This design comes from an exercise in tuning for small area on the open sky130 flow, not from production work. At most, simulation tests tie the RTL to the original design; equivalence was not proved. Some runs may be left out. An edit can pass the tests and still lose a function that they never use. Only the layout flow was run in run 10; the RTL was not checked for function there.

[design/flow/run.sh]
#!/bin/bash
# synth_recipe.tcl (not shown) runs the flow's synth.tcl, then flattens the netlist and writes it again
# the make line also repeats each setting of config.mk as NAME=value (left out here)
make -C /OpenROAD-flow-scripts/flow DESIGN_CONFIG=/design/flow/config.mk WORK_HOME=/design/flow/orfs CLKGATE_MAP_FILE= SYNTH_SCRIPT=/design/flow/synth_recipe.tcl finish
[design/flow/config.mk]
export PLATFORM = sky130hd
export DESIGN_NAME = axis_fir_15
export DESIGN_NICKNAME = axis_fir_15
export VERILOG_FILES = /design/flow/design.v
export SDC_FILE = /design/flow/constraint.sdc
export NUM_CORES = 8
export LEC_CHECK = 0
export CAP_MARGIN = 20
export CORE_MARGIN = 2
export CORE_UTILIZATION = 40
export SLEW_MARGIN = 20
[design/flow/constraint.sdc]
create_clock -name core_clock -period 12.0 [get_ports {s00_axis_aclk}]
set_input_delay 2.4000 -clock core_clock [delete_from_list [all_inputs] [get_ports {s00_axis_aclk}]]
set_output_delay 2.4000 -clock core_clock [all_outputs]
set_load 0.01 [all_outputs]
[design/flow/design.v]
`timescale 1ns / 1ps
`default_nettype none
module axis_fir_15 #
    (
        parameter integer C_S00_AXIS_TDATA_WIDTH    = 64,
        parameter integer C_M00_AXIS_TDATA_WIDTH    = 64
    )
    (
        input wire  s00_axis_aclk, s00_axis_aresetn,
        input wire  s00_axis_tlast, s00_axis_tvalid,
        input wire [C_S00_AXIS_TDATA_WIDTH-1 : 0] s00_axis_tdata,
        input wire [(C_S00_AXIS_TDATA_WIDTH/8)-1: 0] s00_axis_tstrb,
        output logic  s00_axis_tready,
        input wire  m00_axis_aclk, m00_axis_aresetn,
        input wire  m00_axis_tready,
        output logic  m00_axis_tvalid, m00_axis_tlast,
        output logic [C_M00_AXIS_TDATA_WIDTH-1 : 0] m00_axis_tdata,
        output logic [(C_M00_AXIS_TDATA_WIDTH/8)-1: 0] m00_axis_tstrb
    );
    localparam integer N = 102;      
    localparam integer AW = 41;    
    logic [31:0] xs [0:N-1];        
    logic [6:0]  cnt;               
    logic signed [AW-1:0] acc;      
    wire accept = s00_axis_tvalid & m00_axis_tready;
    assign s00_axis_tready = m00_axis_tready;
    assign m00_axis_tdata = {{(64-AW){acc[AW-1]}}, acc};
    always_ff @(posedge s00_axis_aclk) begin
        if (accept) begin
            xs[0] <= s00_axis_tdata[63:32];
            for (int i = 1; i < N; i++) xs[i] <= xs[i-1];
        end
    end
    wire signed [AW-1:0] t0 = (cnt > 7'd0) ? AW'($signed(xs[0])) : AW'(0);
    wire signed [AW-1:0] t1 = (cnt > 7'd1) ? AW'($signed(xs[1])) : AW'(0);
    wire signed [AW-1:0] t4 = (cnt > 7'd4) ? AW'($signed(xs[4])) : AW'(0);
    wire signed [AW-1:0] t10 = (cnt > 7'd10) ? AW'($signed(xs[10])) : AW'(0);
    wire signed [AW-1:0] t23 = (cnt > 7'd23) ? AW'($signed(xs[23])) : AW'(0);
    wire signed [AW-1:0] t27 = (cnt > 7'd27) ? AW'($signed(xs[27])) : AW'(0);
    wire signed [AW-1:0] t30 = (cnt > 7'd30) ? AW'($signed(xs[30])) : AW'(0);
    wire signed [AW-1:0] t33 = (cnt > 7'd33) ? AW'($signed(xs[33])) : AW'(0);
    wire signed [AW-1:0] t35 = (cnt > 7'd35) ? AW'($signed(xs[35])) : AW'(0);
    wire signed [AW-1:0] t37 = (cnt > 7'd37) ? AW'($signed(xs[37])) : AW'(0);
    wire signed [AW-1:0] t40 = (cnt > 7'd40) ? AW'($signed(xs[40])) : AW'(0);
    wire signed [AW-1:0] t42 = (cnt > 7'd42) ? AW'($signed(xs[42])) : AW'(0);
    wire signed [AW-1:0] t46 = (cnt > 7'd46) ? AW'($signed(xs[46])) : AW'(0);
    wire signed [AW-1:0] t55 = (cnt > 7'd55) ? AW'($signed(xs[55])) : AW'(0);
    wire signed [AW-1:0] t59 = (cnt > 7'd59) ? AW'($signed(xs[59])) : AW'(0);
    wire signed [AW-1:0] t61 = (cnt > 7'd61) ? AW'($signed(xs[61])) : AW'(0);
    wire signed [AW-1:0] t64 = (cnt > 7'd64) ? AW'($signed(xs[64])) : AW'(0);
    wire signed [AW-1:0] t66 = (cnt > 7'd66) ? AW'($signed(xs[66])) : AW'(0);
    wire signed [AW-1:0] t68 = (cnt > 7'd68) ? AW'($signed(xs[68])) : AW'(0);
    wire signed [AW-1:0] t71 = (cnt > 7'd71) ? AW'($signed(xs[71])) : AW'(0);
    wire signed [AW-1:0] t74 = (cnt > 7'd74) ? AW'($signed(xs[74])) : AW'(0);
    wire signed [AW-1:0] t78 = (cnt > 7'd78) ? AW'($signed(xs[78])) : AW'(0);
    wire signed [AW-1:0] t91 = (cnt > 7'd91) ? AW'($signed(xs[91])) : AW'(0);
    wire signed [AW-1:0] t97 = (cnt > 7'd97) ? AW'($signed(xs[97])) : AW'(0);
    wire signed [AW-1:0] t100 = (cnt > 7'd100) ? AW'($signed(xs[100])) : AW'(0);
    wire signed [AW-1:0] t101 = (cnt > 7'd101) ? AW'($signed(xs[101])) : AW'(0);
    wire signed [AW-1:0] delta = - 3*t0 + 2*t1 - t4 - t10 + t23 + t27 + t30 + t33 + t35 + t37 + t40 + t42 + t46 - t55 - t59 - t61 - t64 - t66 - t68 - t71 - t74 - t78 + t91 + t97 - 2*t100 + 3*t101;
    always_ff @(posedge s00_axis_aclk) begin
        if (s00_axis_aresetn == 0) begin
            m00_axis_tvalid <= 1'b0;
            acc <= '0;
            cnt <= '0;
        end else if (accept) begin
            m00_axis_tvalid <= 1'b1;
            acc <= acc + delta;
            if (cnt != 7'(N)) cnt <= cnt + 7'd1;
        end else if (m00_axis_tvalid & m00_axis_tready) begin
            m00_axis_tvalid <= 1'b0;
        end
    end
    always_ff @(posedge s00_axis_aclk) begin
        if (accept) begin
            m00_axis_tlast <= s00_axis_tlast;
            m00_axis_tstrb <= s00_axis_tstrb;
        end
    end
endmodule
`default_nettype wire
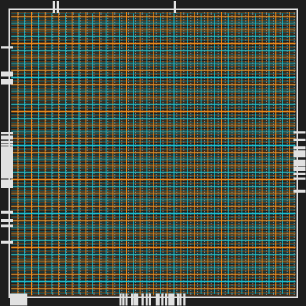
(run_1/power_grid.png)
Drawn at 0.5 px/um. Pins as bars on the die edge. Tap cells in gray.
net	color
VSS	orange
VDD	cyan
met4 straps	41
rows	208
tap cells	4305
signal pins	154
die width: 573 um
core footprint: 322000 um2
height of the die: 573 um

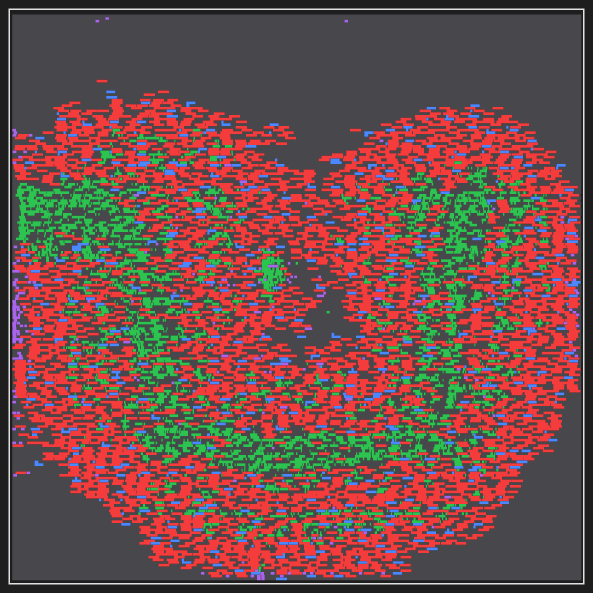
(run_1/placement_by_type.png)
Drawn at 1 px/um. Fill, decap, tap and diode cells in gray.
class	color	cells	share of their area
flops	red	3322	70%
combinational and other logic	green	3133	21%
other buffers and delay cells	purple	204	1.4%
clock drivers and dummy loads	blue	606	7.7%
row count: 208
Final Util: 45.8%
post-route cell area: 147000 um2

==> flow_summary.yaml, run 1 <==
yosys:
  synth_warnings: 2
  yosys.area.top_type: "edfxtp_1"
  postSynthAreaPerCell_um2: 19.7
  syn-cell-area_um2: 129000
  postSynth.asyncResetShare_pct: 0
  synth_area_leaders: "edfxtp_1, fa_1, inv_1, nand2_1, and2_1"
  synth_edf_count: 3273
clock_network:
  numCtsBuffers: 335
  cts_hold_buf: 0
  clock-root-buffer: "clkbuf_16"
  cts.repair.resized: 0
  htree_levels: 5
  cts_tree: "built"
detailed_routing:
  wl_um: 252000
  detail-route-antenna-nets: 0
  drc: 0
  dr.pass1.iters: 5
  dr_total_vias: 54700
placed_design:
  dp_cells: 11000
  finalWeightedCongestion: 0.836
  port_buffers: 119
global_routing:
  grt_use_total_pct: 15.3
  antenna_found_initial: 13
  grt_max_degree: 199
  grt_pass1_wl_um: 376000
  grt-ovfl-total: 0
critical_path:
  rr_worst_depth: 28
  crit_fanout: 14
  cp.depth: 28
  crit_required_ns: 12.80
  arrival_ns: 11.52
  crit_type: "reg2reg"
  max_stage_delay_ns: 0.75
floorplan:
  die_area_um2: 328000
  io_pins: 154
cells_and_area:
  multi_input_area_um2: 26700
  seq_area_um2: 99300
  final_common_cell: "edfxtp_1"
  drive_above_1_share_pct: 8.34
  final_cell_mix: "edfxtp_1, fa_1, inv_1, nand2_1, clkbuf_16"
timing:
  setup_tns_ns: 0
  slew_viol_final: 0
  period_share_pct: 89.4
  finalCriticalPeriod_ns: 10.73
flow_run:
  drv_cap: 0
outcome:
  outcome: "timing/DRC/antenna clean"
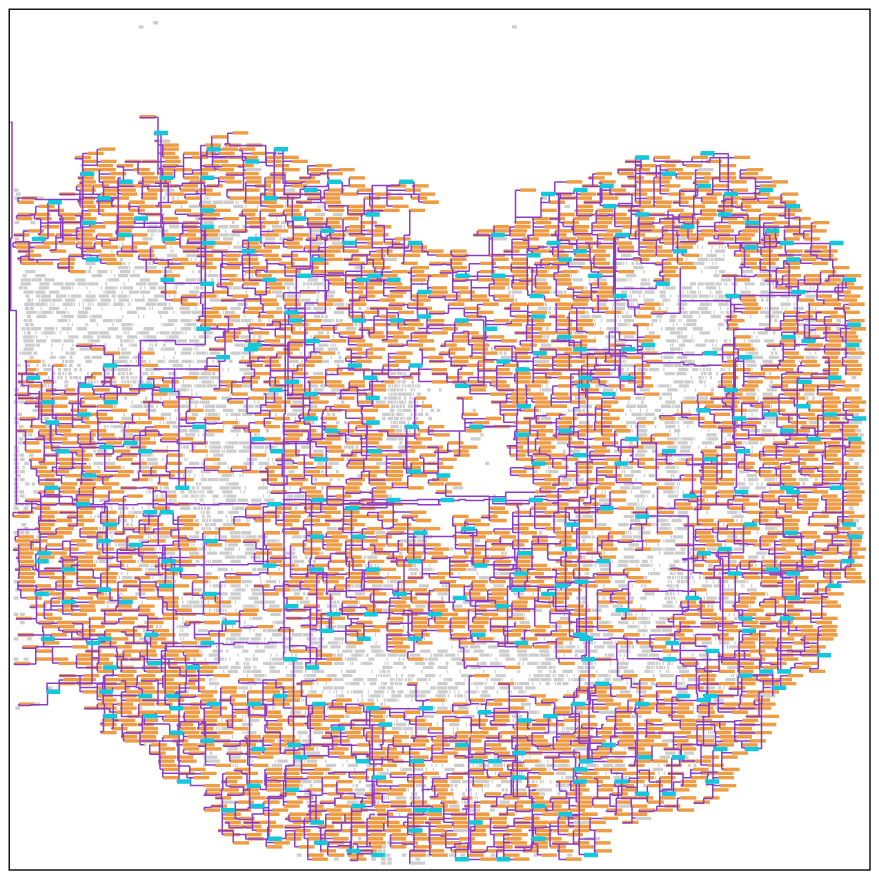
(run_1/clk_routes.png)
Drawn at 1.5 px/um.
[flip-flops] orange | count: 3322
[clock drivers] cyan | count: 335
[clock wires] purple | length: 39.2 mm
routed clock nets	336
worst skew pair latency: 0.89 ns
Final Skew: 0.0552 ns

run 1: stage by stage:
stage               setup slack (ns)  area, um2  util, %  hold WS, ns
floorplan                      0.557     129000        -        0.400
global placement                1.44     136000     42.4        0.400
detailed placement              1.25     136000     42.4        0.405
CTS                             1.24     147000     45.8        0.389
global route                   0.828     147000     45.8        0.393
finish                          1.27     147000     45.8        0.387
run 1: area by class of cell:
class	count	share of cell area [%]
multi-input combinational	2298	18.1
tap	4305	3.65
inverter	835	2.13
timing repair buffer	204	1.39
clock inverter	190	1.36
sequential	3322	67.3
antenna	9	0.0153
clock buffer	416	6.04
run 1: path summary, 6_finish.rpt:
check,from,to,slack (ns)
hold / removal,xs[96][20],xs[97][20],0.39
hold reg to reg,xs[96][20],xs[97][20],0.39
setup / recovery,cnt[1],acc[36],1.27
setup reg to reg,cnt[1],acc[36],1.27
run 1: routing by layer:
layer,routed length [um],global-route usage [%],vias to the layer above
li1,-,-,23800
met1,120000,23.7,29200
met2,113000,22.6,1327
met3,13300,2.55,354
met4,5120,3.82,0
met5,0,0,-
run 1: logic make-up (layout without fill, tap and decap cells):
kind of cell | Yosys count | in the layout | synth area share (%)
DFF | 3322 | 3322 | 76.7
xor gates and xnor gates | 53 | 53 | 0.359
other | 0 | 9 | 0
and+or+nand+nor | 1027 | 1027 | 3.66
adders and majority gates | 1057 | 1057 | 15.6
buffers and inverters | 961 | 1645 | 2.86
muxes | 2 | 2 | 0.0164
AOI/OAI and AO/OA | 159 | 159 | 0.821
run 1: Yosys cell counts (22+ instances only):
library cell  count
edfxtp_1       3273
fa_1            930
inv_1           835
nand2_1         647
and2_1          272
ha_1            127
clkbuf_1         98
dfxtp_1          49
o21ai_0          38
xnor2_1          38
a21oi_1          35
nor2_1           25
buf_4            24
and3_1           22
run 1: flip-flops by register name (all words and copies together) (netlist names):
signal,cells
m00_axis_tvalid,1
m00_axis_tstrb,8
cnt,7
m00_axis_tlast,1
acc,41
xs,3264
==> run_1/wires.png <==
Drawn at 1 px/um. Only two layers are drawn.
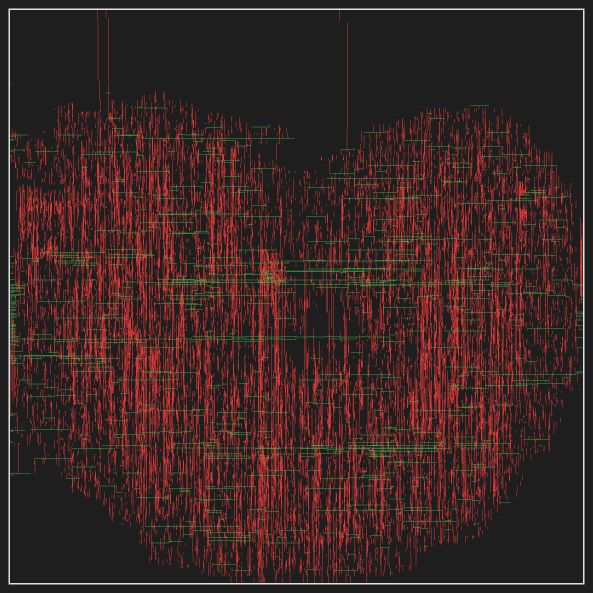

==> run 2: too many edits to list; what changed since run 1 <==
design/flow/design.v: 81 -> 2880 lines; modules unchanged: 0
  axis_fir_15: edited, 78 -> 2873 lines
  fa_cell: new, 4 lines
==> module fa_cell as of run 2 <==
module fa_cell (input wire a, b, c, output wire s, co);
    assign s = a ^ b ^ c;
    assign co = (a & b) | (a & c) | (b & c);
endmodule
--- a/design/flow/config.mk
+++ b/design/flow/config.mk
@@ -8,4 +8,8 @@
 export CAP_MARGIN = 20
 export CORE_MARGIN = 2
-export CORE_UTILIZATION = 40
+export CORE_UTILIZATION = 60
+export CTS_BUF_LIST = sky130_fd_sc_hd__clkbuf_4
+export CTS_CLUSTER_DIAMETER = 40
+export CTS_CLUSTER_SIZE = 8
 export SLEW_MARGIN = 20
+export SYNTH_HIERARCHICAL = 1
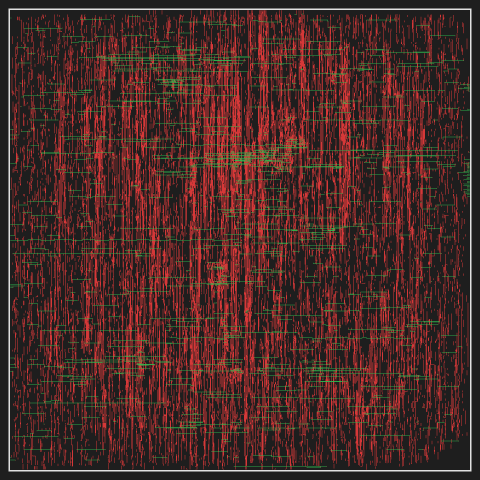
(run_2/wires.png)
Drawn at 1 px/um. Only two layers are drawn.
layer	color	wire length
metal 2	red	110 mm
metal 3	green	14800 um
Via Count: 52900
Post-Route WL: 242000 um
GRT Util Overall: 23.4%
routed len/inst: 26.0 um

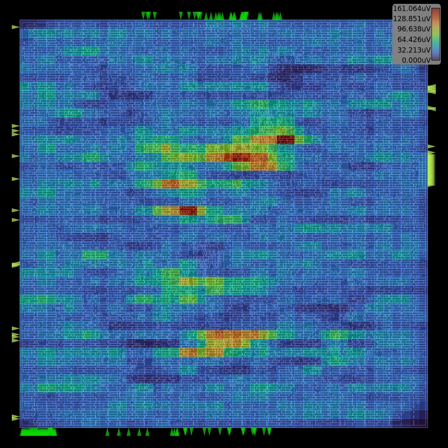
(run_2/ir_drop.png)

==> run 2 against run 1 <==
Effect of this change:
- sequential share of layout area rose by 6.0 points
- final area down 8.2%
- flip-flop and latch count unchanged
- die area decreased by 36%
- final cell count down 19%
- via count is 3.2% lower
- global-route usage rose by 8.0 points
- synthesized cell count fell by 11%
- synthesized area is 3.7% lower
- clock skew increased by 0.032 ns
==> flow_summary.yaml, run 2 <==
outcome:
  outcome: "timing/DRC/antenna clean"
yosys:
  syn-cell-area_um2: 125000
  synth_commonest_cells: "edfxtp_1, nand2_1, fa_1"
  synth_edf_count: 3273
  postSynth.asyncResetShare_pct: 0
  synth_area_leaders: "edfxtp_1, fa_1, nand2_1, ha_1, dfxtp_1"
  synth_warnings: 9
  synth-main-ff-cell: "edfxtp_1"
  postSynthAreaPerCell_um2: 21.3
  synth_most_common_cell: "edfxtp_1"
  synth_top_cell_area_share_pct: 78.8
  yosys.area.top_type: "edfxtp_1"
critical_path:
  crit_type: "reg2reg"
  crit_required_ns: 13.17
  max_stage_delay_ns: 0.92
  r2r_setup_slack_ns: 2.13
  crit_fanout: 19
  critPathBufInv: 1
  crit_family: "compound AO/OA/AOI/OAI gates"
  arrival_ns: 11.04
  cp-end-kind: "flop"
timing:
  slew_viol_final: 0
  period_share_pct: 82.2
  setup_tns_ns: 0
  finalCriticalPeriod_ns: 9.87
  whs_ns: 0.384
  relSlewSlack_pct: 25.4
flow_run:
  drv_cap: 0
detailed_routing:
  dr.pass1.iters: 5
  drc: 0
  drt_iter0_markers: 5459
  detail-route-antenna-nets: 0
cells_and_area:
  largest_reg_flops: 3264
  final_common_cell: "edfxtp_1"
  largestRegisters: "xs (3264), acc (41), m00_axis_tstrb (8)"
  final_nets: 7463
  drive_above_1_share_pct: 12.0
  regMostFlops: "xs"
  final_cell_mix: "edfxtp_1, nand2_1, fa_1, clkbuf_4, inv_1"
global_routing:
  grt.met3_usage_pct: 4.45
  grt_pass1_wl_um: 353000
  grtUsageMet1_pct: 36.4
  grt_max_degree: 217
  grt-ovfl-total: 0
  grtUsageMet2_pct: 34.3
  antenna_found_initial: 10
  grt.busiest_layer: "met1"
clock_network:
  htree_levels: 6
  cts.sinks: 3322
  cts.repair.resized: 0
  cts_hold_buf: 0
  post_cts_buffers: 0
  cts_tree: "built"
  clock-root-buffer: "clkbuf_4"
  cts_max_path_buffers: 4
  numCtsBuffers: 533
floorplan:
  die_area_um2: 211000
  fp.dieH_um: 460
  dieWidth_um: 460
  initial_utilization_pct: 60.3
  io_pins: 154
hold_path:
  min_path_type: "reg2reg"
placed_design:
  dp_cells: 8603
  port_buffers: 119
  finalWeightedCongestion: 0.850
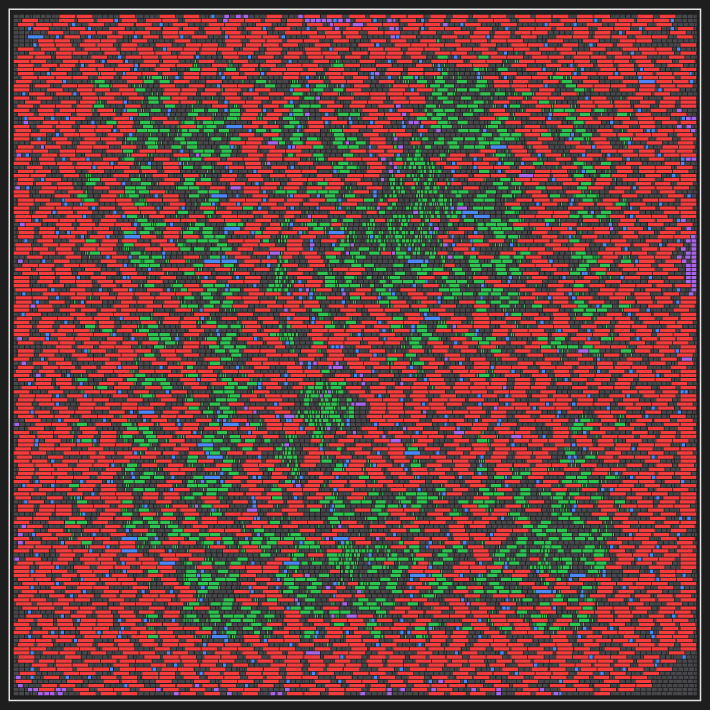
(run_2/placement_by_type.png)
Drawn at 1.5 px/um. Fill, decap, tap and diode cells in gray.
class	color	cells	share of their area
flops	red	3322	75%
clock drivers and dummy loads	blue	710	4.4%
combinational and other logic	green	2392	19%
other buffers and delay cells	purple	187	1.5%
sequential cell area share: 73.3%
Final Util: 65.4%
row count: 167
post-route cell area: 135000 um2
core footprint: 207000 um2

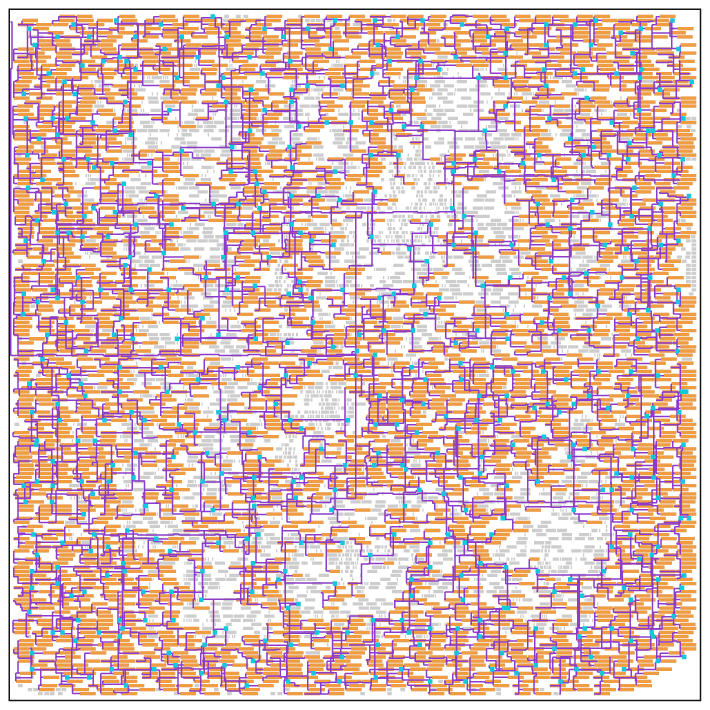
(run_2/clk_routes.png)
Drawn at 1.5 px/um.
[flip-flops] orange | count: 3322
[clock wires] purple | length: 39.1 mm
[clock drivers] cyan | count: 533
flops lie	widely spread
worst skew pair latency: 1.36 ns
Final Skew: 0.0869 ns

## run 2: cell families after synthesis
logic type	share of synthesized area [%]
flops	79.6
simple gates	3.42
fa+ha+maj	14.7
buf+inv	0.916
compound gates	1.15
xor+xnor	0.197
mux	0.0161
other cells	0.00301
## run 2: final cells by class
type / count / area [um2]
fillers: 14000 / 71500
inverters: 132 / 503
clock inverters: 110 / 1250
clock buffers: 600 / 4500
flip-flops and latches: 3322 / 99300
well taps: 2704 / 3380
diodes: 11 / 27.5
multi-input cells: 2260 / 24500
repair buffers: 187 / 1920
## run 2: worst paths after layout
path | depth (start not counted) | startpoint | to
hold reg to reg | 0 | xs[73][17] | xs[74][17]
setup reg to reg | 21 | cnt[2] | acc[37]
hold / removal | 0 | xs[73][17] | xs[74][17]
setup / recovery | 21 | cnt[2] | acc[37]
## run 2: metal layers
metal	vias to the layer above	part of all wire [%]
li1	22700	-
met1	28000	46
met2	1818	46
met3	422	6.1
met4	0	2.7
met5	-	0
## run 2: metrics by stage
stage	setup WS [ns]	util (%)	cell area [um2]
floorplan	0.0490	-	125000
global placement	2.35	62.6	130000
detailed placement	2.28	62.6	130000
CTS	2.25	65.4	135000
global route	1.81	65.4	135000
finish	2.13	65.4	135000
## run 2: per-module statistics from Yosys, one instance, submodules excluded
module / area [um2] / copies in the design / cells inside / flops+latches
axis_fir_15: 107000 / 1 / 4997 / 3322
fa_cell: 20.0 / 860 / 1 / 0
## Run 3: what changed since run 2
--- a/design/flow/config.mk
+++ b/design/flow/config.mk
@@ -8,8 +8,8 @@
 export CAP_MARGIN = 20
 export CORE_MARGIN = 2
 export CORE_UTILIZATION = 60
-export CTS_BUF_LIST = sky130_fd_sc_hd__clkbuf_4
-export CTS_CLUSTER_DIAMETER = 40
-export CTS_CLUSTER_SIZE = 8
+export CTS_BUF_LIST = sky130_fd_sc_hd__clkbuf_16
+export CTS_CLUSTER_DIAMETER = 80
+export CTS_CLUSTER_SIZE = 24
 export SLEW_MARGIN = 20
 export SYNTH_HIERARCHICAL = 1
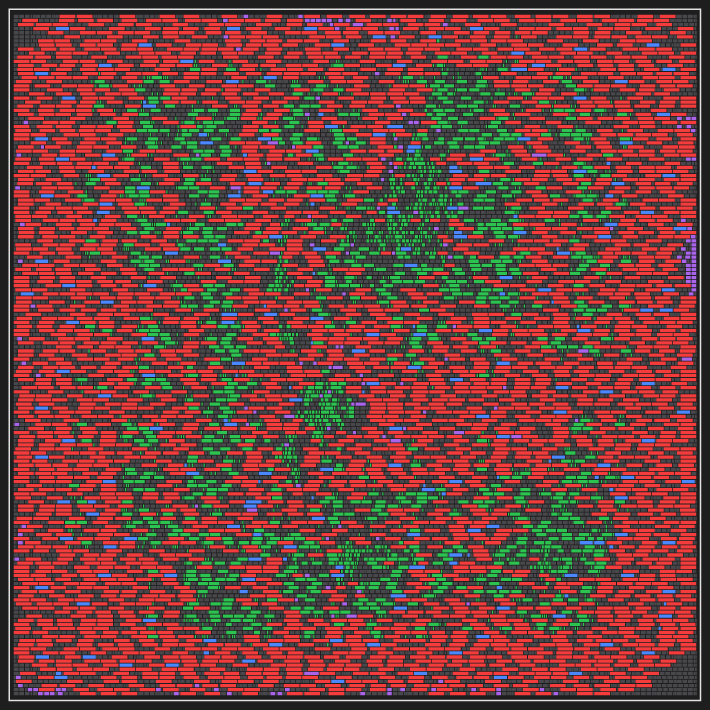
(run_3/placement_by_type.png)
Drawn at 1.5 px/um. Fill, decap, tap and diode cells in gray.
class	color	cells	share of their area
flops	red	3322	76%
other buffers and delay cells	purple	187	1.5%
clock drivers and dummy loads	blue	230	3.8%
combinational and other logic	green	2392	19%
post-route cell area: 135000 um2
sequential cell area share: 73.8%

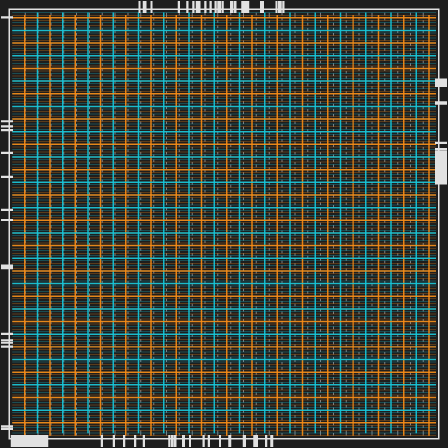
(run_3/power_grid.png)
Pins as bars on the die edge. Tap cells in gray.
net	color
VSS	orange
VDD	cyan
rows	167
tap cells	2704
met1 rails	168
height of the die: 460 um
die width: 460 um

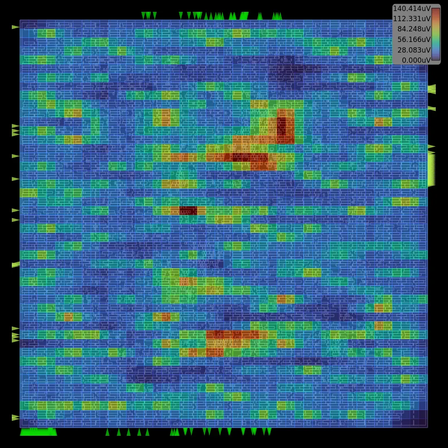
(run_3/ir_drop.png)

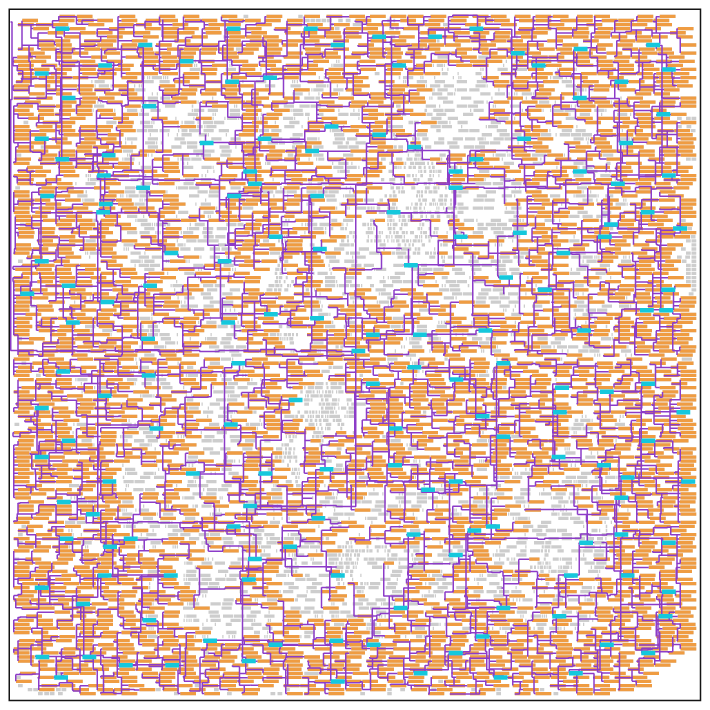
(run_3/clk_routes.png)
Drawn at 1.5 px/um.
[flip-flops] orange | count: 3322
[clock drivers] cyan | count: 167
[clock wires] purple | length: 33.0 mm
routed clock nets	168
worst skew pair latency: 0.84 ns
Final Skew: 0.0288 ns

==> run 3 against run 2 <==
Effect of this change:
- still clean on timing, DRC and antenna
- first-iteration DRC count is 0.77% higher
- sequential share of layout area increased by 0.46 points
- final area is 0.62% lower
- synthesized cell count stayed put
- critical path type unchanged
==> flow_summary.yaml, run 3 <==
floorplan:
  coreArea_um2: 207000
  die_area_um2: 211000
  initial_utilization_pct: 60.3
  io_pins: 154
  core.rowCount: 167
critical_path:
  crit_required_ns: 12.69
  crit_end: "acc[37]"
  crit_start: "cnt[2]"
  arrival_ns: 10.45
  crit_fanout: 19
  regToRegStartpoint: "cnt[2]"
  cp-end-kind: "flop"
  r2r_setup_slack_ns: 2.24
  rr_worst_depth: 21
  regToRegEndpoint: "acc[37]"
  crit_type: "reg2reg"
yosys:
  postSynth.asyncResetShare_pct: 0
  postSynthAreaPerCell_um2: 21.3
  synth_most_common_cell: "edfxtp_1"
  yosys.area.top_type: "edfxtp_1"
  synth_top_cell_area_share_pct: 78.8
  synth-main-ff-cell: "edfxtp_1"
  synth_warnings: 9
  synthAdderAreaFrac_pct: 14.7
  synth_top_family_by_area: "adder cells"
  synth_compound_area_share_pct: 1.15
  muxShareOfSynthArea_pct: 0.0161
  synth_edf_count: 3273
  synth_commonest_cells: "edfxtp_1, nand2_1, fa_1"
  syn-cell-area_um2: 125000
  synth_area_leaders: "edfxtp_1, fa_1, nand2_1, ha_1, dfxtp_1"
  yosys.area_share.simple_pct: 3.42
  synthXorXnorAreaFrac_pct: 0.197
global_routing:
  grt_max_degree: 217
  grt-ovfl-total: 0
  grt_use_total_pct: 22.7
  grt_pass1_wl_um: 342000
  antenna_found_initial: 9
cells_and_area:
  final_common_cell: "edfxtp_1"
  fillers: 13800
  multi_input_area_um2: 24500
  seq_area_um2: 99300
  fin_util_pct: 65.0
  final_nets: 7097
  final_cell_mix: "edfxtp_1, nand2_1, fa_1, clkbuf_16, inv_1"
  regMostFlops: "xs"
  largest_reg_flops: 3264
  drive_above_1_share_pct: 5.30
  largestRegisters: "xs (3264), acc (41), m00_axis_tstrb (8)"
flow_run:
  drv_cap: 0
detailed_routing:
  dr.pass1.iters: 5
  detail-route-antenna-nets: 0
  drt_iter0_markers: 5501
  dr_total_vias: 50600
  wl_per_cell_um: 26.7
  wl_um: 236000
  drc: 0
placed_design:
  finalWeightedCongestion: 0.850
  port_buffers: 119
clock_network:
  clk_pin_slew_ns: 0.10
  cts.sinks: 3322
  htree_levels: 4
  numCtsBuffers: 167
  clock-root-buffer: "clkbuf_16"
  cts_tree: "built"
  cts_max_path_buffers: 3
  post_cts_buffers: 0
  cts_hold_buf: 0
  cts.repair.resized: 0
timing:
  finalCriticalPeriod_ns: 9.76
  relSlewSlack_pct: 23.7
  slew_viol_final: 0
  period_share_pct: 81.3
  setup_tns_ns: 0
  tightest_slew_ns: 1.14
outcome:
  outcome: "timing/DRC/antenna clean"
hold_path:
  min_path_type: "reg2reg"
## run 3: cell count changes in the layout (fill, tap and decap cells not counted), moves of 8 or more
cell / delta
bufinv_16: -23
clkbuf_16: +167
clkbuf_4: -600
clkinv_1: -22
clkinv_2: -21
diode_2: -8
inv_1: +11
inv_2: -18
inv_6: +10
## run 3: routing by layer
metal | GRT usage [%] | up-vias | part of all wire (%)
met1 | 36.2 | 27300 | 47
met2 | 34.0 | 1313 | 46
met5 | 0 | - | 0
met3 | 3.06 | 283 | 5.1
li1 | - | 21700 | -
met4 | 5.54 | 0 | 2.5
## run 3: layout make-up
class	count	area share, %
Antenna cell	3	0.00558
Tap cell	2704	2.51
Timing Repair Buffer	187	1.43
Sequential cell	3322	73.8
Clock inverter	63	0.557
Inverter	132	0.374
Clock buffer	167	3.11
Multi-Input combinational cell	2260	18.2
## run 3: worst max-delay path, cell delays in order (launching register included)
cell      delay (ns)
dfxtp_1         0.59
o21ai_0         0.42
o21ai_0         0.36
nor2b_4         0.92
nand2_1         0.29
fa_1            0.47
fa_1            0.55
inv_1           0.06
fa_1            0.55
fa_1            0.43
fa_1            0.42
fa_1            0.55
fa_1            0.42
ha_1            0.36
a21oi_1         0.50
o211ai_2        0.40
o221ai_1        0.84
a21oi_1         0.45
a211oi_1        0.59
o21bai_1        0.15
xnor2_1         0.15
o21ai_0         0.09
## run 3: through the flow
stage	setup WS, ns	hold slack, ns	cells	instance area (um2)
6_report	2.24	0.408	8838	135000
5_1_grt	1.84	0.404	8836	135000
4_1_cts	2.26	0.412	8833	134000
3_5_place_dp	2.28	0.405	8603	130000
3_3_place_gp	2.35	0.400	8603	130000
2_1_floorplan	0.0490	0.400	5858	125000
## run 3: cells by family (layout without fill, tap and decap cells)
| kind of cell | Yosys count | after routing |
|---|---|---|
| mux | 2 | 2 |
| flops | 3322 | 3322 |
| xor+xnor | 28 | 28 |
| buf+inv | 276 | 549 |
| other cells | 1 | 5 |
| compound gates | 216 | 216 |
| simple gates | 1064 | 1064 |
| fa+ha+maj | 948 | 948 |
## run 3: how the worst min path moves through the flow
stage | start | to | slack (ns) | cells past startpoint
floorplan | xs[99][0] | xs[100][0] | 0.40 | 0
global placement | xs[9][17] | xs[10][17] | 0.40 | 0
detailed placement | xs[9][20] | xs[10][20] | 0.40 | 0
CTS | xs[36][11] | xs[37][11] | 0.41 | 0
global route | xs[36][11] | xs[37][11] | 0.40 | 0
finish | xs[79][16] | xs[80][16] | 0.41 | 0
## run 3: Yosys stat by module (local to each module, per instance)
module,area (um2),cells
fa_cell,20.0,1
axis_fir_15,107000,4997
==> run_3/wires.png <==
Drawn at 1 px/um. Only two layers are drawn.
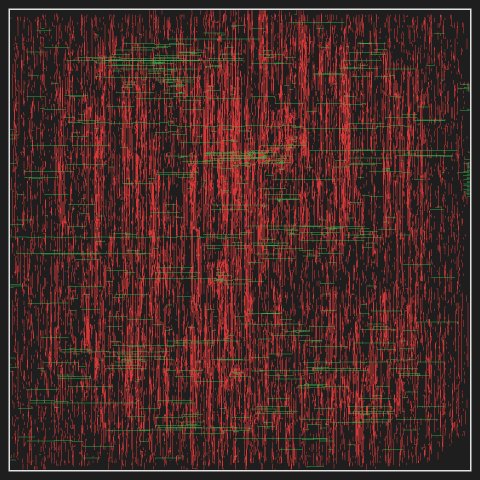

## Run 4: what changed since run 3
--- a/design/flow/config.mk
+++ b/design/flow/config.mk
@@ -8,8 +8,8 @@
 export CAP_MARGIN = 20
 export CORE_MARGIN = 2
 export CORE_UTILIZATION = 60
-export CTS_BUF_LIST = sky130_fd_sc_hd__clkbuf_16
-export CTS_CLUSTER_DIAMETER = 80
-export CTS_CLUSTER_SIZE = 24
+export CTS_BUF_LIST = sky130_fd_sc_hd__clkbuf_8
+export CTS_CLUSTER_DIAMETER = 50
+export CTS_CLUSTER_SIZE = 12
 export SLEW_MARGIN = 20
 export SYNTH_HIERARCHICAL = 1
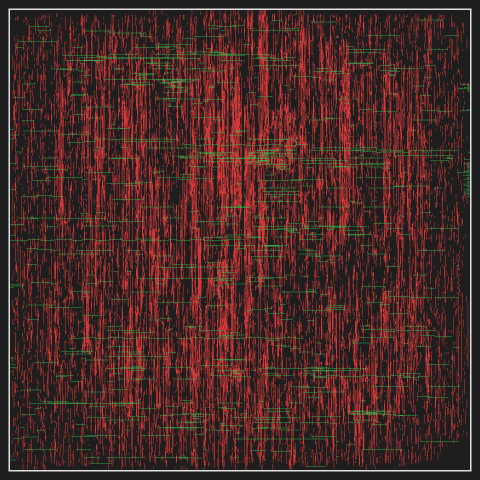
(run_4/wires.png)
Drawn at 1 px/um. Only two layers are drawn.
layer	color	wire length
metal 3	green	13100 um
metal 2	red	110 mm
Via Count: 51800
GRT Util Overall: 23.1%
Post-Route WL: 240000 um

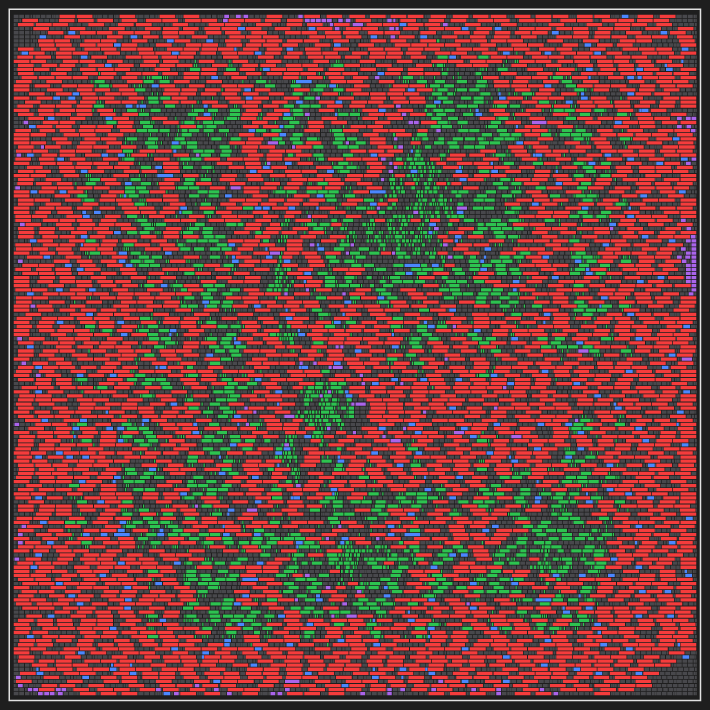
(run_4/placement_by_type.png)
Drawn at 1.5 px/um. Fill, decap, tap and diode cells in gray.
class	color	cells	share of their area
clock drivers and dummy loads	blue	458	4.3%
combinational and other logic	green	2392	19%
other buffers and delay cells	purple	187	1.5%
flops	red	3322	75%
post-route cell area: 135000 um2
Final Util: 65.4%
sequential cell area share: 73.4%

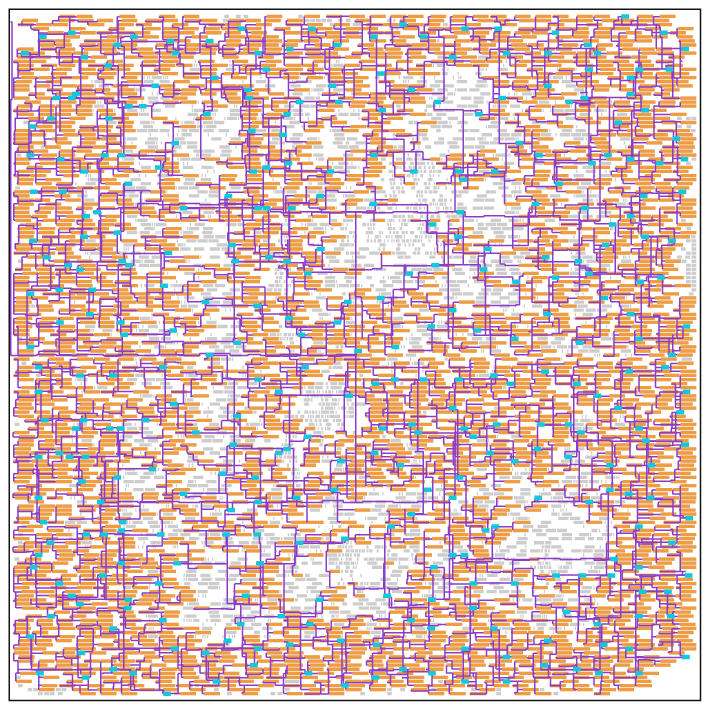
(run_4/clk_routes.png)
Drawn at 1.5 px/um.
[clock drivers] cyan | count: 348
[flip-flops] orange | count: 3322
[clock wires] purple | length: 36.7 mm
flops lie	widely spread
routed clock nets	349
Final Skew: 0.0487 ns
worst skew pair latency: 1.06 ns

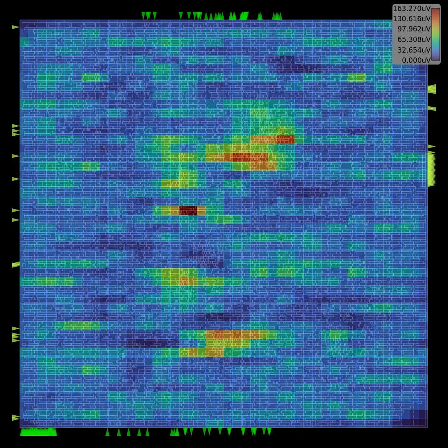
(run_4/ir_drop.png)

==> run 4 against run 3 <==
Effect of this change:
- critical endpoint unchanged
- routed wire length increased by 1.4%
- sequential share of layout area decreased by 0.39 points
==> flow_summary.yaml, run 4 <==
floorplan:
  die_area_um2: 211000
  dieWidth_um: 460
  core.rowCount: 167
  io_pins: 154
  fp.dieH_um: 460
cells_and_area:
  layoutNonFillerInstCount: 9070
  regMostFlops: "xs"
  fillers: 13900
  final_nets: 7278
  final_cell_mix: "edfxtp_1, nand2_1, fa_1, clkbuf_8, inv_1"
outcome:
  outcome: "timing/DRC/antenna clean"
placed_design:
  port_buffers: 119
  dp_cells: 8603
  finalWeightedCongestion: 0.850
clock_network:
  cts.repair.resized: 0
  clk_pin_slew_ns: 0.09
  cts_tree: "built"
  cts_hold_buf: 0
  post_cts_buffers: 0
  clock-root-buffer: "clkbuf_8"
  numCtsBuffers: 348
detailed_routing:
  drt_iter0_markers: 5524
  drc: 0
critical_path:
  crit_type: "reg2reg"
  cp-end-kind: "flop"
  crit_required_ns: 12.91
yosys:
  postSynth.asyncResetShare_pct: 0
  synth_commonest_cells: "edfxtp_1, nand2_1, fa_1"
  postSynthAreaPerCell_um2: 21.3
  synth-main-ff-cell: "edfxtp_1"
  synth_top_cell_area_share_pct: 78.8
  yosys.area.top_type: "edfxtp_1"
  synth_most_common_cell: "edfxtp_1"
timing:
  period_share_pct: 80.9
  finalCriticalPeriod_ns: 9.71
  relSlewSlack_pct: 26.5
global_routing:
  antenna_found_initial: 10
## run 4: layout make-up
class / instances / area (um2) / share of cell area [%]
antenna: 7 / 17.5 / 0.0130
clock buffer: 355 / 4890 / 3.61
clock inverter: 103 / 749 / 0.554
inverter: 132 / 503 / 0.372
multi-input combinational: 2260 / 24500 / 18.1
sequential: 3322 / 99300 / 73.4
tap: 2704 / 3380 / 2.50
timing repair buffer: 187 / 1920 / 1.42
## run 4: layer usage
metal | vias to the layer above | routed length [um] | track usage (%)
li1 | 22100 | - | -
met3 | 391 | 13100 | 3.49
met1 | 27800 | 110000 | 36.5
met2 | 1579 | 110000 | 34.2
met4 | 0 | 6470 | 6.58
met5 | - | 0 | 0
## run 4: cell families (layout without fill, tap and decap cells)
| group | after synthesis | count (layout) | synth area share, % |
|---|---|---|---|
| DFF | 3322 | 3322 | 79.6 |
| and+or+nand+nor | 1064 | 1064 | 3.42 |
| adders and majority gates | 948 | 948 | 14.7 |
| buffers and inverters | 276 | 777 | 0.916 |
| AOI/OAI and AO/OA | 216 | 216 | 1.15 |
| xor gates and xnor gates | 28 | 28 | 0.197 |
| muxes | 2 | 2 | 0.0161 |
| other | 1 | 9 | 0.00301 |
## run 4: worst paths after layout
kind	startpoint	to	slack [ns]	cells past startpoint
min reg2reg	xs[73][31]	xs[74][31]	0.39	0
min	xs[73][31]	xs[74][31]	0.39	0
max	cnt[2]	acc[37]	2.29	21
max reg2reg	cnt[2]	acc[37]	2.29	21
## run 4: metrics by stage
| stage | instance area, um2 | util (%) | hold WS (ns) | setup WS, ns |
|---|---|---|---|---|
| 2_1_floorplan | 125000 | - | 0.400 | 0.0490 |
| 3_3_place_gp | 130000 | 62.6 | 0.400 | 2.35 |
| 3_5_place_dp | 130000 | 62.6 | 0.405 | 2.28 |
| 4_1_cts | 135000 | 65.3 | 0.385 | 2.30 |
| 5_1_grt | 135000 | 65.4 | 0.399 | 1.90 |
| 6_report | 135000 | 65.4 | 0.391 | 2.29 |
## run 4: worst max-delay path, stage by stage, from the launching register on
cell      delay, ns
dfxtp_1        0.58
o21ai_0        0.42
o21ai_0        0.36
nor2b_4        0.92
nand2_1        0.29
fa_1           0.47
fa_1           0.55
inv_1          0.06
fa_1           0.55
fa_1           0.43
fa_1           0.42
fa_1           0.55
fa_1           0.42
ha_1           0.36
a21oi_1        0.51
o211ai_2       0.39
o221ai_1       0.84
a21oi_1        0.45
a211oi_1       0.60
o21bai_1       0.15
xnor2_1        0.15
o21ai_0        0.09
## run 4: per-module statistics from Yosys, one instance, submodules excluded
module	cells inside	cell area, um2	flip-flops and latches	copies in the design
axis_fir_15	4997	107000	3322	1
fa_cell	1	20.0	0	860
## Run 5: what changed since run 4
--- a/design/flow/config.mk
+++ b/design/flow/config.mk
@@ -9,7 +9,7 @@
 export CORE_MARGIN = 2
 export CORE_UTILIZATION = 60
 export CTS_BUF_LIST = sky130_fd_sc_hd__clkbuf_8
-export CTS_CLUSTER_DIAMETER = 50
-export CTS_CLUSTER_SIZE = 12
+export CTS_CLUSTER_DIAMETER = 60
+export CTS_CLUSTER_SIZE = 16
 export SLEW_MARGIN = 20
 export SYNTH_HIERARCHICAL = 1
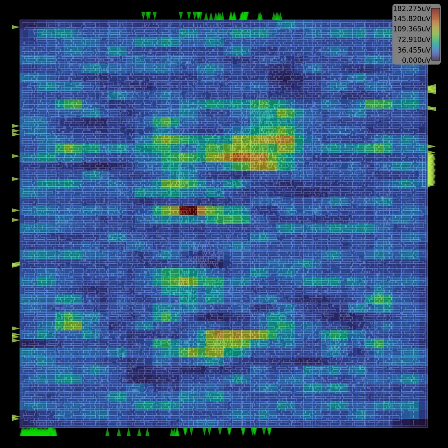
(run_5/ir_drop.png)

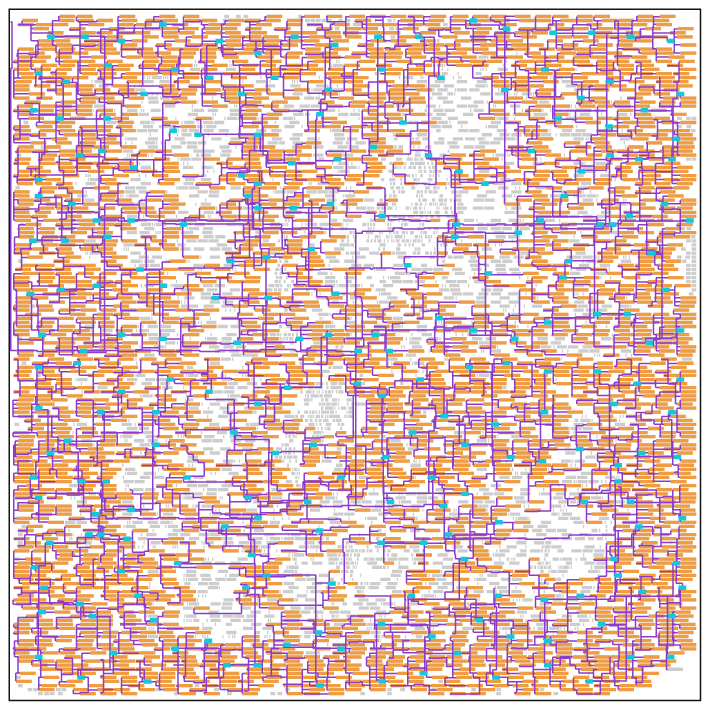
(run_5/clk_routes.png)
Drawn at 1.5 px/um.
[clock wires] purple | length: 34.7 mm
[clock drivers] cyan | count: 238
[flip-flops] orange | count: 3322
routed clock nets	239
Final Skew: 0.0501 ns
worst skew pair latency: 1.04 ns

==> run 5 against run 4 <==
Effect of this change:
- critical path depth unchanged
- maximum frequency decreased by 0.38%
- sequential share of layout area up 0.84 points
- non-clock buffer count is the same
- highest routed layer unchanged
- count of clock-buffer cells in the layout decreased by 106
- core utilization down 0.74 points
- still clean on timing, DRC and antenna
- flip-flop and latch count stayed put
- synthesized area unchanged
- critical path type unchanged
==> flow_summary.yaml, run 5 <==
outcome:
  outcome: "timing/DRC/antenna clean"
cells_and_area:
  largest_reg_flops: 3264
  regMostFlops: "xs"
  largestRegisters: "xs (3264), acc (41), m00_axis_tstrb (8)"
  fillers: 14000
  drive_above_1_share_pct: 6.44
  multi_input_area_um2: 24500
  final_nets: 7168
global_routing:
  grt_use_total_pct: 22.9
  grt_max_degree: 217
  grt_pass1_wl_um: 345000
timing:
  setup_tns_ns: 0
  relSlewSlack_pct: 26.0
  finalCriticalPeriod_ns: 9.75
  whs_ns: 0.393
  slew_viol_final: 0
  tightest_slew_ns: 1.11
  period_share_pct: 81.2
critical_path:
  rr_worst_depth: 21
  crit_fanout: 19
  crit_required_ns: 12.91
  cp-end-kind: "flop"
  regToRegEndpoint: "acc[37]"
  r2r_setup_slack_ns: 2.25
  arrival_ns: 10.66
  crit_start: "cnt[2]"
  crit_type: "reg2reg"
  regToRegStartpoint: "cnt[2]"
  crit_end: "acc[37]"
placed_design:
  finalWeightedCongestion: 0.850
  place_area_um2: 130000
  port_buffers: 119
yosys:
  yosys.area.top_type: "edfxtp_1"
  postSynthAreaPerCell_um2: 21.3
  synth_warnings: 9
  synth_commonest_cells: "edfxtp_1, nand2_1, fa_1"
  postSynth.asyncResetShare_pct: 0
  synth_top_cell_area_share_pct: 78.8
  syn-cell-area_um2: 125000
  synth_edf_count: 3273
  synth_most_common_cell: "edfxtp_1"
  synth-main-ff-cell: "edfxtp_1"
  synth_area_leaders: "edfxtp_1, fa_1, nand2_1, ha_1, dfxtp_1"
hold_path:
  min_path_type: "reg2reg"
clock_network:
  cts_max_path_buffers: 3
  cts_tree: "built"
  cts.repair.resized: 0
  clk_pin_slew_ns: 0.11
  cts_hold_buf: 0
  clock-root-buffer: "clkbuf_8"
  numCtsBuffers: 238
  htree_levels: 4
  post_cts_buffers: 0
floorplan:
  initial_utilization_pct: 60.3
  die_area_um2: 211000
  coreArea_um2: 207000
  fp.dieH_um: 460
  dieWidth_um: 460
detailed_routing:
  dr.pass1.iters: 6
  detail-route-antenna-nets: 0
  drc: 0
  drt_iter0_markers: 5500
flow_run:
  drv_cap: 0
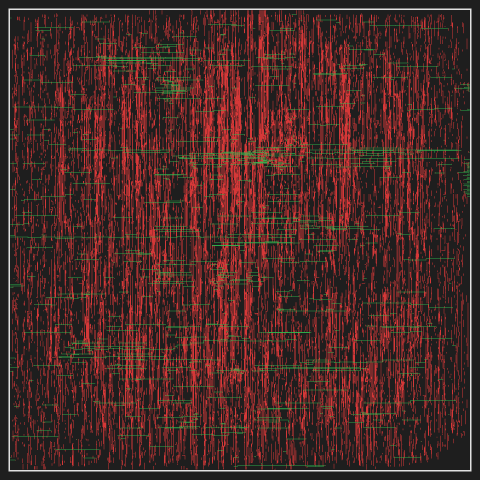
(run_5/wires.png)
Drawn at 1 px/um. Only two layers are drawn.
layer	color	wire length
metal 2	red	109 mm
metal 3	green	12000 um
routed len/inst: 26.5 um
Via Count: 51200

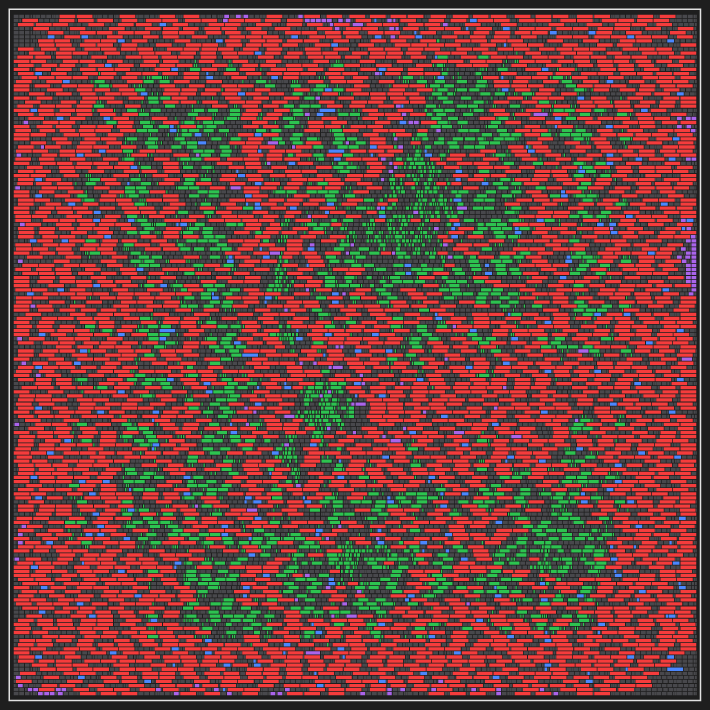
(run_5/placement_by_type.png)
Drawn at 1.5 px/um. Fill, decap, tap and diode cells in gray.
class	color	cells	share of their area
other buffers and delay cells	purple	187	1.5%
combinational and other logic	green	2392	19%
flops	red	3322	76%
clock drivers and dummy loads	blue	344	3.1%
sequential cell area share: 74.2%
Final Util: 64.6%
post-route cell area: 134000 um2

-- run 5: cell counts after synthesis --
Identical to the previous run, type by type.
-- run 5: cells by family after synthesis --
logic type      synth area share [%]
compound gates                  1.15
xor+xnor                       0.197
fa+ha+maj                       14.7
buf+inv                        0.916
flops                           79.6
mux                           0.0161
other cells                  0.00301
simple gates                    3.42
-- run 5: critical path: stages (launching register included) --
cell and delay, ns:
dfxtp_1 0.58, o21ai_0 0.43, o21ai_0 0.36, nor2b_4 0.91
nand2_1 0.29, fa_1 0.47, fa_1 0.55, inv_1 0.06
fa_1 0.55, fa_1 0.43, fa_1 0.42, fa_1 0.54
fa_1 0.42, ha_1 0.36, a21oi_1 0.56, o211ai_2 0.41
o221ai_1 0.81, a21oi_1 0.46, a211oi_1 0.59, o21bai_1 0.14
xnor2_1 0.15, o21ai_0 0.09
-- run 5: modules after synthesis, one instance, submodules excluded --
module / cell area [um2] / copies in the design / cells
axis_fir_15: 107000 / 1 / 4997
fa_cell: 20.0 / 860 / 1
-- run 5: area by class of cell --
cell class                 instances  area share (%)
sequential                      3322            74.2
multi-input combinational       2260            18.3
clock buffer                     249            2.56
tap                             2704            2.53
timing repair buffer             187            1.44
clock inverter                    95           0.500
inverter                         132           0.376
antenna                           11          0.0206
-- run 5: worst min-delay path by stage --
stage                          start  slack (ns)  cells after the start    endpoint
after floorplan            xs[99][0]        0.40                      0  xs[100][0]
after global placement     xs[9][17]        0.40                      0  xs[10][17]
after detailed placement   xs[9][20]        0.40                      0  xs[10][20]
after CTS                 xs[69][21]        0.40                      0  xs[70][21]
after global routing       xs[86][8]        0.40                      0   xs[87][8]
final                      xs[96][9]        0.39                      0   xs[97][9]
-- run 5: metal layers --
metal / vias to the layer above / track usage [%] / share of wire [%]
met5: - / 0 / 0
met1: 27700 / 36.4 / 47
met4: 0 / 5.99 / 2.5
met2: 1342 / 34.1 / 46
li1: 21800 / - / -
met3: 305 / 3.21 / 5.0
-- run 5: through the flow --
step | setup WS, ns | cells
after floorplan | 0.0490 | 5858
after CTS | 2.29 | 8947
after detailed placement | 2.28 | 8603
final | 2.25 | 8960
after global routing | 1.87 | 8954
after global placement | 2.35 | 8603
## Run 6: what changed since run 5
--- a/design/flow/config.mk
+++ b/design/flow/config.mk
@@ -7,9 +7,10 @@
 export LEC_CHECK = 0
 export CAP_MARGIN = 20
 export CORE_MARGIN = 2
-export CORE_UTILIZATION = 60
+export CORE_UTILIZATION = 70
 export CTS_BUF_LIST = sky130_fd_sc_hd__clkbuf_8
 export CTS_CLUSTER_DIAMETER = 60
 export CTS_CLUSTER_SIZE = 16
+export GPL_TIMING_DRIVEN = 0
 export SLEW_MARGIN = 20
 export SYNTH_HIERARCHICAL = 1
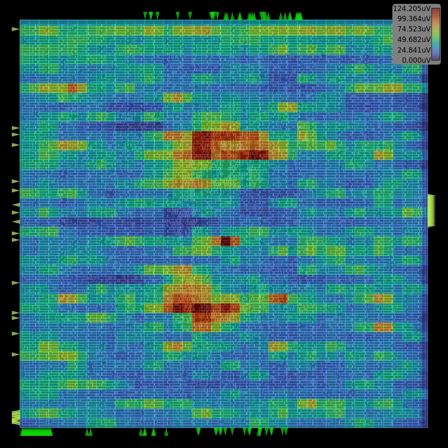
(run_6/ir_drop.png)

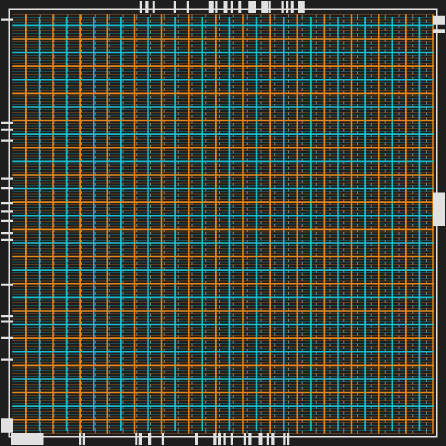
(run_6/power_grid.png)
Drawn at 1 px/um. Pins as bars on the die edge. Tap cells in gray.
net	color
VSS	orange
VDD	cyan
met1 rails	155
met5 straps	30
core footprint: 176000 um2
height of the die: 426 um
die width: 426 um

==> run 6 against run 5 <==
Effect of this change:
- still clean on timing, DRC and antenna
- die area down 14%
- register-to-register slack worse by 1.1 ns
- global-route usage up 4.3 points
- count of clock-buffer cells in the layout down 13
- critical endpoint is now acc[31]
- largest cell class unchanged
- highest routed layer is now met5
==> flow_summary.yaml, run 6 <==
outcome:
  outcome: "timing/DRC/antenna clean"
detailed_routing:
  dr.pass1.iters: 5
  detail-route-antenna-nets: 0
  vias_per_cell: 5.99
  drc: 0
  drt_iter0_markers: 6103
critical_path:
  critPathBufInv: 4
  cp-end-kind: "flop"
  path_cells: "clkbuf_1 > inv_1 > ha_1 > o21ai_1 > clkbuf_1 > nand2_1 > fa_1 > fa_1 > fa_1 > fa_1 > inv_1 > fa_1 > fa_1 > fa_1 > fa_1 > ha_1 > o211ai_1 > o21ai_0 > o211ai_1 > o311ai_1 > a21boi_0 > o311ai_1 > mux2i_1 > o311ai_0"
  rr_worst_depth: 24
  crit_fanout: 10
  arrival_ns: 11.72
  cp_common_cell: "fa_1"
  crit_family: "adder cells"
  max_stage_delay_ns: 0.91
  cp.depth: 24
  worst_setup_path_start_kind: "flop"
  crit_required_ns: 12.92
  cpMaxStageDelayCell: "o311ai_1"
  crit_type: "reg2reg"
placed_design:
  dp_cells: 8340
  place_hpwl_um: 164000
  place_area_um2: 130000
  port_buffers: 119
  finalWeightedCongestion: 0.895
timing:
  period_share_pct: 90.1
  finalCriticalPeriod_ns: 10.81
  rsz0062_at_grt: "no"
  fin_skew_ns: 0.0436
  hold_violations: 0
  fmax_ghz: 0.0925
  slew_viol_final: 0
  tightest_slew_ns: 1.22
  setup_viol: 0
  relSlewSlack_pct: 18.8
  setup_tns_ns: 0
cells_and_area:
  drive_above_1_share_pct: 5.82
  largestRegisters: "xs (3264), acc (41), m00_axis_tstrb (8)"
  final_nets: 7263
  largest_reg_flops: 3264
  syn2layout_area_growth_pct: 6.92
  final_cell_mix: "edfxtp_1, nand2_1, fa_1, clkbuf_8, inv_1"
  fillers: 9615
  regMostFlops: "xs"
  stdcell_area_um2: 133000
  final_common_cell: "edfxtp_1"
  layoutNonFillerInstCount: 8653
yosys:
  postSynth.asyncResetShare_pct: 0
  synth.distinct_cells: 68
  yosys.area.top_type: "edfxtp_1"
  synth_commonest_cells: "edfxtp_1, nand2_1, fa_1"
  postSynthCellCount: 5857
  synth_area_leaders: "edfxtp_1, fa_1, nand2_1, ha_1, dfxtp_1"
  postSynthAreaPerCell_um2: 21.3
  synth_edf_count: 3273
  synth_most_common_cell: "edfxtp_1"
  synth-main-ff-cell: "edfxtp_1"
  synth_warnings: 9
  synth_top_cell_area_share_pct: 78.8
  syn-cell-area_um2: 125000
  synth-seq-cells: 3322
  ys_seq_area_share_pct: 79.6
hold_path:
  hold_depth: 0
  min_path_type: "reg2reg"
global_routing:
  grt_pass1_vias: 51900
  grt_max_degree: 171
  antenna_found_initial: 14
  grt-ovfl-total: 0
  grt_pass1_wl_um: 345000
clock_network:
  cts.sinks: 3322
  cts_max_path_buffers: 3
  clk_pin_slew_ns: 0.10
  numCtsBuffers: 234
  htree_levels: 4
  clock_latency_ns: 1.05
  post_cts_buffers: 0
  cts_hold_buf: 0
  clock-root-buffer: "clkbuf_8"
  cts_tree: "built"
  cts.repair.resized: 0
floorplan:
  die_area_um2: 182000
  io_pins: 154
  initial_utilization_pct: 70.7
flow_run:
  drv_cap: 0
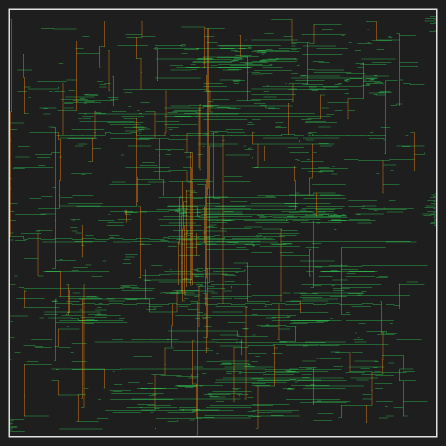
(run_6/wires.png)
Drawn at 1 px/um. Only two layers are drawn.
layer	color	wire length
metal 4	orange	5910 um
metal 3	green	21.0 mm
Post-Route WL: 239000 um
GRT Util Overall: 27.1%
routed len/inst: 27.6 um
Via Count: 51800

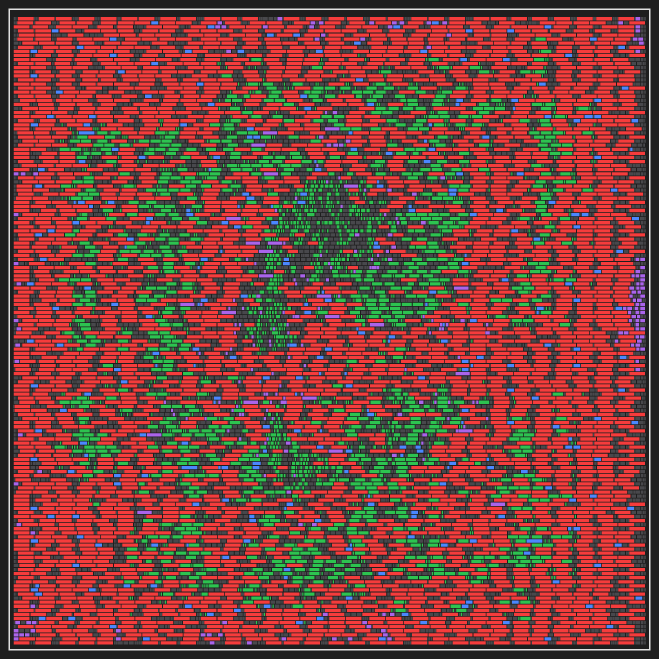
(run_6/placement_by_type.png)
Drawn at 1.5 px/um. Fill, decap, tap and diode cells in gray.
class	color	cells	share of their area
clock drivers and dummy loads	blue	306	2.9%
combinational and other logic	green	2392	19%
flops	red	3322	76%
other buffers and delay cells	purple	286	1.9%
Final Util: 75.5%
row count: 154

## run 6: cell counts after synthesis
Identical to the previous run, type by type.
## run 6: cell type report
type,instances,area (um2),area share [%]
timing repair buffer,142,1820,1.37
clock buffer,236,3250,2.44
buffer,144,698,0.524
tap,2340,2930,2.20
inverter,132,495,0.372
antenna,7,17.5,0.0131
clock inverter,70,543,0.407
sequential,3322,99300,74.4
multi-input combinational,2260,24300,18.2
## run 6: routing by layer
| layer | GRT usage, % | routed length (um) | vias to the layer above |
|---|---|---|---|
| met5 | 0 | 13 | - |
| met4 | 6.86 | 5910 | 2 |
| met2 | 39.0 | 107000 | 2166 |
| met1 | 44.0 | 105000 | 27300 |
| met3 | 5.72 | 21000 | 320 |
| li1 | - | - | 22000 |
## run 6: cell families (layout without fill, tap and decap cells)
kind of cell             count (synthesis)  after routing  synth area share (%)
adder cells (fa/ha/maj)                948            948                  14.7
XOR/XNOR                                28             28                 0.197
AND/OR/NAND/NOR                       1064           1064                  3.42
multiplexers                             2              2                0.0161
other                                    1              9               0.00301
AO/OA/AOI/OAI                          216            216                  1.15
buffers and inverters                  276            724                 0.916
flip-flops                            3322           3322                  79.6
## run 6: stage by stage
step	setup WS, ns	hold slack (ns)
floorplan	0.0490	0.400
global placement	-3.75	0.400
detailed placement	1.49	0.405
CTS	1.42	0.398
global route	1.03	0.402
finish	1.19	0.395
## run 6: path summary, 6_finish.rpt
check / startpoint / endpoint / slack (ns)
worst max-delay path: cnt[1] / acc[31] / 1.19
worst max register to register: cnt[1] / acc[31] / 1.19
worst min register to register: xs[85][7] / xs[86][7] / 0.39
worst min-delay path: xs[85][7] / xs[86][7] / 0.39
## run 6: per-module statistics from Yosys, one instance, submodules excluded
module       copies in the design  flops+latches
fa_cell                       860              0
axis_fir_15                     1           3322
==> run_6/clk_routes.png <==
Drawn at 2 px/um.
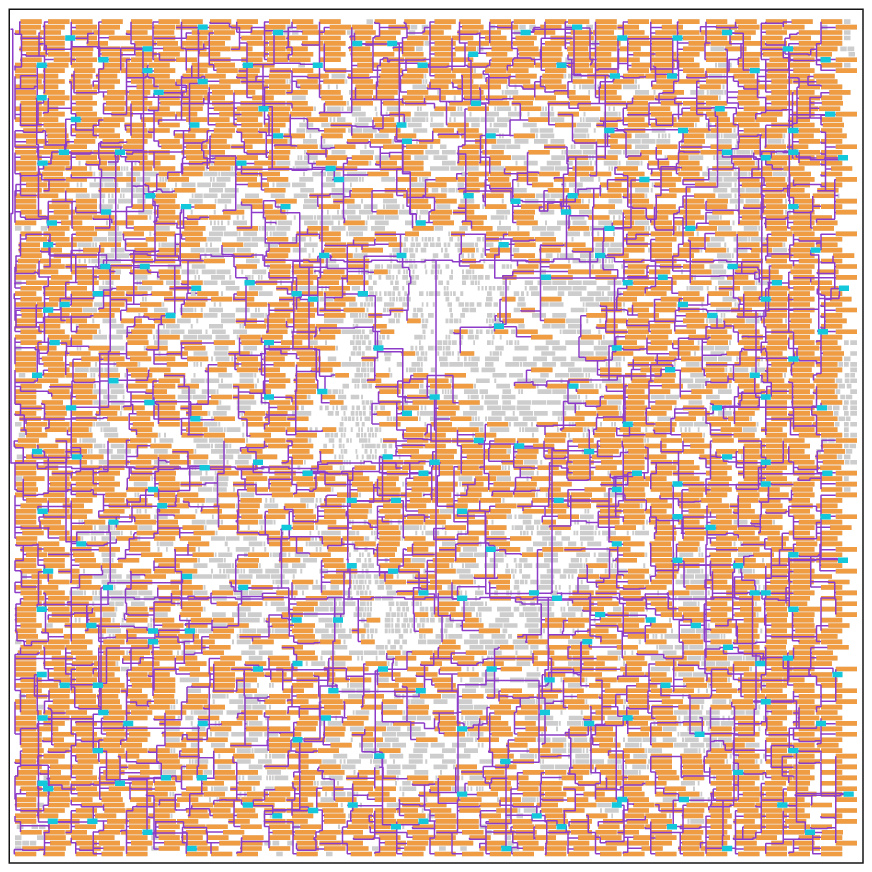

## Run 7: what changed since run 6
==> design/flow/flow/run.sh (new file) <==
#!/bin/bash
set -euo pipefail
export BUFFER_PORTS_ARGS="-buffer_cell sky130_fd_sc_hd__buf_1"
export CTS_ARGS="-sink_clustering_enable -repair_clock_nets -buf_list sky130_fd_sc_hd__clkbuf_16 -sink_clustering_size 30 -sink_clustering_max_diameter 80 -dont_use_dummy_load"
bash standard.sh > standard.log 2>&1
==> design/flow/standard.sh (new file) <==
#!/bin/bash
# synth_recipe.tcl (not shown) runs the flow's synth.tcl, then flattens the netlist and writes it again
# the make line also repeats each setting of config.mk as NAME=value (left out here)
make -C /OpenROAD-flow-scripts/flow DESIGN_CONFIG=/design/flow/config.mk WORK_HOME=/design/flow/orfs CLKGATE_MAP_FILE= SYNTH_SCRIPT=/design/flow/synth_recipe.tcl "${@:-finish}"
--- a/design/flow/config.mk
+++ b/design/flow/config.mk
@@ -7,10 +7,9 @@
 export LEC_CHECK = 0
 export CAP_MARGIN = 20
 export CORE_MARGIN = 2
-export CORE_UTILIZATION = 70
+export CORE_UTILIZATION = 60
 export CTS_BUF_LIST = sky130_fd_sc_hd__clkbuf_8
 export CTS_CLUSTER_DIAMETER = 60
 export CTS_CLUSTER_SIZE = 16
-export GPL_TIMING_DRIVEN = 0
 export SLEW_MARGIN = 20
 export SYNTH_HIERARCHICAL = 1
removed: design/flow/run.sh
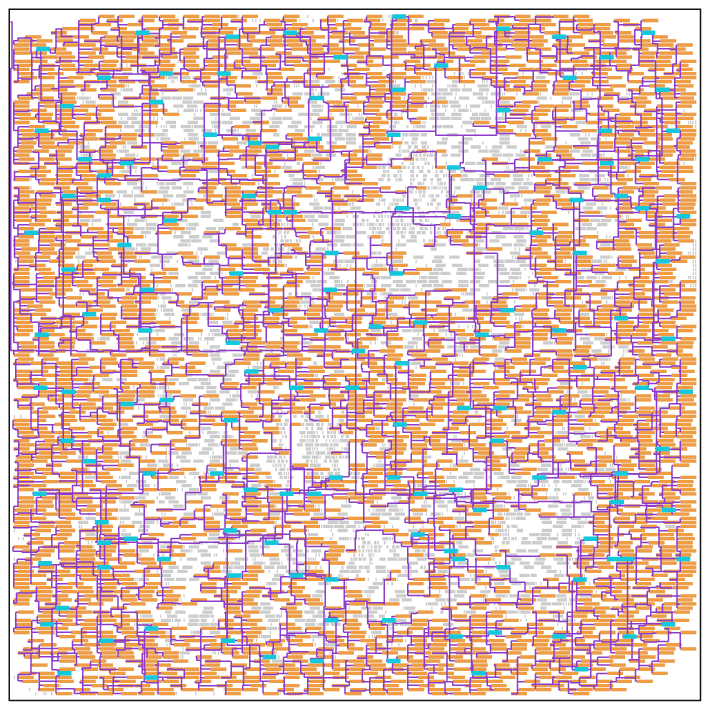
(run_7/clk_routes.png)
Drawn at 1.5 px/um.
[flip-flops] orange | count: 3322
[clock drivers] cyan | count: 148
[clock wires] purple | length: 32.1 mm
routed clock nets	149
worst skew pair latency: 0.83 ns

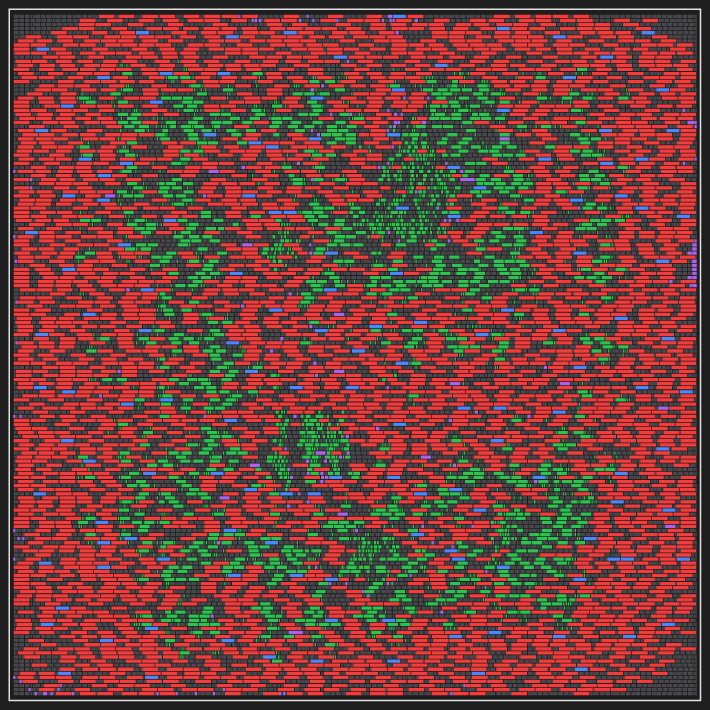
(run_7/placement_by_type.png)
Drawn at 1.5 px/um. Fill, decap, tap and diode cells in gray.
class	color	cells	share of their area
clock drivers	blue	148	2.9%
combinational and other logic	green	2392	19%
other buffers and delay cells	purple	187	0.92%
flops	red	3322	77%
post-route cell area: 133000 um2
core footprint: 207000 um2
Final Util: 64.1%

==> run 7 against run 6 <==
Effect of this change:
- via count shrank 2.7%
- highest routed layer is now met4
- global-route usage shrank 4.4 points
- worst hold slack lost 0.015 ns
- count of clock-buffer cells in the layout shrank 88
- maximum frequency grew 9.4%
- final cell count grew 1.2%
- routed wire length shrank 0.92%
- first-iteration DRC count shrank 4.8%
- critical path type unchanged
- flip-flop and latch count is the same
==> flow_summary.yaml, run 7 <==
global_routing:
  grt_pass1_vias: 50000
  grt-ovfl-total: 0
  grt_pass1_wl_um: 341000
detailed_routing:
  dr.pass1.iters: 5
  drt_iter0_markers: 5811
outcome:
  outcome: "timing/DRC/antenna clean"
yosys:
  synth_area_leaders: "edfxtp_1, fa_1, nand2_1, ha_1, dfxtp_1"
  synth.distinct_cells: 68
  synth_warnings: 9
  synth_top_cell_area_share_pct: 78.8
  synth-main-ff-cell: "edfxtp_1"
  synth_edf_count: 3273
  ys_seq_area_share_pct: 79.6
  synth-seq-cells: 3322
cells_and_area:
  syn2layout_area_growth_pct: 6.32
  final_common_cell: "edfxtp_1"
  regMostFlops: "xs"
  largest_reg_flops: 3264
clock_network:
  cts_hold_buf: 0
  cts.sinks: 3322
  post_cts_buffers: 0
  cts_max_path_buffers: 3
  cts.repair.resized: 0
  numCtsBuffers: 148
  clk_pin_slew_ns: 0.11
  htree_levels: 4
critical_path:
  worst_setup_path_start_kind: "flop"
  cp-end-kind: "flop"
  crit_type: "reg2reg"
  crit_required_ns: 12.65
  arrival_ns: 10.53
  crit_fanout: 15
timing:
  fmax_ghz: 0.101
  setup_viol: 0
  fin_skew_ns: 0.0644
  period_share_pct: 82.4
hold_path:
  hold_depth: 0
  hp-start: "xs[31][29]"
placed_design:
  port_buffers: 119
  dp_cells: 8603
  post-place-ws_ns: 2.11
floorplan:
  die_area_um2: 211000
  dieWidth_um: 460
  fp.dieH_um: 460
  core.rowCount: 167
  initial_utilization_pct: 60.3
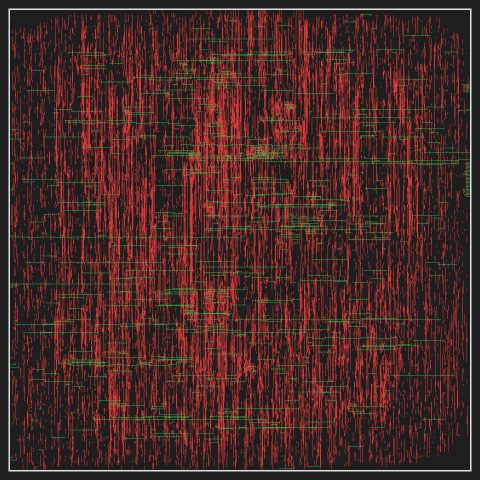
(run_7/wires.png)
Drawn at 1 px/um. Only two layers are drawn.
layer	color	wire length
metal 3	green	12700 um
metal 2	red	107 mm
routed len/inst: 27.0 um
Post-Route WL: 237000 um
Via Count: 50400
GRT Util Overall: 22.7%

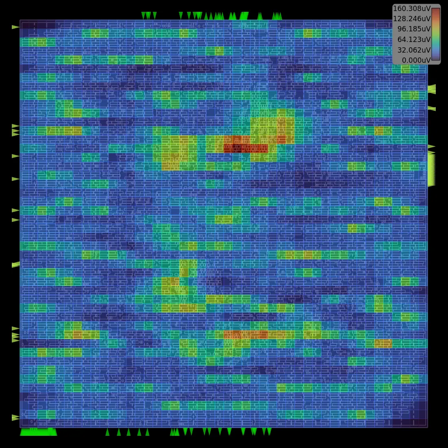
(run_7/ir_drop.png)

==> run 7: worst max-delay path, cell delays in order, from the launching register on <==
cell	delay [ns]
dfxtp_1	0.44
ha_1	0.29
inv_1	0.09
a31oi_1	0.23
o21ai_4	0.90
buf_4	0.43
nand2_1	0.11
fa_1	0.48
fa_1	0.50
fa_1	0.51
inv_1	0.07
fa_1	0.55
fa_1	0.44
fa_1	0.43
fa_1	0.55
fa_1	0.43
ha_1	0.36
a21oi_1	0.46
o211ai_2	0.33
o221ai_1	0.63
a21oi_1	0.49
a211oi_1	0.59
o21bai_1	0.14
xnor2_1	0.16
o21ai_0	0.09
==> run 7: per-module statistics from Yosys (local to each module, per instance) <==
module	cell area (um2)	cells inside
axis_fir_15	107000	4997
fa_cell	20.0	1
==> run 7: how the worst max path moves through the flow <==
stage / from / to / slack (ns) / cells past startpoint
2_1_floorplan: s00_axis_tvalid / acc[40] / 0.05 / 6
3_3_place_gp: cnt[0] / acc[37] / 2.08 / 24
3_5_place_dp: cnt[0] / acc[37] / 2.11 / 24
4_1_cts: cnt[0] / acc[37] / 2.01 / 24
5_1_grt: cnt[0] / acc[37] / 1.81 / 24
6_report: cnt[0] / acc[37] / 2.12 / 24
==> run 7: per-layer routing <==
| layer | wire length, um | GRT usage (%) |
|---|---|---|
| met3 | 12700 | 3.12 |
| met2 | 107000 | 33.5 |
| met4 | 6410 | 5.98 |
| met1 | 110000 | 36.5 |
| met5 | 0 | 0 |
==> run 7: final cells by class <==
cell class | instances | area [um2]
multi-input cells | 2260 | 24500
clock buffers | 148 | 3700
inverters | 132 | 503
well taps | 2704 | 3380
fillers | 13900 | 74300
repair buffers | 187 | 1190
diodes | 3 | 7.51
flip-flops and latches | 3322 | 99300
==> run 7: kinds of logic (layout without fill, tap and decap cells) <==
logic type                 count (synthesis)  in the layout  share of synthesized area, %
muxes                                      2              2                        0.0161
AOI/OAI and AO/OA                        216            216                          1.15
adders and majority gates                948            948                          14.7
DFF                                     3322           3322                          79.6
buffers and inverters                    276            467                         0.916
other                                      1              5                       0.00301
xor gates and xnor gates                  28             28                         0.197
and+or+nand+nor                         1064           1064                          3.42
==> run 7: through the flow <==
step | utilization [%]
final | 64.1
after global routing | 64.1
after global placement | 62.3
after detailed placement | 62.3
after floorplan | -
after CTS | 64.1
## Run 8: what changed since run 7
==> design/flow/flow/run.sh (replaced) <==
#!/bin/bash
set -euo pipefail
export BUFFER_PORTS_ARGS="-buffer_cell sky130_fd_sc_hd__buf_1"
export CTS_ARGS="-sink_clustering_enable -repair_clock_nets -buf_list sky130_fd_sc_hd__clkbuf_8 -sink_clustering_size 20 -sink_clustering_max_diameter 50 -dont_use_dummy_load"
bash standard.sh > standard.log 2>&1
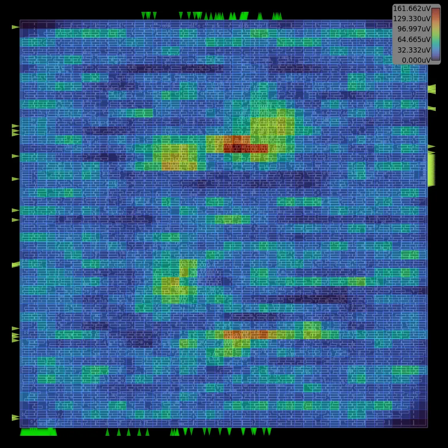
(run_8/ir_drop.png)

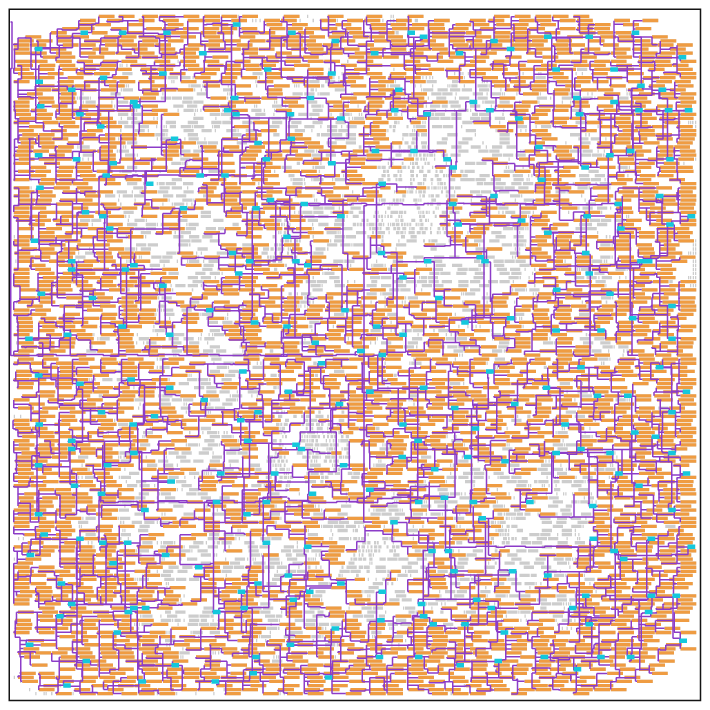
(run_8/clk_routes.png)
Drawn at 1.5 px/um.
[clock drivers] cyan | count: 283
[clock wires] purple | length: 35.0 mm
[flip-flops] orange | count: 3322
routed clock nets	284
flops lie	widely spread

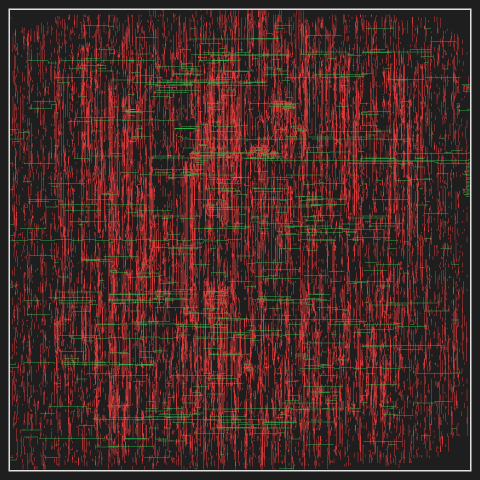
(run_8/wires.png)
Drawn at 1 px/um. Only two layers are drawn.
layer	color	wire length
metal 2	red	108 mm
metal 3	green	14400 um
Via Count: 51100
Post-Route WL: 240000 um
routed len/inst: 26.9 um

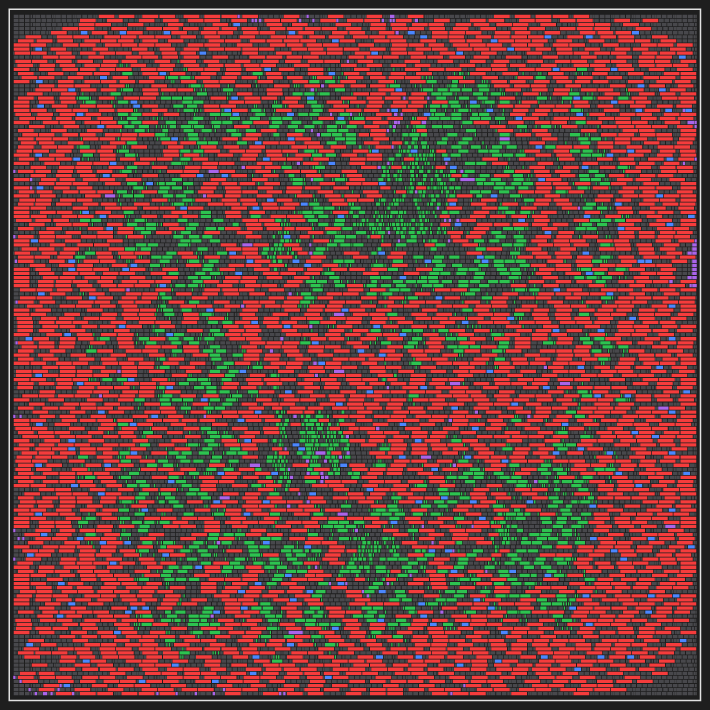
(run_8/placement_by_type.png)
Drawn at 1.5 px/um. Fill, decap, tap and diode cells in gray.
class	color	cells	share of their area
other buffers and delay cells	purple	187	0.92%
clock drivers	blue	283	3.0%
flops	red	3322	77%
combinational and other logic	green	2392	19%
Final Util: 64.2%
row count: 167
post-route cell area: 133000 um2

==> run 8 against run 7 <==
Effect of this change:
- final cell count increased by 1.6%
- routed wire length rose by 1.2%
- first-iteration DRC count decreased by 3.0%
- register-to-register slack improved by 0.06 ns
- via count grew 1.5%
- core utilization grew 0.099 points
- count of clock-buffer cells in the layout up 135
- critical endpoint unchanged
==> flow_summary.yaml, run 8 <==
critical_path:
  regToRegStartpoint: "cnt[0]"
  r2r_setup_slack_ns: 2.18
  rr_worst_depth: 24
  regToRegEndpoint: "acc[37]"
  crit_type: "reg2reg"
  cpMaxStageDelayCell: "o21ai_4"
  cp_common_cell: "fa_1"
  arrival_ns: 10.69
  crit_family: "adder cells"
  max_stage_delay_ns: 0.92
  critPathBufInv: 3
  crit_fanout: 15
  cp-end-kind: "flop"
global_routing:
  grt_use_total_pct: 23.0
  antenna_found_initial: 12
  grt_max_degree: 213
  grt_pass1_vias: 51200
  grt_pass1_wl_um: 345000
  grt-ovfl-total: 0
clock_network:
  cts_max_path_buffers: 4
  numCtsBuffers: 283
  clk_pin_slew_ns: 0.11
  htree_levels: 5
  clock_latency_ns: 1.04
  cts_hold_buf: 0
  cts.repair.resized: 0
  cts.sinks: 3322
timing:
  hold_violations: 0
  relSlewSlack_pct: 25.1
  finalCriticalPeriod_ns: 9.82
  period_share_pct: 81.8
  setup_tns_ns: 0
  slew_viol_final: 0
  rsz0062_at_grt: "no"
  setup_viol: 0
  tightest_slew_ns: 1.12
yosys:
  yosys.area.top_type: "edfxtp_1"
  postSynthAreaPerCell_um2: 21.3
  syn-cell-area_um2: 125000
  synth_area_leaders: "edfxtp_1, fa_1, nand2_1, ha_1, dfxtp_1"
  synth-seq-cells: 3322
  synth.distinct_cells: 68
  synth-main-ff-cell: "edfxtp_1"
  postSynthCellCount: 5857
cells_and_area:
  seq_area_um2: 99300
  largest_reg_flops: 3264
  regMostFlops: "xs"
  syn2layout_area_growth_pct: 6.48
  largestRegisters: "xs (3264), acc (41), m00_axis_tstrb (8)"
  drive_above_1_share_pct: 6.39
  fillers: 13900
  final_common_cell: "edfxtp_1"
  final_nets: 7213
  final_cell_mix: "edfxtp_1, nand2_1, fa_1, clkbuf_8, inv_1"
flow_run:
  drv_cap: 0
floorplan:
  initial_utilization_pct: 60.3
  dieWidth_um: 460
hold_path:
  hold_depth: 0
  hold_end: "xs[64][30]"
  min_path_type: "reg2reg"
detailed_routing:
  detail-route-antenna-nets: 0
  drt_iter0_markers: 5636
  vias_per_cell: 5.75
outcome:
  outcome: "timing/DRC/antenna clean"
run 8: cell types whose count changed in the layout (fill, tap and decap cells not counted), sizes merged:
cell	before	now
diode	3	8
clkbuf	149	284
run 8: routing by layer:
| layer | vias up | GRT usage (%) | part of all wire, % |
|---|---|---|---|
| met4 | 0 | 7.44 | 3.3 |
| met3 | 421 | 3.45 | 6.0 |
| met1 | 27300 | 36.5 | 46 |
| met2 | 1666 | 33.5 | 45 |
| li1 | 21800 | - | - |
| met5 | - | 0 | 0 |
run 8: cell type report:
cell class	count	share of cell area, %
antenna	8	0.0151
clock buffer	283	2.93
inverter	132	0.379
multi-input combinational	2260	18.5
sequential	3322	74.8
tap	2704	2.55
timing repair buffer	187	0.893
run 8: logic make-up after synthesis:
logic type               Yosys count  share of synthesized area (%)
AO/OA/AOI/OAI                    216                           1.15
AND/OR/NAND/NOR                 1064                           3.42
adder cells (fa/ha/maj)          948                           14.7
multiplexers                       2                         0.0161
buffers and inverters            276                          0.916
XOR/XNOR                          28                          0.197
other                              1                        0.00301
flip-flops                      3322                           79.6
run 8: worst register-to-register path: stages, from the launching register on:
cell and delay [ns]:
dfxtp_1 0.43, ha_1 0.30, inv_1 0.09, a31oi_1 0.23
o21ai_4 0.92, buf_4 0.44, nand2_1 0.13, fa_1 0.48
fa_1 0.51, fa_1 0.51, inv_1 0.07, fa_1 0.55
fa_1 0.44, fa_1 0.43, fa_1 0.55, fa_1 0.43
ha_1 0.36, a21oi_1 0.42, o211ai_2 0.31, o221ai_1 0.62
a21oi_1 0.48, a211oi_1 0.60, o21bai_1 0.14, xnor2_1 0.15
o21ai_0 0.08
run 8: how the worst max path moves through the flow:
stage	startpoint	endpoint	slack (ns)	cells past startpoint
floorplan	s00_axis_tvalid	acc[40]	0.05	6
CTS	cnt[0]	acc[37]	2.07	24
finish	cnt[0]	acc[37]	2.18	24
global placement	cnt[0]	acc[37]	2.08	24
detailed placement	cnt[0]	acc[37]	2.11	24
global route	cnt[1]	acc[37]	1.84	24
run 8: Yosys stat by module, one instance, submodules excluded:
module / cells inside / times used / flops+latches
axis_fir_15: 4997 / 1 / 3322
fa_cell: 1 / 860 / 0
run 8: per-stage QoR:
stage	area, um2	cells	setup WS (ns)	hold slack, ns
after global routing	133000	8891	1.84	0.341
after floorplan	125000	5858	0.0490	0.400
after CTS	133000	8886	2.07	0.339
after detailed placement	129000	8603	2.11	0.405
after global placement	129000	8602	2.08	0.400
final	133000	8896	2.18	0.335
## Run 9: what changed since run 8
==> design/flow/flow/run.sh (replaced) <==
#!/bin/bash
set -euo pipefail
export BUFFER_PORTS_ARGS="-buffer_cell sky130_fd_sc_hd__buf_1"
export CTS_ARGS="-sink_clustering_enable -repair_clock_nets -buf_list sky130_fd_sc_hd__clkbuf_8 -sink_clustering_size 16 -sink_clustering_max_diameter 60 -dont_use_dummy_load"
bash standard.sh > standard.log 2>&1
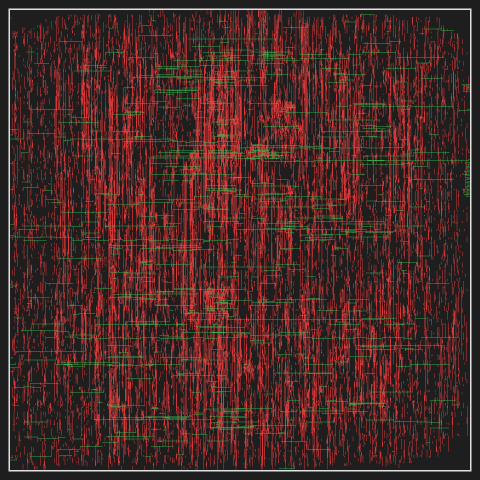
(run_9/wires.png)
Drawn at 1 px/um. Only two layers are drawn.
layer	color	wire length
metal 2	red	108 mm
metal 3	green	13900 um
routed len/inst: 27.0 um
GRT Util Overall: 22.9%
Post-Route WL: 239000 um

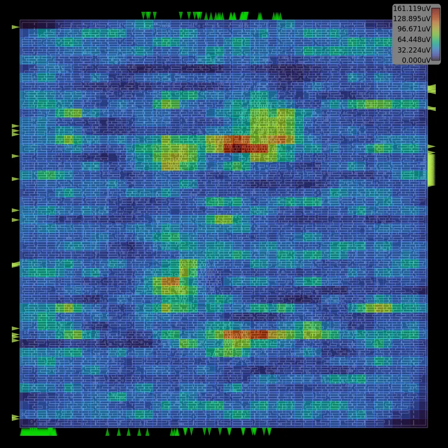
(run_9/ir_drop.png)

==> run 9 against run 8 <==
Effect of this change:
- first-iteration DRC count increased by 5.5%
- highest routed layer unchanged
- maximum frequency hardly changed
- global-route usage down 0.080 points
- non-clock buffer count is the same
- final cell count down 0.49%
==> flow_summary.yaml, run 9 <==
outcome:
  outcome: "timing/DRC/antenna clean"
detailed_routing:
  detail-route-antenna-nets: 0
  vias_per_cell: 5.75
  drc: 0
  drt_iter0_markers: 5944
  dr_total_vias: 50900
  dr.pass1.iters: 6
timing:
  setup_tns_ns: 0
  hold_violations: 0
  whs_ns: 0.365
  rsz0062_at_grt: "no"
  setup_viol: 0
  finalCriticalPeriod_ns: 9.81
  fmax_ghz: 0.102
  relSlewSlack_pct: 21.7
  slew_viol_final: 0
  tightest_slew_ns: 1.17
  period_share_pct: 81.8
hold_path:
  min_path_type: "reg2reg"
  hp-start: "xs[56][28]"
  hold_end: "xs[57][28]"
  hold_depth: 0
clock_network:
  clk_pin_slew_ns: 0.09
  htree_levels: 4
  cts_tree: "built"
  cts_hold_buf: 0
  clock-root-buffer: "clkbuf_8"
  cts.repair.resized: 0
  numCtsBuffers: 240
  cts.sinks: 3322
  post_cts_buffers: 0
  cts_max_path_buffers: 3
critical_path:
  r2r_setup_slack_ns: 2.19
  path_cells: "ha_1 > inv_1 > a31oi_1 > o21ai_4 > buf_4 > nand2_1 > fa_1 > fa_1 > fa_1 > inv_1 > fa_1 > fa_1 > fa_1 > fa_1 > fa_1 > ha_1 > a21oi_1 > o211ai_2 > o221ai_1 > a21oi_1 > a211oi_1 > o21bai_1 > xnor2_1 > o21ai_0"
  cp_common_cell: "fa_1"
  regToRegEndpoint: "acc[37]"
  regToRegStartpoint: "cnt[0]"
  rr_worst_depth: 24
  cpMaxStageDelayCell: "o21ai_4"
  worst_setup_path_start_kind: "flop"
  max_stage_delay_ns: 0.87
  cp-end-kind: "flop"
  crit_type: "reg2reg"
  crit_fanout: 15
  crit_required_ns: 12.81
  arrival_ns: 10.62
floorplan:
  initial_utilization_pct: 60.3
  dieWidth_um: 460
  core.rowCount: 167
  die_area_um2: 211000
  coreArea_um2: 207000
  io_pins: 154
  fp.dieH_um: 460
cells_and_area:
  syn2layout_area_growth_pct: 6.00
  final_nets: 7170
  final_common_cell: "edfxtp_1"
  drive_above_1_share_pct: 5.73
  largestRegisters: "xs (3264), acc (41), m00_axis_tstrb (8)"
  largest_reg_flops: 3264
  regMostFlops: "xs"
  final_cell_mix: "edfxtp_1, nand2_1, fa_1, clkbuf_8, inv_1"
  layoutNonFillerInstCount: 8852
placed_design:
  place_hpwl_um: 154000
  finalWeightedCongestion: 0.848
  dp_cells: 8603
  port_buffers: 119
yosys:
  postSynthAreaPerCell_um2: 21.3
  synth.distinct_cells: 68
  synth_most_common_cell: "edfxtp_1"
  synth_area_leaders: "edfxtp_1, fa_1, nand2_1, ha_1, dfxtp_1"
  yosys.area.top_type: "edfxtp_1"
  synth_top_cell_area_share_pct: 78.8
  synth_warnings: 9
  syn-cell-area_um2: 125000
  postSynth.asyncResetShare_pct: 0
  postSynthCellCount: 5857
  synth-seq-cells: 3322
  synth_commonest_cells: "edfxtp_1, nand2_1, fa_1"
  synth-main-ff-cell: "edfxtp_1"
  ys_seq_area_share_pct: 79.6
  synth_edf_count: 3273
global_routing:
  antenna_found_initial: 14
  grt_pass1_wl_um: 344000
  grtUsageMet1_pct: 36.6
  grt.met3_usage_pct: 3.58
  grt.busiest_layer: "met1"
  grt-ovfl-total: 0
  grtUsageMet2_pct: 33.6
  grt_max_degree: 213
  grt_pass1_vias: 50900
flow_run:
  drv_cap: 0
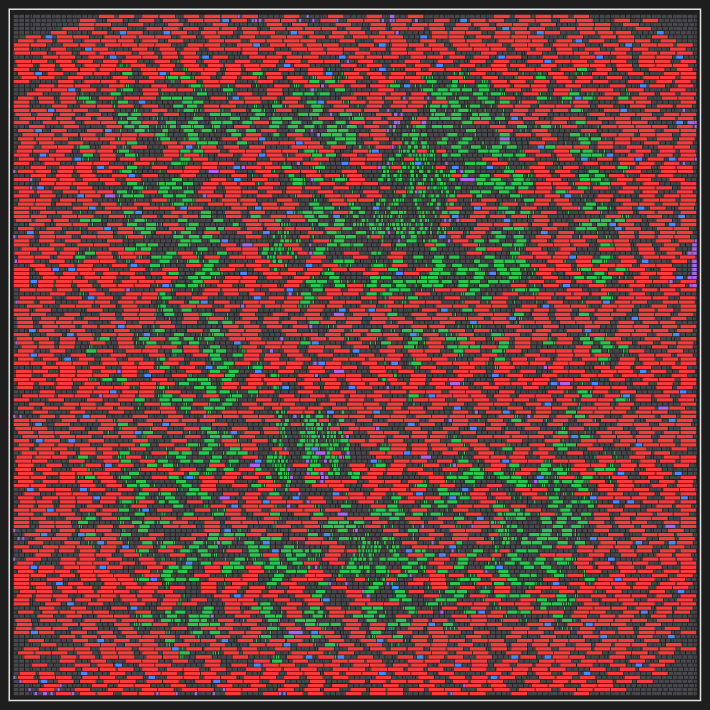
(run_9/placement_by_type.png)
Drawn at 1.5 px/um. Fill, decap, tap and diode cells in gray.
class	color	cells	share of their area
other buffers and delay cells	purple	187	0.92%
flops	red	3322	77%
clock drivers	blue	240	2.6%
combinational and other logic	green	2392	19%
Final Util: 63.9%
sequential cell area share: 75.1%
post-route cell area: 132000 um2

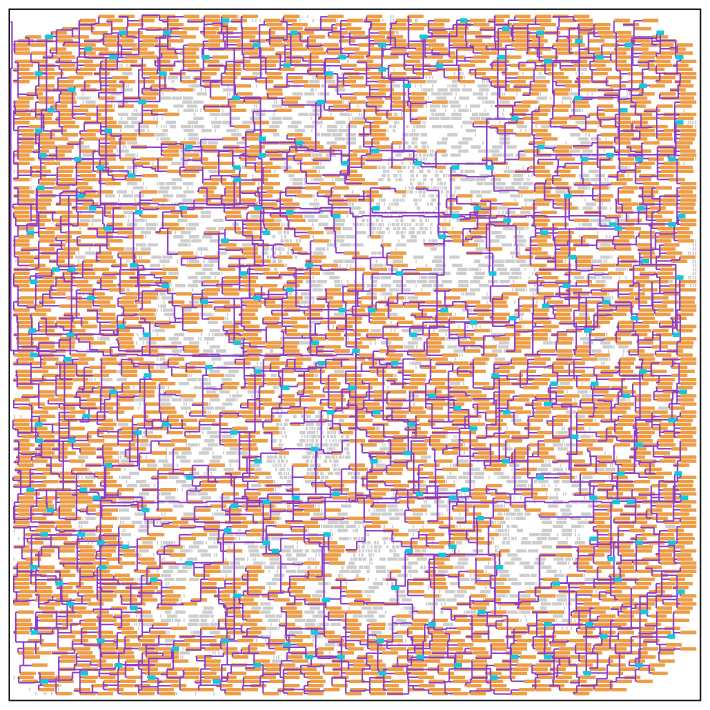
(run_9/clk_routes.png)
Drawn at 1.5 px/um.
[flip-flops] orange | count: 3322
[clock wires] purple | length: 34.0 mm
[clock drivers] cyan | count: 240
routed clock nets	241
flops lie	widely spread
worst skew pair latency: 1.01 ns
Final Skew: 0.0745 ns

-- run 9: logic make-up after synthesis --
family | Yosys count | synth area share, %
multiplexers | 2 | 0.0161
AO/OA/AOI/OAI | 216 | 1.15
other | 1 | 0.00301
AND/OR/NAND/NOR | 1064 | 3.42
flip-flops | 3322 | 79.6
adder cells (fa/ha/maj) | 948 | 14.7
XOR/XNOR | 28 | 0.197
buffers and inverters | 276 | 0.916
-- run 9: routing by layer --
metal  share of wire, %  up-vias
met2                 45     1507
met1                 46    27300
met4                2.7        0
met5                  0        -
li1                   -    21700
met3                5.8      356
-- run 9: layout make-up --
type / count / area, um2
sequential: 3322 / 99300
fill: 14000 / 74700
multi-input combinational: 2260 / 24500
tap: 2704 / 3380
clock buffer: 240 / 3300
timing repair buffer: 187 / 1190
inverter: 132 / 503
antenna: 7 / 17.5
-- run 9: worst max path at each step --
| stage | from | end | cells after the start |
|---|---|---|---|
| 5_1_grt | cnt[0] | acc[37] | 24 |
| 3_5_place_dp | cnt[0] | acc[37] | 24 |
| 2_1_floorplan | s00_axis_tvalid | acc[40] | 6 |
| 3_3_place_gp | cnt[0] | acc[37] | 24 |
| 6_report | cnt[0] | acc[37] | 24 |
| 4_1_cts | cnt[0] | acc[37] | 24 |
-- run 9: critical path: cells and delay by family, from the launching register on --
kind / cells / cell delay [ns]
adders and majority gates: 10 / 4.54
buffers and inverters: 3 / 0.58
and+or+nand+nor: 1 / 0.11
AOI/OAI and AO/OA: 9 / 3.78
DFF: 1 / 0.43
xor gates and xnor gates: 1 / 0.16
-- run 9: Yosys stat by module, one instance, submodules excluded --
module       area [um2]  copies in the design
fa_cell            20.0                   860
axis_fir_15      107000                     1
-- run 9: per-stage QoR --
step	setup WS (ns)	cell area (um2)
floorplan	0.0490	125000
global placement	2.08	129000
detailed placement	2.11	129000
CTS	2.01	132000
global route	1.76	132000
finish	2.19	132000
## Run 10: what changed since run 9
--- a/design/flow/design.v
+++ b/design/flow/design.v
@@ -25,12 +25,17 @@
     wire accept = s00_axis_tvalid & m00_axis_tready;
     assign s00_axis_tready = m00_axis_tready;
     assign m00_axis_tdata = {{(64-AW){acc[AW-1]}}, acc};
-    always_ff @(posedge s00_axis_aclk) begin
-        if (accept) begin
-            xs[0] <= s00_axis_tdata[63:32];
-            for (int i = 1; i < N; i++) xs[i] <= xs[i-1];
+    wire accept_n = ~accept;
+    logic [31:0] xs_d [0:N-1];
+    for (genvar i = 0; i < N; i++) begin : g_line
+        for (genvar j = 0; j < 32; j++) begin : g_bit
+            hold1 u_h (.d(i == 0 ? s00_axis_tdata[32+j] : xs[i-1][j]), .q(xs[i][j]),
+                       .en(accept), .en_n(accept_n), .y(xs_d[i][j]));
         end
     end
+    always_ff @(posedge s00_axis_aclk) begin
+        for (int i = 0; i < N; i++) xs[i] <= xs_d[i];
+    end
     wire m0 = (cnt > 7'd0);
     wire [31:0] n0 = ~({32{m0}} & xs[0]);   
     wire m1 = (cnt > 7'd1);
@@ -395,7 +400,7 @@
     fa_cell u_s185 (.a(n71[4]), .b(n74[4]), .c(n78[4]), .s(s185), .co(c186));
     wire s187;
     wire c188;
-    fa_cell u_s187 (.a(n100[3]), .b(acc[4]), .c(1'b1), .s(s187), .co(c188));
+    fa_cell u_s187 (.a(n100[3]), .b(~n101[3]), .c(acc[4]), .s(s187), .co(c188));
     wire s189;
     wire c190;
     fa_cell u_s189 (.a(c8), .b(s11), .c(n30[5]), .s(s189), .co(c190));
@@ -1195,16 +1200,16 @@
     fa_cell u_s717 (.a(c160), .b(s171), .c(s173), .s(s717), .co(c718));
     wire s719;
     wire c720;
-    fa_cell u_s719 (.a(s175), .b(s177), .c(n101[3]), .s(s719), .co(c720));
+    fa_cell u_s719 (.a(c162), .b(c164), .c(c166), .s(s719), .co(c720));
     wire s721;
     wire c722;
-    fa_cell u_s721 (.a(c162), .b(c164), .c(c166), .s(s721), .co(c722));
+    fa_cell u_s721 (.a(c168), .b(c170), .c(s179), .s(s721), .co(c722));
     wire s723;
     wire c724;
-    fa_cell u_s723 (.a(c168), .b(c170), .c(s179), .s(s723), .co(c724));
+    fa_cell u_s723 (.a(s181), .b(s183), .c(s185), .s(s723), .co(c724));
     wire s725;
     wire c726;
-    fa_cell u_s725 (.a(s181), .b(s183), .c(s185), .s(s725), .co(c726));
+    fa_cell u_s725 (.a(~s175), .b(~s177), .c(s187), .s(s725), .co(c726));
     wire s727;
     wire c728;
     fa_cell u_s727 (.a(c172), .b(c174), .c(c176), .s(s727), .co(c728));
@@ -1752,25 +1757,25 @@
     fa_cell u_s1087 (.a(c704), .b(c706), .c(c708), .s(s1087), .co(c1088));
     wire s1089;
     wire c1090;
-    fa_cell u_s1089 (.a(s715), .b(s717), .c(s719), .s(s1089), .co(c1090));
+    fa_cell u_s1089 (.a(c710), .b(c712), .c(c714), .s(s1089), .co(c1090));
     wire s1091;
     wire c1092;
-    fa_cell u_s1091 (.a(c710), .b(c712), .c(c714), .s(s1091), .co(c1092));
+    fa_cell u_s1091 (.a(s719), .b(s721), .c(s723), .s(s1091), .co(c1092));
     wire s1093;
     wire c1094;
-    fa_cell u_s1093 (.a(s721), .b(s723), .c(s725), .s(s1093), .co(c1094));
+    fa_cell u_s1093 (.a(~s715), .b(~s717), .c(s725), .s(s1093), .co(c1094));
     wire s1095;
     wire c1096;
-    fa_cell u_s1095 (.a(c716), .b(c718), .c(c720), .s(s1095), .co(c1096));
+    fa_cell u_s1095 (.a(c716), .b(c718), .c(s727), .s(s1095), .co(c1096));
     wire s1097;
     wire c1098;
-    fa_cell u_s1097 (.a(s727), .b(s729), .c(s731), .s(s1097), .co(c1098));
+    fa_cell u_s1097 (.a(c720), .b(c722), .c(c724), .s(s1097), .co(c1098));
     wire s1099;
     wire c1100;
-    fa_cell u_s1099 (.a(c722), .b(c724), .c(c726), .s(s1099), .co(c1100));
+    fa_cell u_s1099 (.a(c726), .b(s733), .c(s735), .s(s1099), .co(c1100));
     wire s1101;
     wire c1102;
-    fa_cell u_s1101 (.a(s733), .b(s735), .c(s737), .s(s1101), .co(c1102));
+    fa_cell u_s1101 (.a(~s729), .b(~s731), .c(s737), .s(s1101), .co(c1102));
     wire s1103;
     wire c1104;
     fa_cell u_s1103 (.a(c728), .b(c730), .c(c732), .s(s1103), .co(c1104));
@@ -2136,31 +2141,32 @@
     fa_cell u_s1341 (.a(~c1072), .b(~s1079), .c(acc[3]), .s(s1341), .co(c1342));
     wire s1343;
     wire c1344;
-    fa_cell u_s1343 (.a(c1080), .b(s1087), .c(s1089), .s(s1343), .co(c1344));
+    fa_cell u_s1343 (.a(c1082), .b(c1084), .c(c1086), .s(s1343), .co(c1344));
     wire s1345;
     wire c1346;
-    fa_cell u_s1345 (.a(c1082), .b(c1084), .c(c1086), .s(s1345), .co(c1346));
+    fa_cell u_s1345 (.a(s1089), .b(s1091), .c(s1093), .s(s1345), .co(c1346));
     wire s1347;
     wire c1348;
-    fa_cell u_s1347 (.a(s1091), .b(s1093), .c(s187), .s(s1347), .co(c1348));
+    assign s1347 = ~c1080 ^ ~s1087 ^ 1'b1;
+    assign c1348 = (~c1080 & ~s1087) | (~c1080 & 1'b1) | (~s1087 & 1'b1);
     wire s1349;
     wire c1350;
-    fa_cell u_s1349 (.a(c1088), .b(c1090), .c(s1095), .s(s1349), .co(c1350));
+    fa_cell u_s1349 (.a(c1090), .b(c1092), .c(c1094), .s(s1349), .co(c1350));
     wire s1351;
     wire c1352;
-    fa_cell u_s1351 (.a(c1092), .b(c1094), .c(s1099), .s(s1351), .co(c1352));
+    fa_cell u_s1351 (.a(s1097), .b(s1099), .c(s1101), .s(s1351), .co(c1352));
     wire s1353;
     wire c1354;
-    fa_cell u_s1353 (.a(~s1097), .b(s1101), .c(s205), .s(s1353), .co(c1354));
+    fa_cell u_s1353 (.a(~c1088), .b(~s1095), .c(s205), .s(s1353), .co(c1354));
     wire s1355;
     wire c1356;
-    fa_cell u_s1355 (.a(c1096), .b(c1098), .c(s1103), .s(s1355), .co(c1356));
+    fa_cell u_s1355 (.a(c1096), .b(s1103), .c(s1105), .s(s1355), .co(c1356));
     wire s1357;
     wire c1358;
-    fa_cell u_s1357 (.a(c1100), .b(c1102), .c(s1107), .s(s1357), .co(c1358));
+    fa_cell u_s1357 (.a(c1098), .b(c1100), .c(c1102), .s(s1357), .co(c1358));
     wire s1359;
     wire c1360;
-    fa_cell u_s1359 (.a(~s1105), .b(s1109), .c(s223), .s(s1359), .co(c1360));
+    fa_cell u_s1359 (.a(s1107), .b(s1109), .c(s223), .s(s1359), .co(c1360));
     wire s1361;
     wire c1362;
     fa_cell u_s1361 (.a(c1104), .b(c1106), .c(s1111), .s(s1361), .co(c1362));
@@ -2431,19 +2437,19 @@
     fa_cell u_s1537 (.a(c1338), .b(c1340), .c(c1342), .s(s1537), .co(c1538));
     wire s1539;
     wire c1540;
-    fa_cell u_s1539 (.a(~s1343), .b(s1345), .c(s1347), .s(s1539), .co(c1540));
+    fa_cell u_s1539 (.a(s1343), .b(s1345), .c(s1347), .s(s1539), .co(c1540));
     wire s1541;
     wire c1542;
-    fa_cell u_s1541 (.a(c1346), .b(c1348), .c(s1351), .s(s1541), .co(c1542));
+    fa_cell u_s1541 (.a(c1344), .b(c1346), .c(c1348), .s(s1541), .co(c1542));
     wire s1543;
     wire c1544;
-    fa_cell u_s1543 (.a(~c1344), .b(~s1349), .c(s1353), .s(s1543), .co(c1544));
+    fa_cell u_s1543 (.a(s1349), .b(s1351), .c(s1353), .s(s1543), .co(c1544));
     wire s1545;
     wire c1546;
-    fa_cell u_s1545 (.a(c1352), .b(c1354), .c(s1357), .s(s1545), .co(c1546));
+    fa_cell u_s1545 (.a(c1350), .b(c1352), .c(c1354), .s(s1545), .co(c1546));
     wire s1547;
     wire c1548;
-    fa_cell u_s1547 (.a(~c1350), .b(~s1355), .c(s1359), .s(s1547), .co(c1548));
+    fa_cell u_s1547 (.a(~s1355), .b(s1357), .c(s1359), .s(s1547), .co(c1548));
     wire s1549;
     wire c1550;
     fa_cell u_s1549 (.a(c1358), .b(c1360), .c(s1363), .s(s1549), .co(c1550));
@@ -2834,7 +2840,8 @@
     fa_cell u_s1803 (.a(c1730), .b(s1731), .c(acc[35]), .s(s1803), .co(c1804));
     wire s1805;
     wire c1806;
-    fa_cell u_s1805 (.a(c1732), .b(acc[36]), .c(1'b1), .s(s1805), .co(c1806));
+    assign s1805 = c1732 ^ acc[36] ^ 1'b1;
+    assign c1806 = (c1732 & acc[36]) | (c1732 & 1'b1) | (acc[36] & 1'b1);
     wire s1807;
     wire c1808;
     assign s1807 = acc[37] ^ 1'b1;
@@ -2878,3 +2885,6 @@
     assign s = a ^ b ^ c;
     assign co = (a & b) | (a & c) | (b & c);
 endmodule
+module hold1 (input wire d, q, en, en_n, output wire y);
+    assign y = (d & en) | (q & en_n);
+endmodule
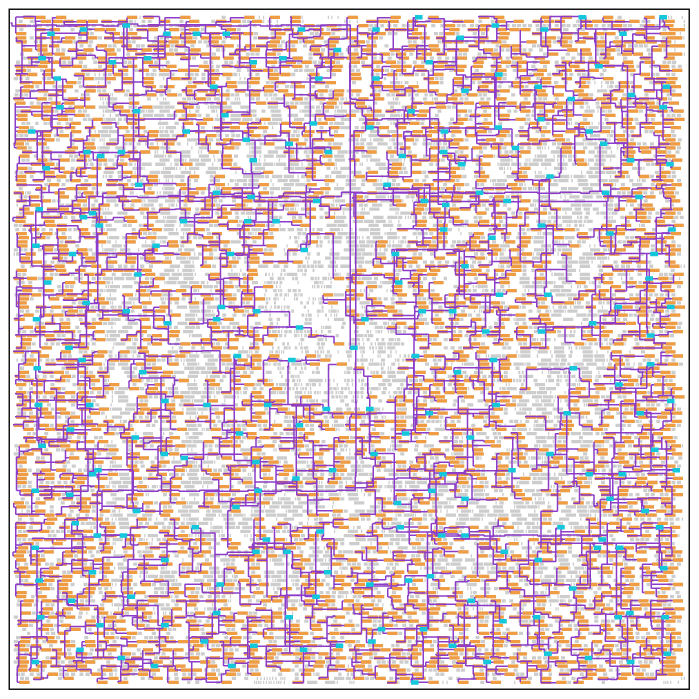
(run_10/clk_routes.png)
Drawn at 1.5 px/um.
[flip-flops] orange | count: 3322
[clock wires] purple | length: 33.4 mm
[clock drivers] cyan | count: 235
routed clock nets	236
flops lie	widely spread
Final Skew: 0.105 ns

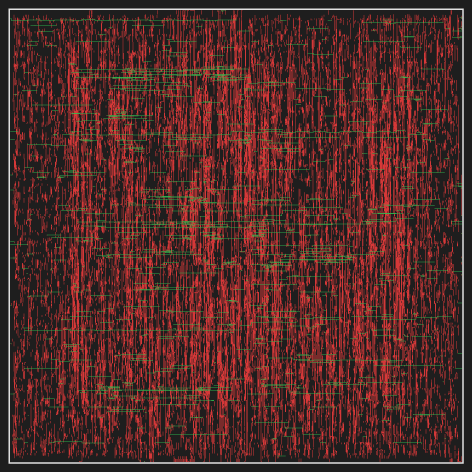
(run_10/wires.png)
Drawn at 1 px/um. Only two layers are drawn.
layer	color	wire length
metal 2	red	126 mm
metal 3	green	12200 um
routed len/inst: 22.8 um
GRT Util Overall: 26.6%
Via Count: 75300
Post-Route WL: 275000 um

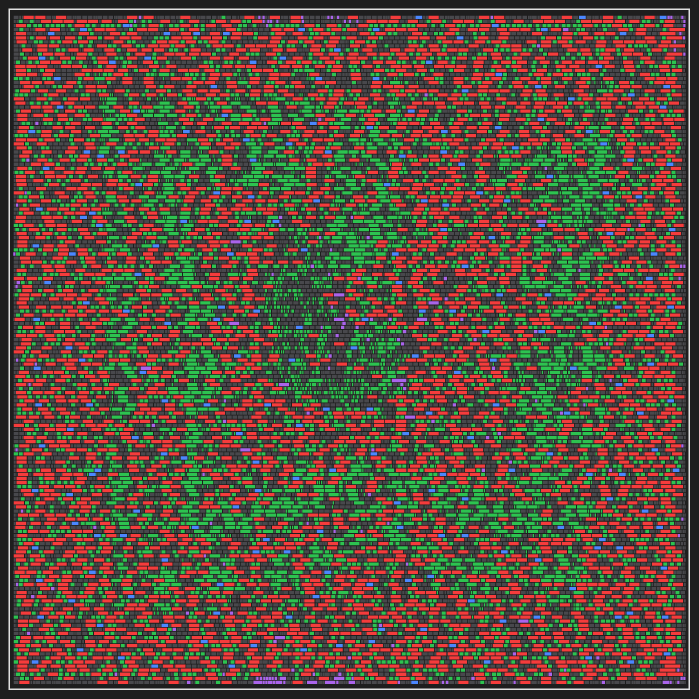
(run_10/placement_by_type.png)
Drawn at 1.5 px/um. Fill, decap, tap and diode cells in gray.
class	color	cells	share of their area
combinational and other logic	green	5660	43%
flops	red	3322	53%
other buffers and delay cells	purple	200	1.0%
clock drivers	blue	235	2.6%
Final Util: 64.0%
row count: 164
core footprint: 200000 um2
sequential cell area share: 52.0%

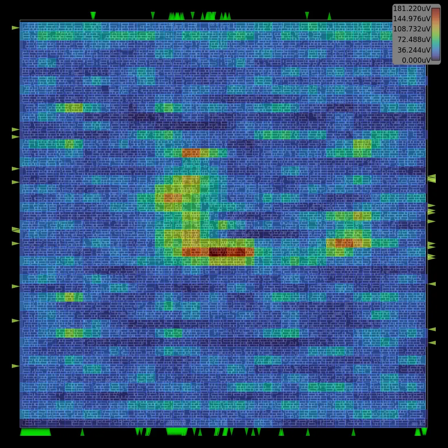
(run_10/ir_drop.png)

==> run 10 against run 9 <==
Effect of this change:
- final cell count increased by 36%
- via count increased by 48%
- count of clock-buffer cells in the layout decreased by 5
- non-clock buffer count increased by 13
- routed wire length increased by 15%
- final area decreased by 3.2%
- critical path depth decreased by 4
- register-to-register slack improved by 0.38 ns
- setup slack improved by 0.38 ns
- synthesized cell count increased by 56%
- maximum frequency increased by 4.0%
- still clean on timing, DRC and antenna
- critical path type unchanged
- core utilization increased by 0.14 points
==> flow_summary.yaml, run 10 <==
clock_network:
  post_cts_buffers: 0
  cts_tree: "built"
  clock_latency_ns: 1.01
  htree_levels: 4
  cts.repair.resized: 0
  numCtsBuffers: 235
  cts_hold_buf: 0
  clk_pin_slew_ns: 0.10
  cts.sinks: 3322
  cts_max_path_buffers: 3
  clock-root-buffer: "clkbuf_8"
placed_design:
  place_hpwl_um: 174000
  place_area_um2: 125000
  post-place-ws_ns: 2.68
  finalWeightedCongestion: 0.869
  dp_cells: 11800
  port_buffers: 119
timing:
  tightest_slew_ns: 1.24
  finalCriticalPeriod_ns: 9.44
  period_share_pct: 78.6
  fmax_ghz: 0.106
  rsz0062_at_grt: "no"
  hold_violations: 0
  setup_viol: 0
  slew_viol_final: 0
  setup_slack_ns: 2.56
  relSlewSlack_pct: 17.0
  setup_tns_ns: 0
critical_path:
  regToRegStartpoint: "cnt[5]"
  crit_type: "reg2reg"
  cp-end-kind: "flop"
  crit_required_ns: 12.77
  arrival_ns: 10.21
  rr_worst_depth: 20
  r2r_setup_slack_ns: 2.56
  worst_setup_path_start_kind: "flop"
  crit_fanout: 32
  regToRegEndpoint: "acc[31]"
yosys:
  synth_commonest_cells: "dfxtp_1, a22o_1, nand2_1"
  synth_top_family_by_area: "compound AO/OA/AOI/OAI gates"
  synthXorXnorAreaFrac_pct: 0.174
  syn-cell-area_um2: 121000
  synth.distinct_cells: 67
  synth_most_common_cell: "dfxtp_1"
  postSynth.asyncResetShare_pct: 0
  synth_edf_count: 9
  synth_warnings: 10
  synth_area_leaders: "dfxtp_1, a22o_1, fa_1, nand2_1, ha_1"
  synth-seq-cells: 3322
  muxShareOfSynthArea_pct: 0.0581
  synth_top_cell_area_share_pct: 55.0
  yosys.area_share.simple_pct: 3.49
  postSynthAreaPerCell_um2: 13.2
  synth-main-ff-cell: "dfxtp_1"
  synth_compound_area_share_pct: 24.9
  ys_seq_area_share_pct: 55.2
  yosys.area.top_type: "dfxtp_1"
  postSynthCellCount: 9124
  synthAdderAreaFrac_pct: 15.2
cells_and_area:
  syn2layout_area_growth_pct: 6.13
  drive_above_1_share_pct: 3.91
  final_common_cell: "dfxtp_1"
  regMostFlops: "xs"
  fillers: 15400
  final_cell_mix: "dfxtp_1, a22o_1, nand2_1, fa_1, clkbuf_8"
  largest_reg_flops: 3264
  stdcell_area_um2: 128000
  layoutNonFillerInstCount: 12100
  largestRegisters: "xs (3264), acc (41), m00_axis_tstrb (8)"
  final_nets: 10400
detailed_routing:
  vias_per_cell: 6.23
  detail-route-antenna-nets: 0
  dr.pass1.iters: 5
  drt_iter0_markers: 6786
  drc: 0
floorplan:
  die_area_um2: 205000
  initial_utilization_pct: 60.3
  dieWidth_um: 452
  fp.dieH_um: 452
  io_pins: 154
hold_path:
  hp-start: "xs[39][24]"
  hold_depth: 1
  min_path_type: "reg2reg"
  hold_end: "xs[40][24]"
global_routing:
  grt_pass1_vias: 73200
  antenna_found_initial: 12
  grt_max_degree: 264
  grt-ovfl-total: 0
  grt_pass1_wl_um: 432000
outcome:
  outcome: "timing/DRC/antenna clean"
flow_run:
  drv_cap: 0
==> run 10: cell types whose count changed after synthesis, moves of 11 or more <==
cell and change:
o21ai_1 +12, o21ai_0 -28, clkbuf_1 -20, nand2_1 +11
edfxtp_1 -3264, a22o_1 +3264, dfxtp_1 +3264, a21oi_1 +20
and2_1 -23
==> run 10: critical path: stages, from the launching register on <==
cell	delay, ns
dfxtp_1	0.43
nor2_1	0.85
nand3_4	0.94
nand2_1	0.47
ha_1	0.31
fa_1	0.52
fa_1	0.59
fa_1	0.44
fa_1	0.52
fa_1	0.44
fa_1	0.51
fa_1	0.54
ha_1	0.30
a21o_1	0.13
nand4_1	0.37
a21oi_1	0.64
o21ai_1	0.27
a21oi_1	0.34
a21boi_0	0.27
xnor2_1	0.23
a21oi_1	0.09
==> run 10: metal layers <==
metal	wire length (um)	share of wire, %	track usage (%)
met4	8300	3.0	8.11
met3	12200	4.4	3.08
met5	0	0	0
met2	126000	46	41.3
met1	128000	47	39.3
==> run 10: cells by family after synthesis <==
group,after synthesis
compound gates,3475
flops,3322
simple gates,1067
fa+ha+maj,948
buf+inv,281
xor+xnor,24
mux,7
==> run 10: final cells by class <==
class	count	area, um2	area share [%]
diodes	6	15.0	0.0117
clock buffers	235	3230	2.53
inverters	139	529	0.413
multi-input cells	5521	53000	41.4
flip-flops and latches	3322	66600	52.0
well taps	2656	3320	2.60
repair buffers	200	1280	0.999
==> run 10: Yosys stat by module (local to each module, per instance) <==
module / cells inside / cell area [um2] / times used
fa_cell: 1 / 20.0 / 858
axis_fir_15: 5002 / 74800 / 1
hold1: 1 / 8.76 / 3264
==> run 10: worst max-delay path by stage <==
| stage | start | end | slack, ns | cells after the start |
|---|---|---|---|---|
| global placement | cnt[5] | acc[37] | 2.72 | 20 |
| global route | cnt[5] | acc[31] | 2.28 | 20 |
| detailed placement | cnt[5] | acc[37] | 2.68 | 20 |
| CTS | cnt[5] | acc[31] | 2.64 | 20 |
| finish | cnt[5] | acc[31] | 2.56 | 20 |
| floorplan | s00_axis_tvalid | xs[0][0] | 2.08 | 5 |
==> run 10: stage by stage <==
stage          hold WS [ns]
3_3_place_gp          0.455
3_5_place_dp          0.455
4_1_cts               0.446
6_report              0.454
2_1_floorplan         0.442
5_1_grt               0.472
==> run_10/power_grid.png <==
Pins as bars on the die edge. Tap cells in gray.
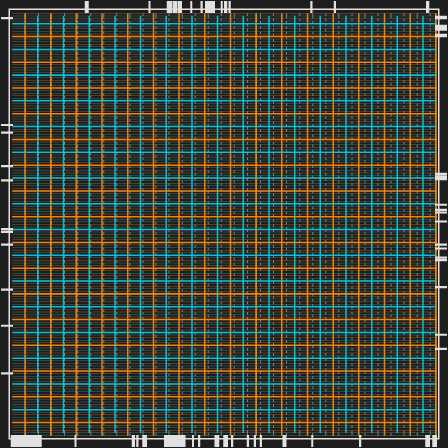

## Run 11: large edit since run 10, in outline
design/flow/design.v: 2890 -> 3172 lines; modules unchanged: 2
  axis_fir_15: edited, 2880 -> 3162 lines
==> design/flow/flow/run.sh (replaced) <==
#!/bin/bash
set -euo pipefail
export BUFFER_PORTS_ARGS="-buffer_cell sky130_fd_sc_hd__buf_1"
export CTS_ARGS="-sink_clustering_enable -repair_clock_nets -buf_list sky130_fd_sc_hd__clkbuf_8 -sink_clustering_size 20 -sink_clustering_max_diameter 60 -dont_use_dummy_load"
bash standard.sh > standard.log 2>&1
--- a/design/flow/config.mk
+++ b/design/flow/config.mk
@@ -8,5 +8,5 @@
 export CAP_MARGIN = 20
 export CORE_MARGIN = 2
-export CORE_UTILIZATION = 60
+export CORE_UTILIZATION = 75
 export CTS_BUF_LIST = sky130_fd_sc_hd__clkbuf_8
 export CTS_CLUSTER_DIAMETER = 60
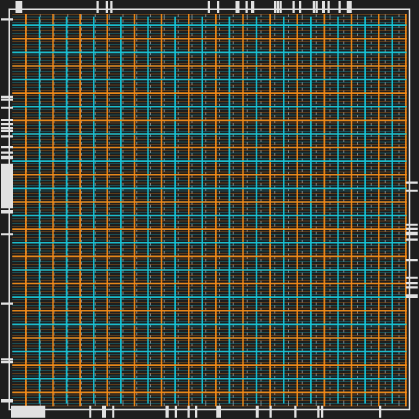
(run_11/power_grid.png)
Drawn at 1 px/um. Pins as bars on the die edge. Tap cells in gray.
net	color
VDD	cyan
VSS	orange
met4 straps	29
tap cells	2044
met1 rails	145
met5 straps	28
signal pins	154
height of the die: 399 um
core footprint: 154000 um2
die width: 399 um

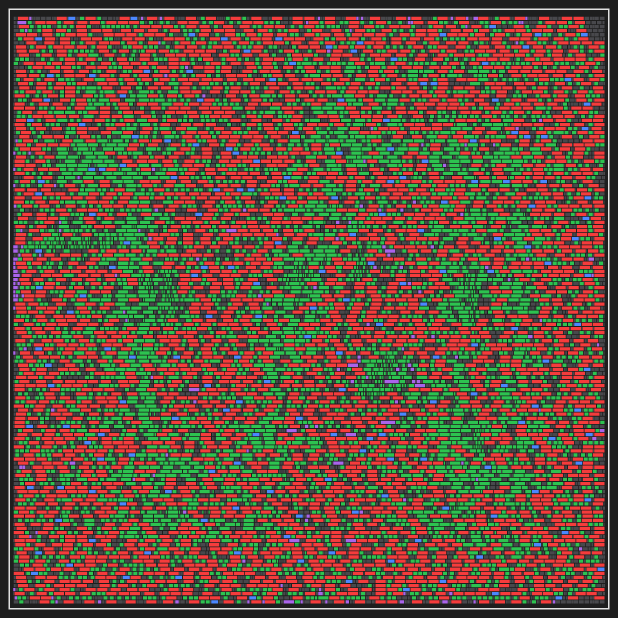
(run_11/placement_by_type.png)
Drawn at 1.5 px/um. Fill, decap, tap and diode cells in gray.
class	color	cells	share of their area
clock drivers	blue	194	2.2%
combinational and other logic	green	4770	42%
other buffers and delay cells	purple	196	1.0%
flops	red	3322	55%
row count: 144
post-route cell area: 123000 um2
sequential cell area share: 54.0%
Final Util: 79.8%

==> run 11 against run 10 <==
Effect of this change:
- sequential share of layout area is 1.9 points higher
- count of clock-buffer cells in the layout is 41 lower
- highest routed layer unchanged
- still clean on timing, DRC and antenna
- critical path type unchanged
==> flow_summary.yaml, run 11 <==
clock_network:
  numCtsBuffers: 194
  cts.repair.resized: 0
  htree_levels: 4
  cts_hold_buf: 0
  post_cts_buffers: 0
cells_and_area:
  clkbuf_count: 194
  multi_input_area_um2: 49600
placed_design:
  place_hpwl_um: 164000
detailed_routing:
  detail-route-antenna-nets: 0
yosys:
  synth_warnings: 10
  synth-seq-cells: 3322
  synth_edf_count: 0
critical_path:
  crit_required_ns: 12.81
timing:
  setup_viol: 0
  finalCriticalPeriod_ns: 7.85
outcome:
  outcome: "timing/DRC/antenna clean"
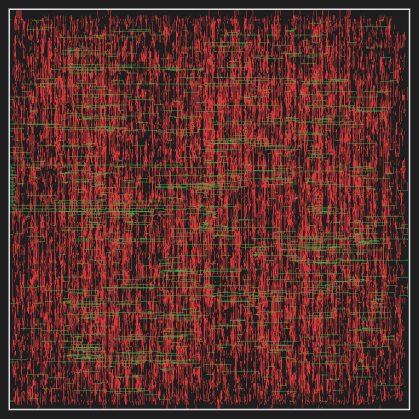
(run_11/wires.png)
Drawn at 1 px/um. Only two layers are drawn.
layer	color	wire length
metal 3	green	16400 um
metal 2	red	124 mm
GRT Util Overall: 33.3%
routed len/inst: 25.1 um

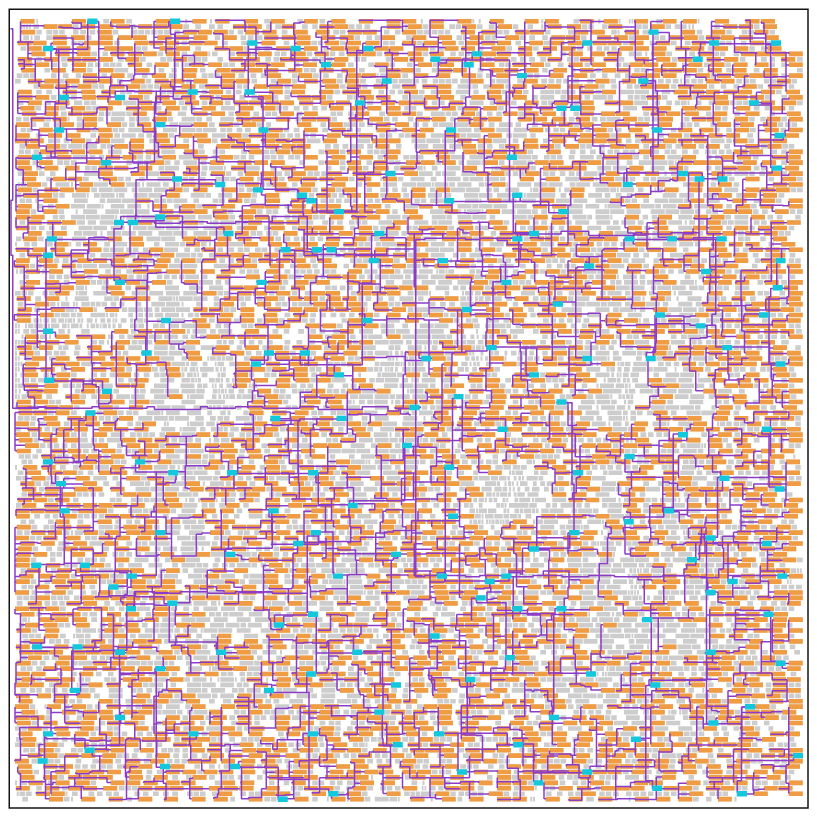
(run_11/clk_routes.png)
Drawn at 2 px/um.
[clock drivers] cyan | count: 194
[clock wires] purple | length: 29.5 mm
[flip-flops] orange | count: 3322
flops lie	widely spread
routed clock nets	195
Final Skew: 0.0856 ns
worst skew pair latency: 0.96 ns

-- run 11: metal layers --
metal  GRT usage (%)  routed length (um)  part of all wire (%)  vias to the layer above
met2            52.1              124000                    47                     2355
met3            4.84               16400                   6.2                      489
met4            10.4                9070                   3.4                        0
met5               0                   0                     0                        -
met1            48.5              115000                    44                    36800
li1                -                   -                     -                    32100
-- run 11: cell families (layout without fill, tap and decap cells) --
kind of cell / Yosys count / in the layout / share of synthesized area (%)
adders and majority gates: 948 / 948 / 15.7
xor gates and xnor gates: 42 / 42 / 0.315
buffers and inverters: 232 / 578 / 0.844
and+or+nand+nor: 133 / 133 / 0.546
AOI/OAI and AO/OA: 3459 / 3459 / 25.7
DFF: 3322 / 3322 / 56.9
other: 0 / 6 / 0

separate check: timing with driven ports:
The results above use ideal ports. As a check the final layouts listed here were re-extracted and re-timed, cells and wires unchanged. Step 1 sets driving cells, clkbuf_16 on the clock port and buf_2 on the other inputs (assumed; they add their load-dependent delay and slew). Step 2 moves the port delays by t, midway between the first and last clock arrival at a register: inputs arrive t later, outputs are due t later. That takes back most of the time a late clock gives input paths. a / b / c = ideal ports / drivers / drivers and shift; a / b = the first two.
| run | shift t [ns] | setup slack, ns | clock arrival spread, ns | slew at the worst register clock pin (ns) | pins driven straight from the clock port |
|---|---|---|---|---|---|
| run 1 | 0.960 | 1.275 / 1.275 / 1.275 | 0.055 / 0.055 | 0.07 / 0.07 | 1 |
| run 2 | 1.392 | 2.134 / 2.134 / 2.134 | 0.087 / 0.087 | 0.10 / 0.10 | 1 |
| run 3 | 0.916 | 2.244 / 2.244 / 2.244 | 0.032 / 0.032 | 0.10 / 0.10 | 1 |
| run 4 | 1.113 | 2.290 / 2.290 / 2.290 | 0.056 / 0.056 | 0.09 / 0.09 | 1 |
| run 5 | 1.099 | 2.253 / 2.253 / 2.253 | 0.051 / 0.051 | 0.11 / 0.11 | 1 |
| run 6 | 1.123 | 1.192 / 1.192 / 1.192 | 0.055 / 0.055 | 0.11 / 0.11 | 1 |
| run 7 | 0.883 | 2.117 / 2.117 / 2.117 | 0.065 / 0.066 | 0.11 / 0.11 | 1 |
| run 8 | 1.091 | 2.180 / 2.180 / 2.180 | 0.109 / 0.110 | 0.11 / 0.11 | 1 |
| run 9 | 1.044 | 2.187 / 2.187 / 2.187 | 0.090 / 0.091 | 0.11 / 0.11 | 1 |
| run 10 | 1.058 | 2.564 / 2.564 / 2.564 | 0.105 / 0.105 | 0.11 / 0.11 | 1 |
| run 11 | 1.000 | 4.148 / 4.148 / 4.148 | 0.087 / 0.088 | 0.12 / 0.12 | 1 |
After both steps every run listed still meets setup and hold.
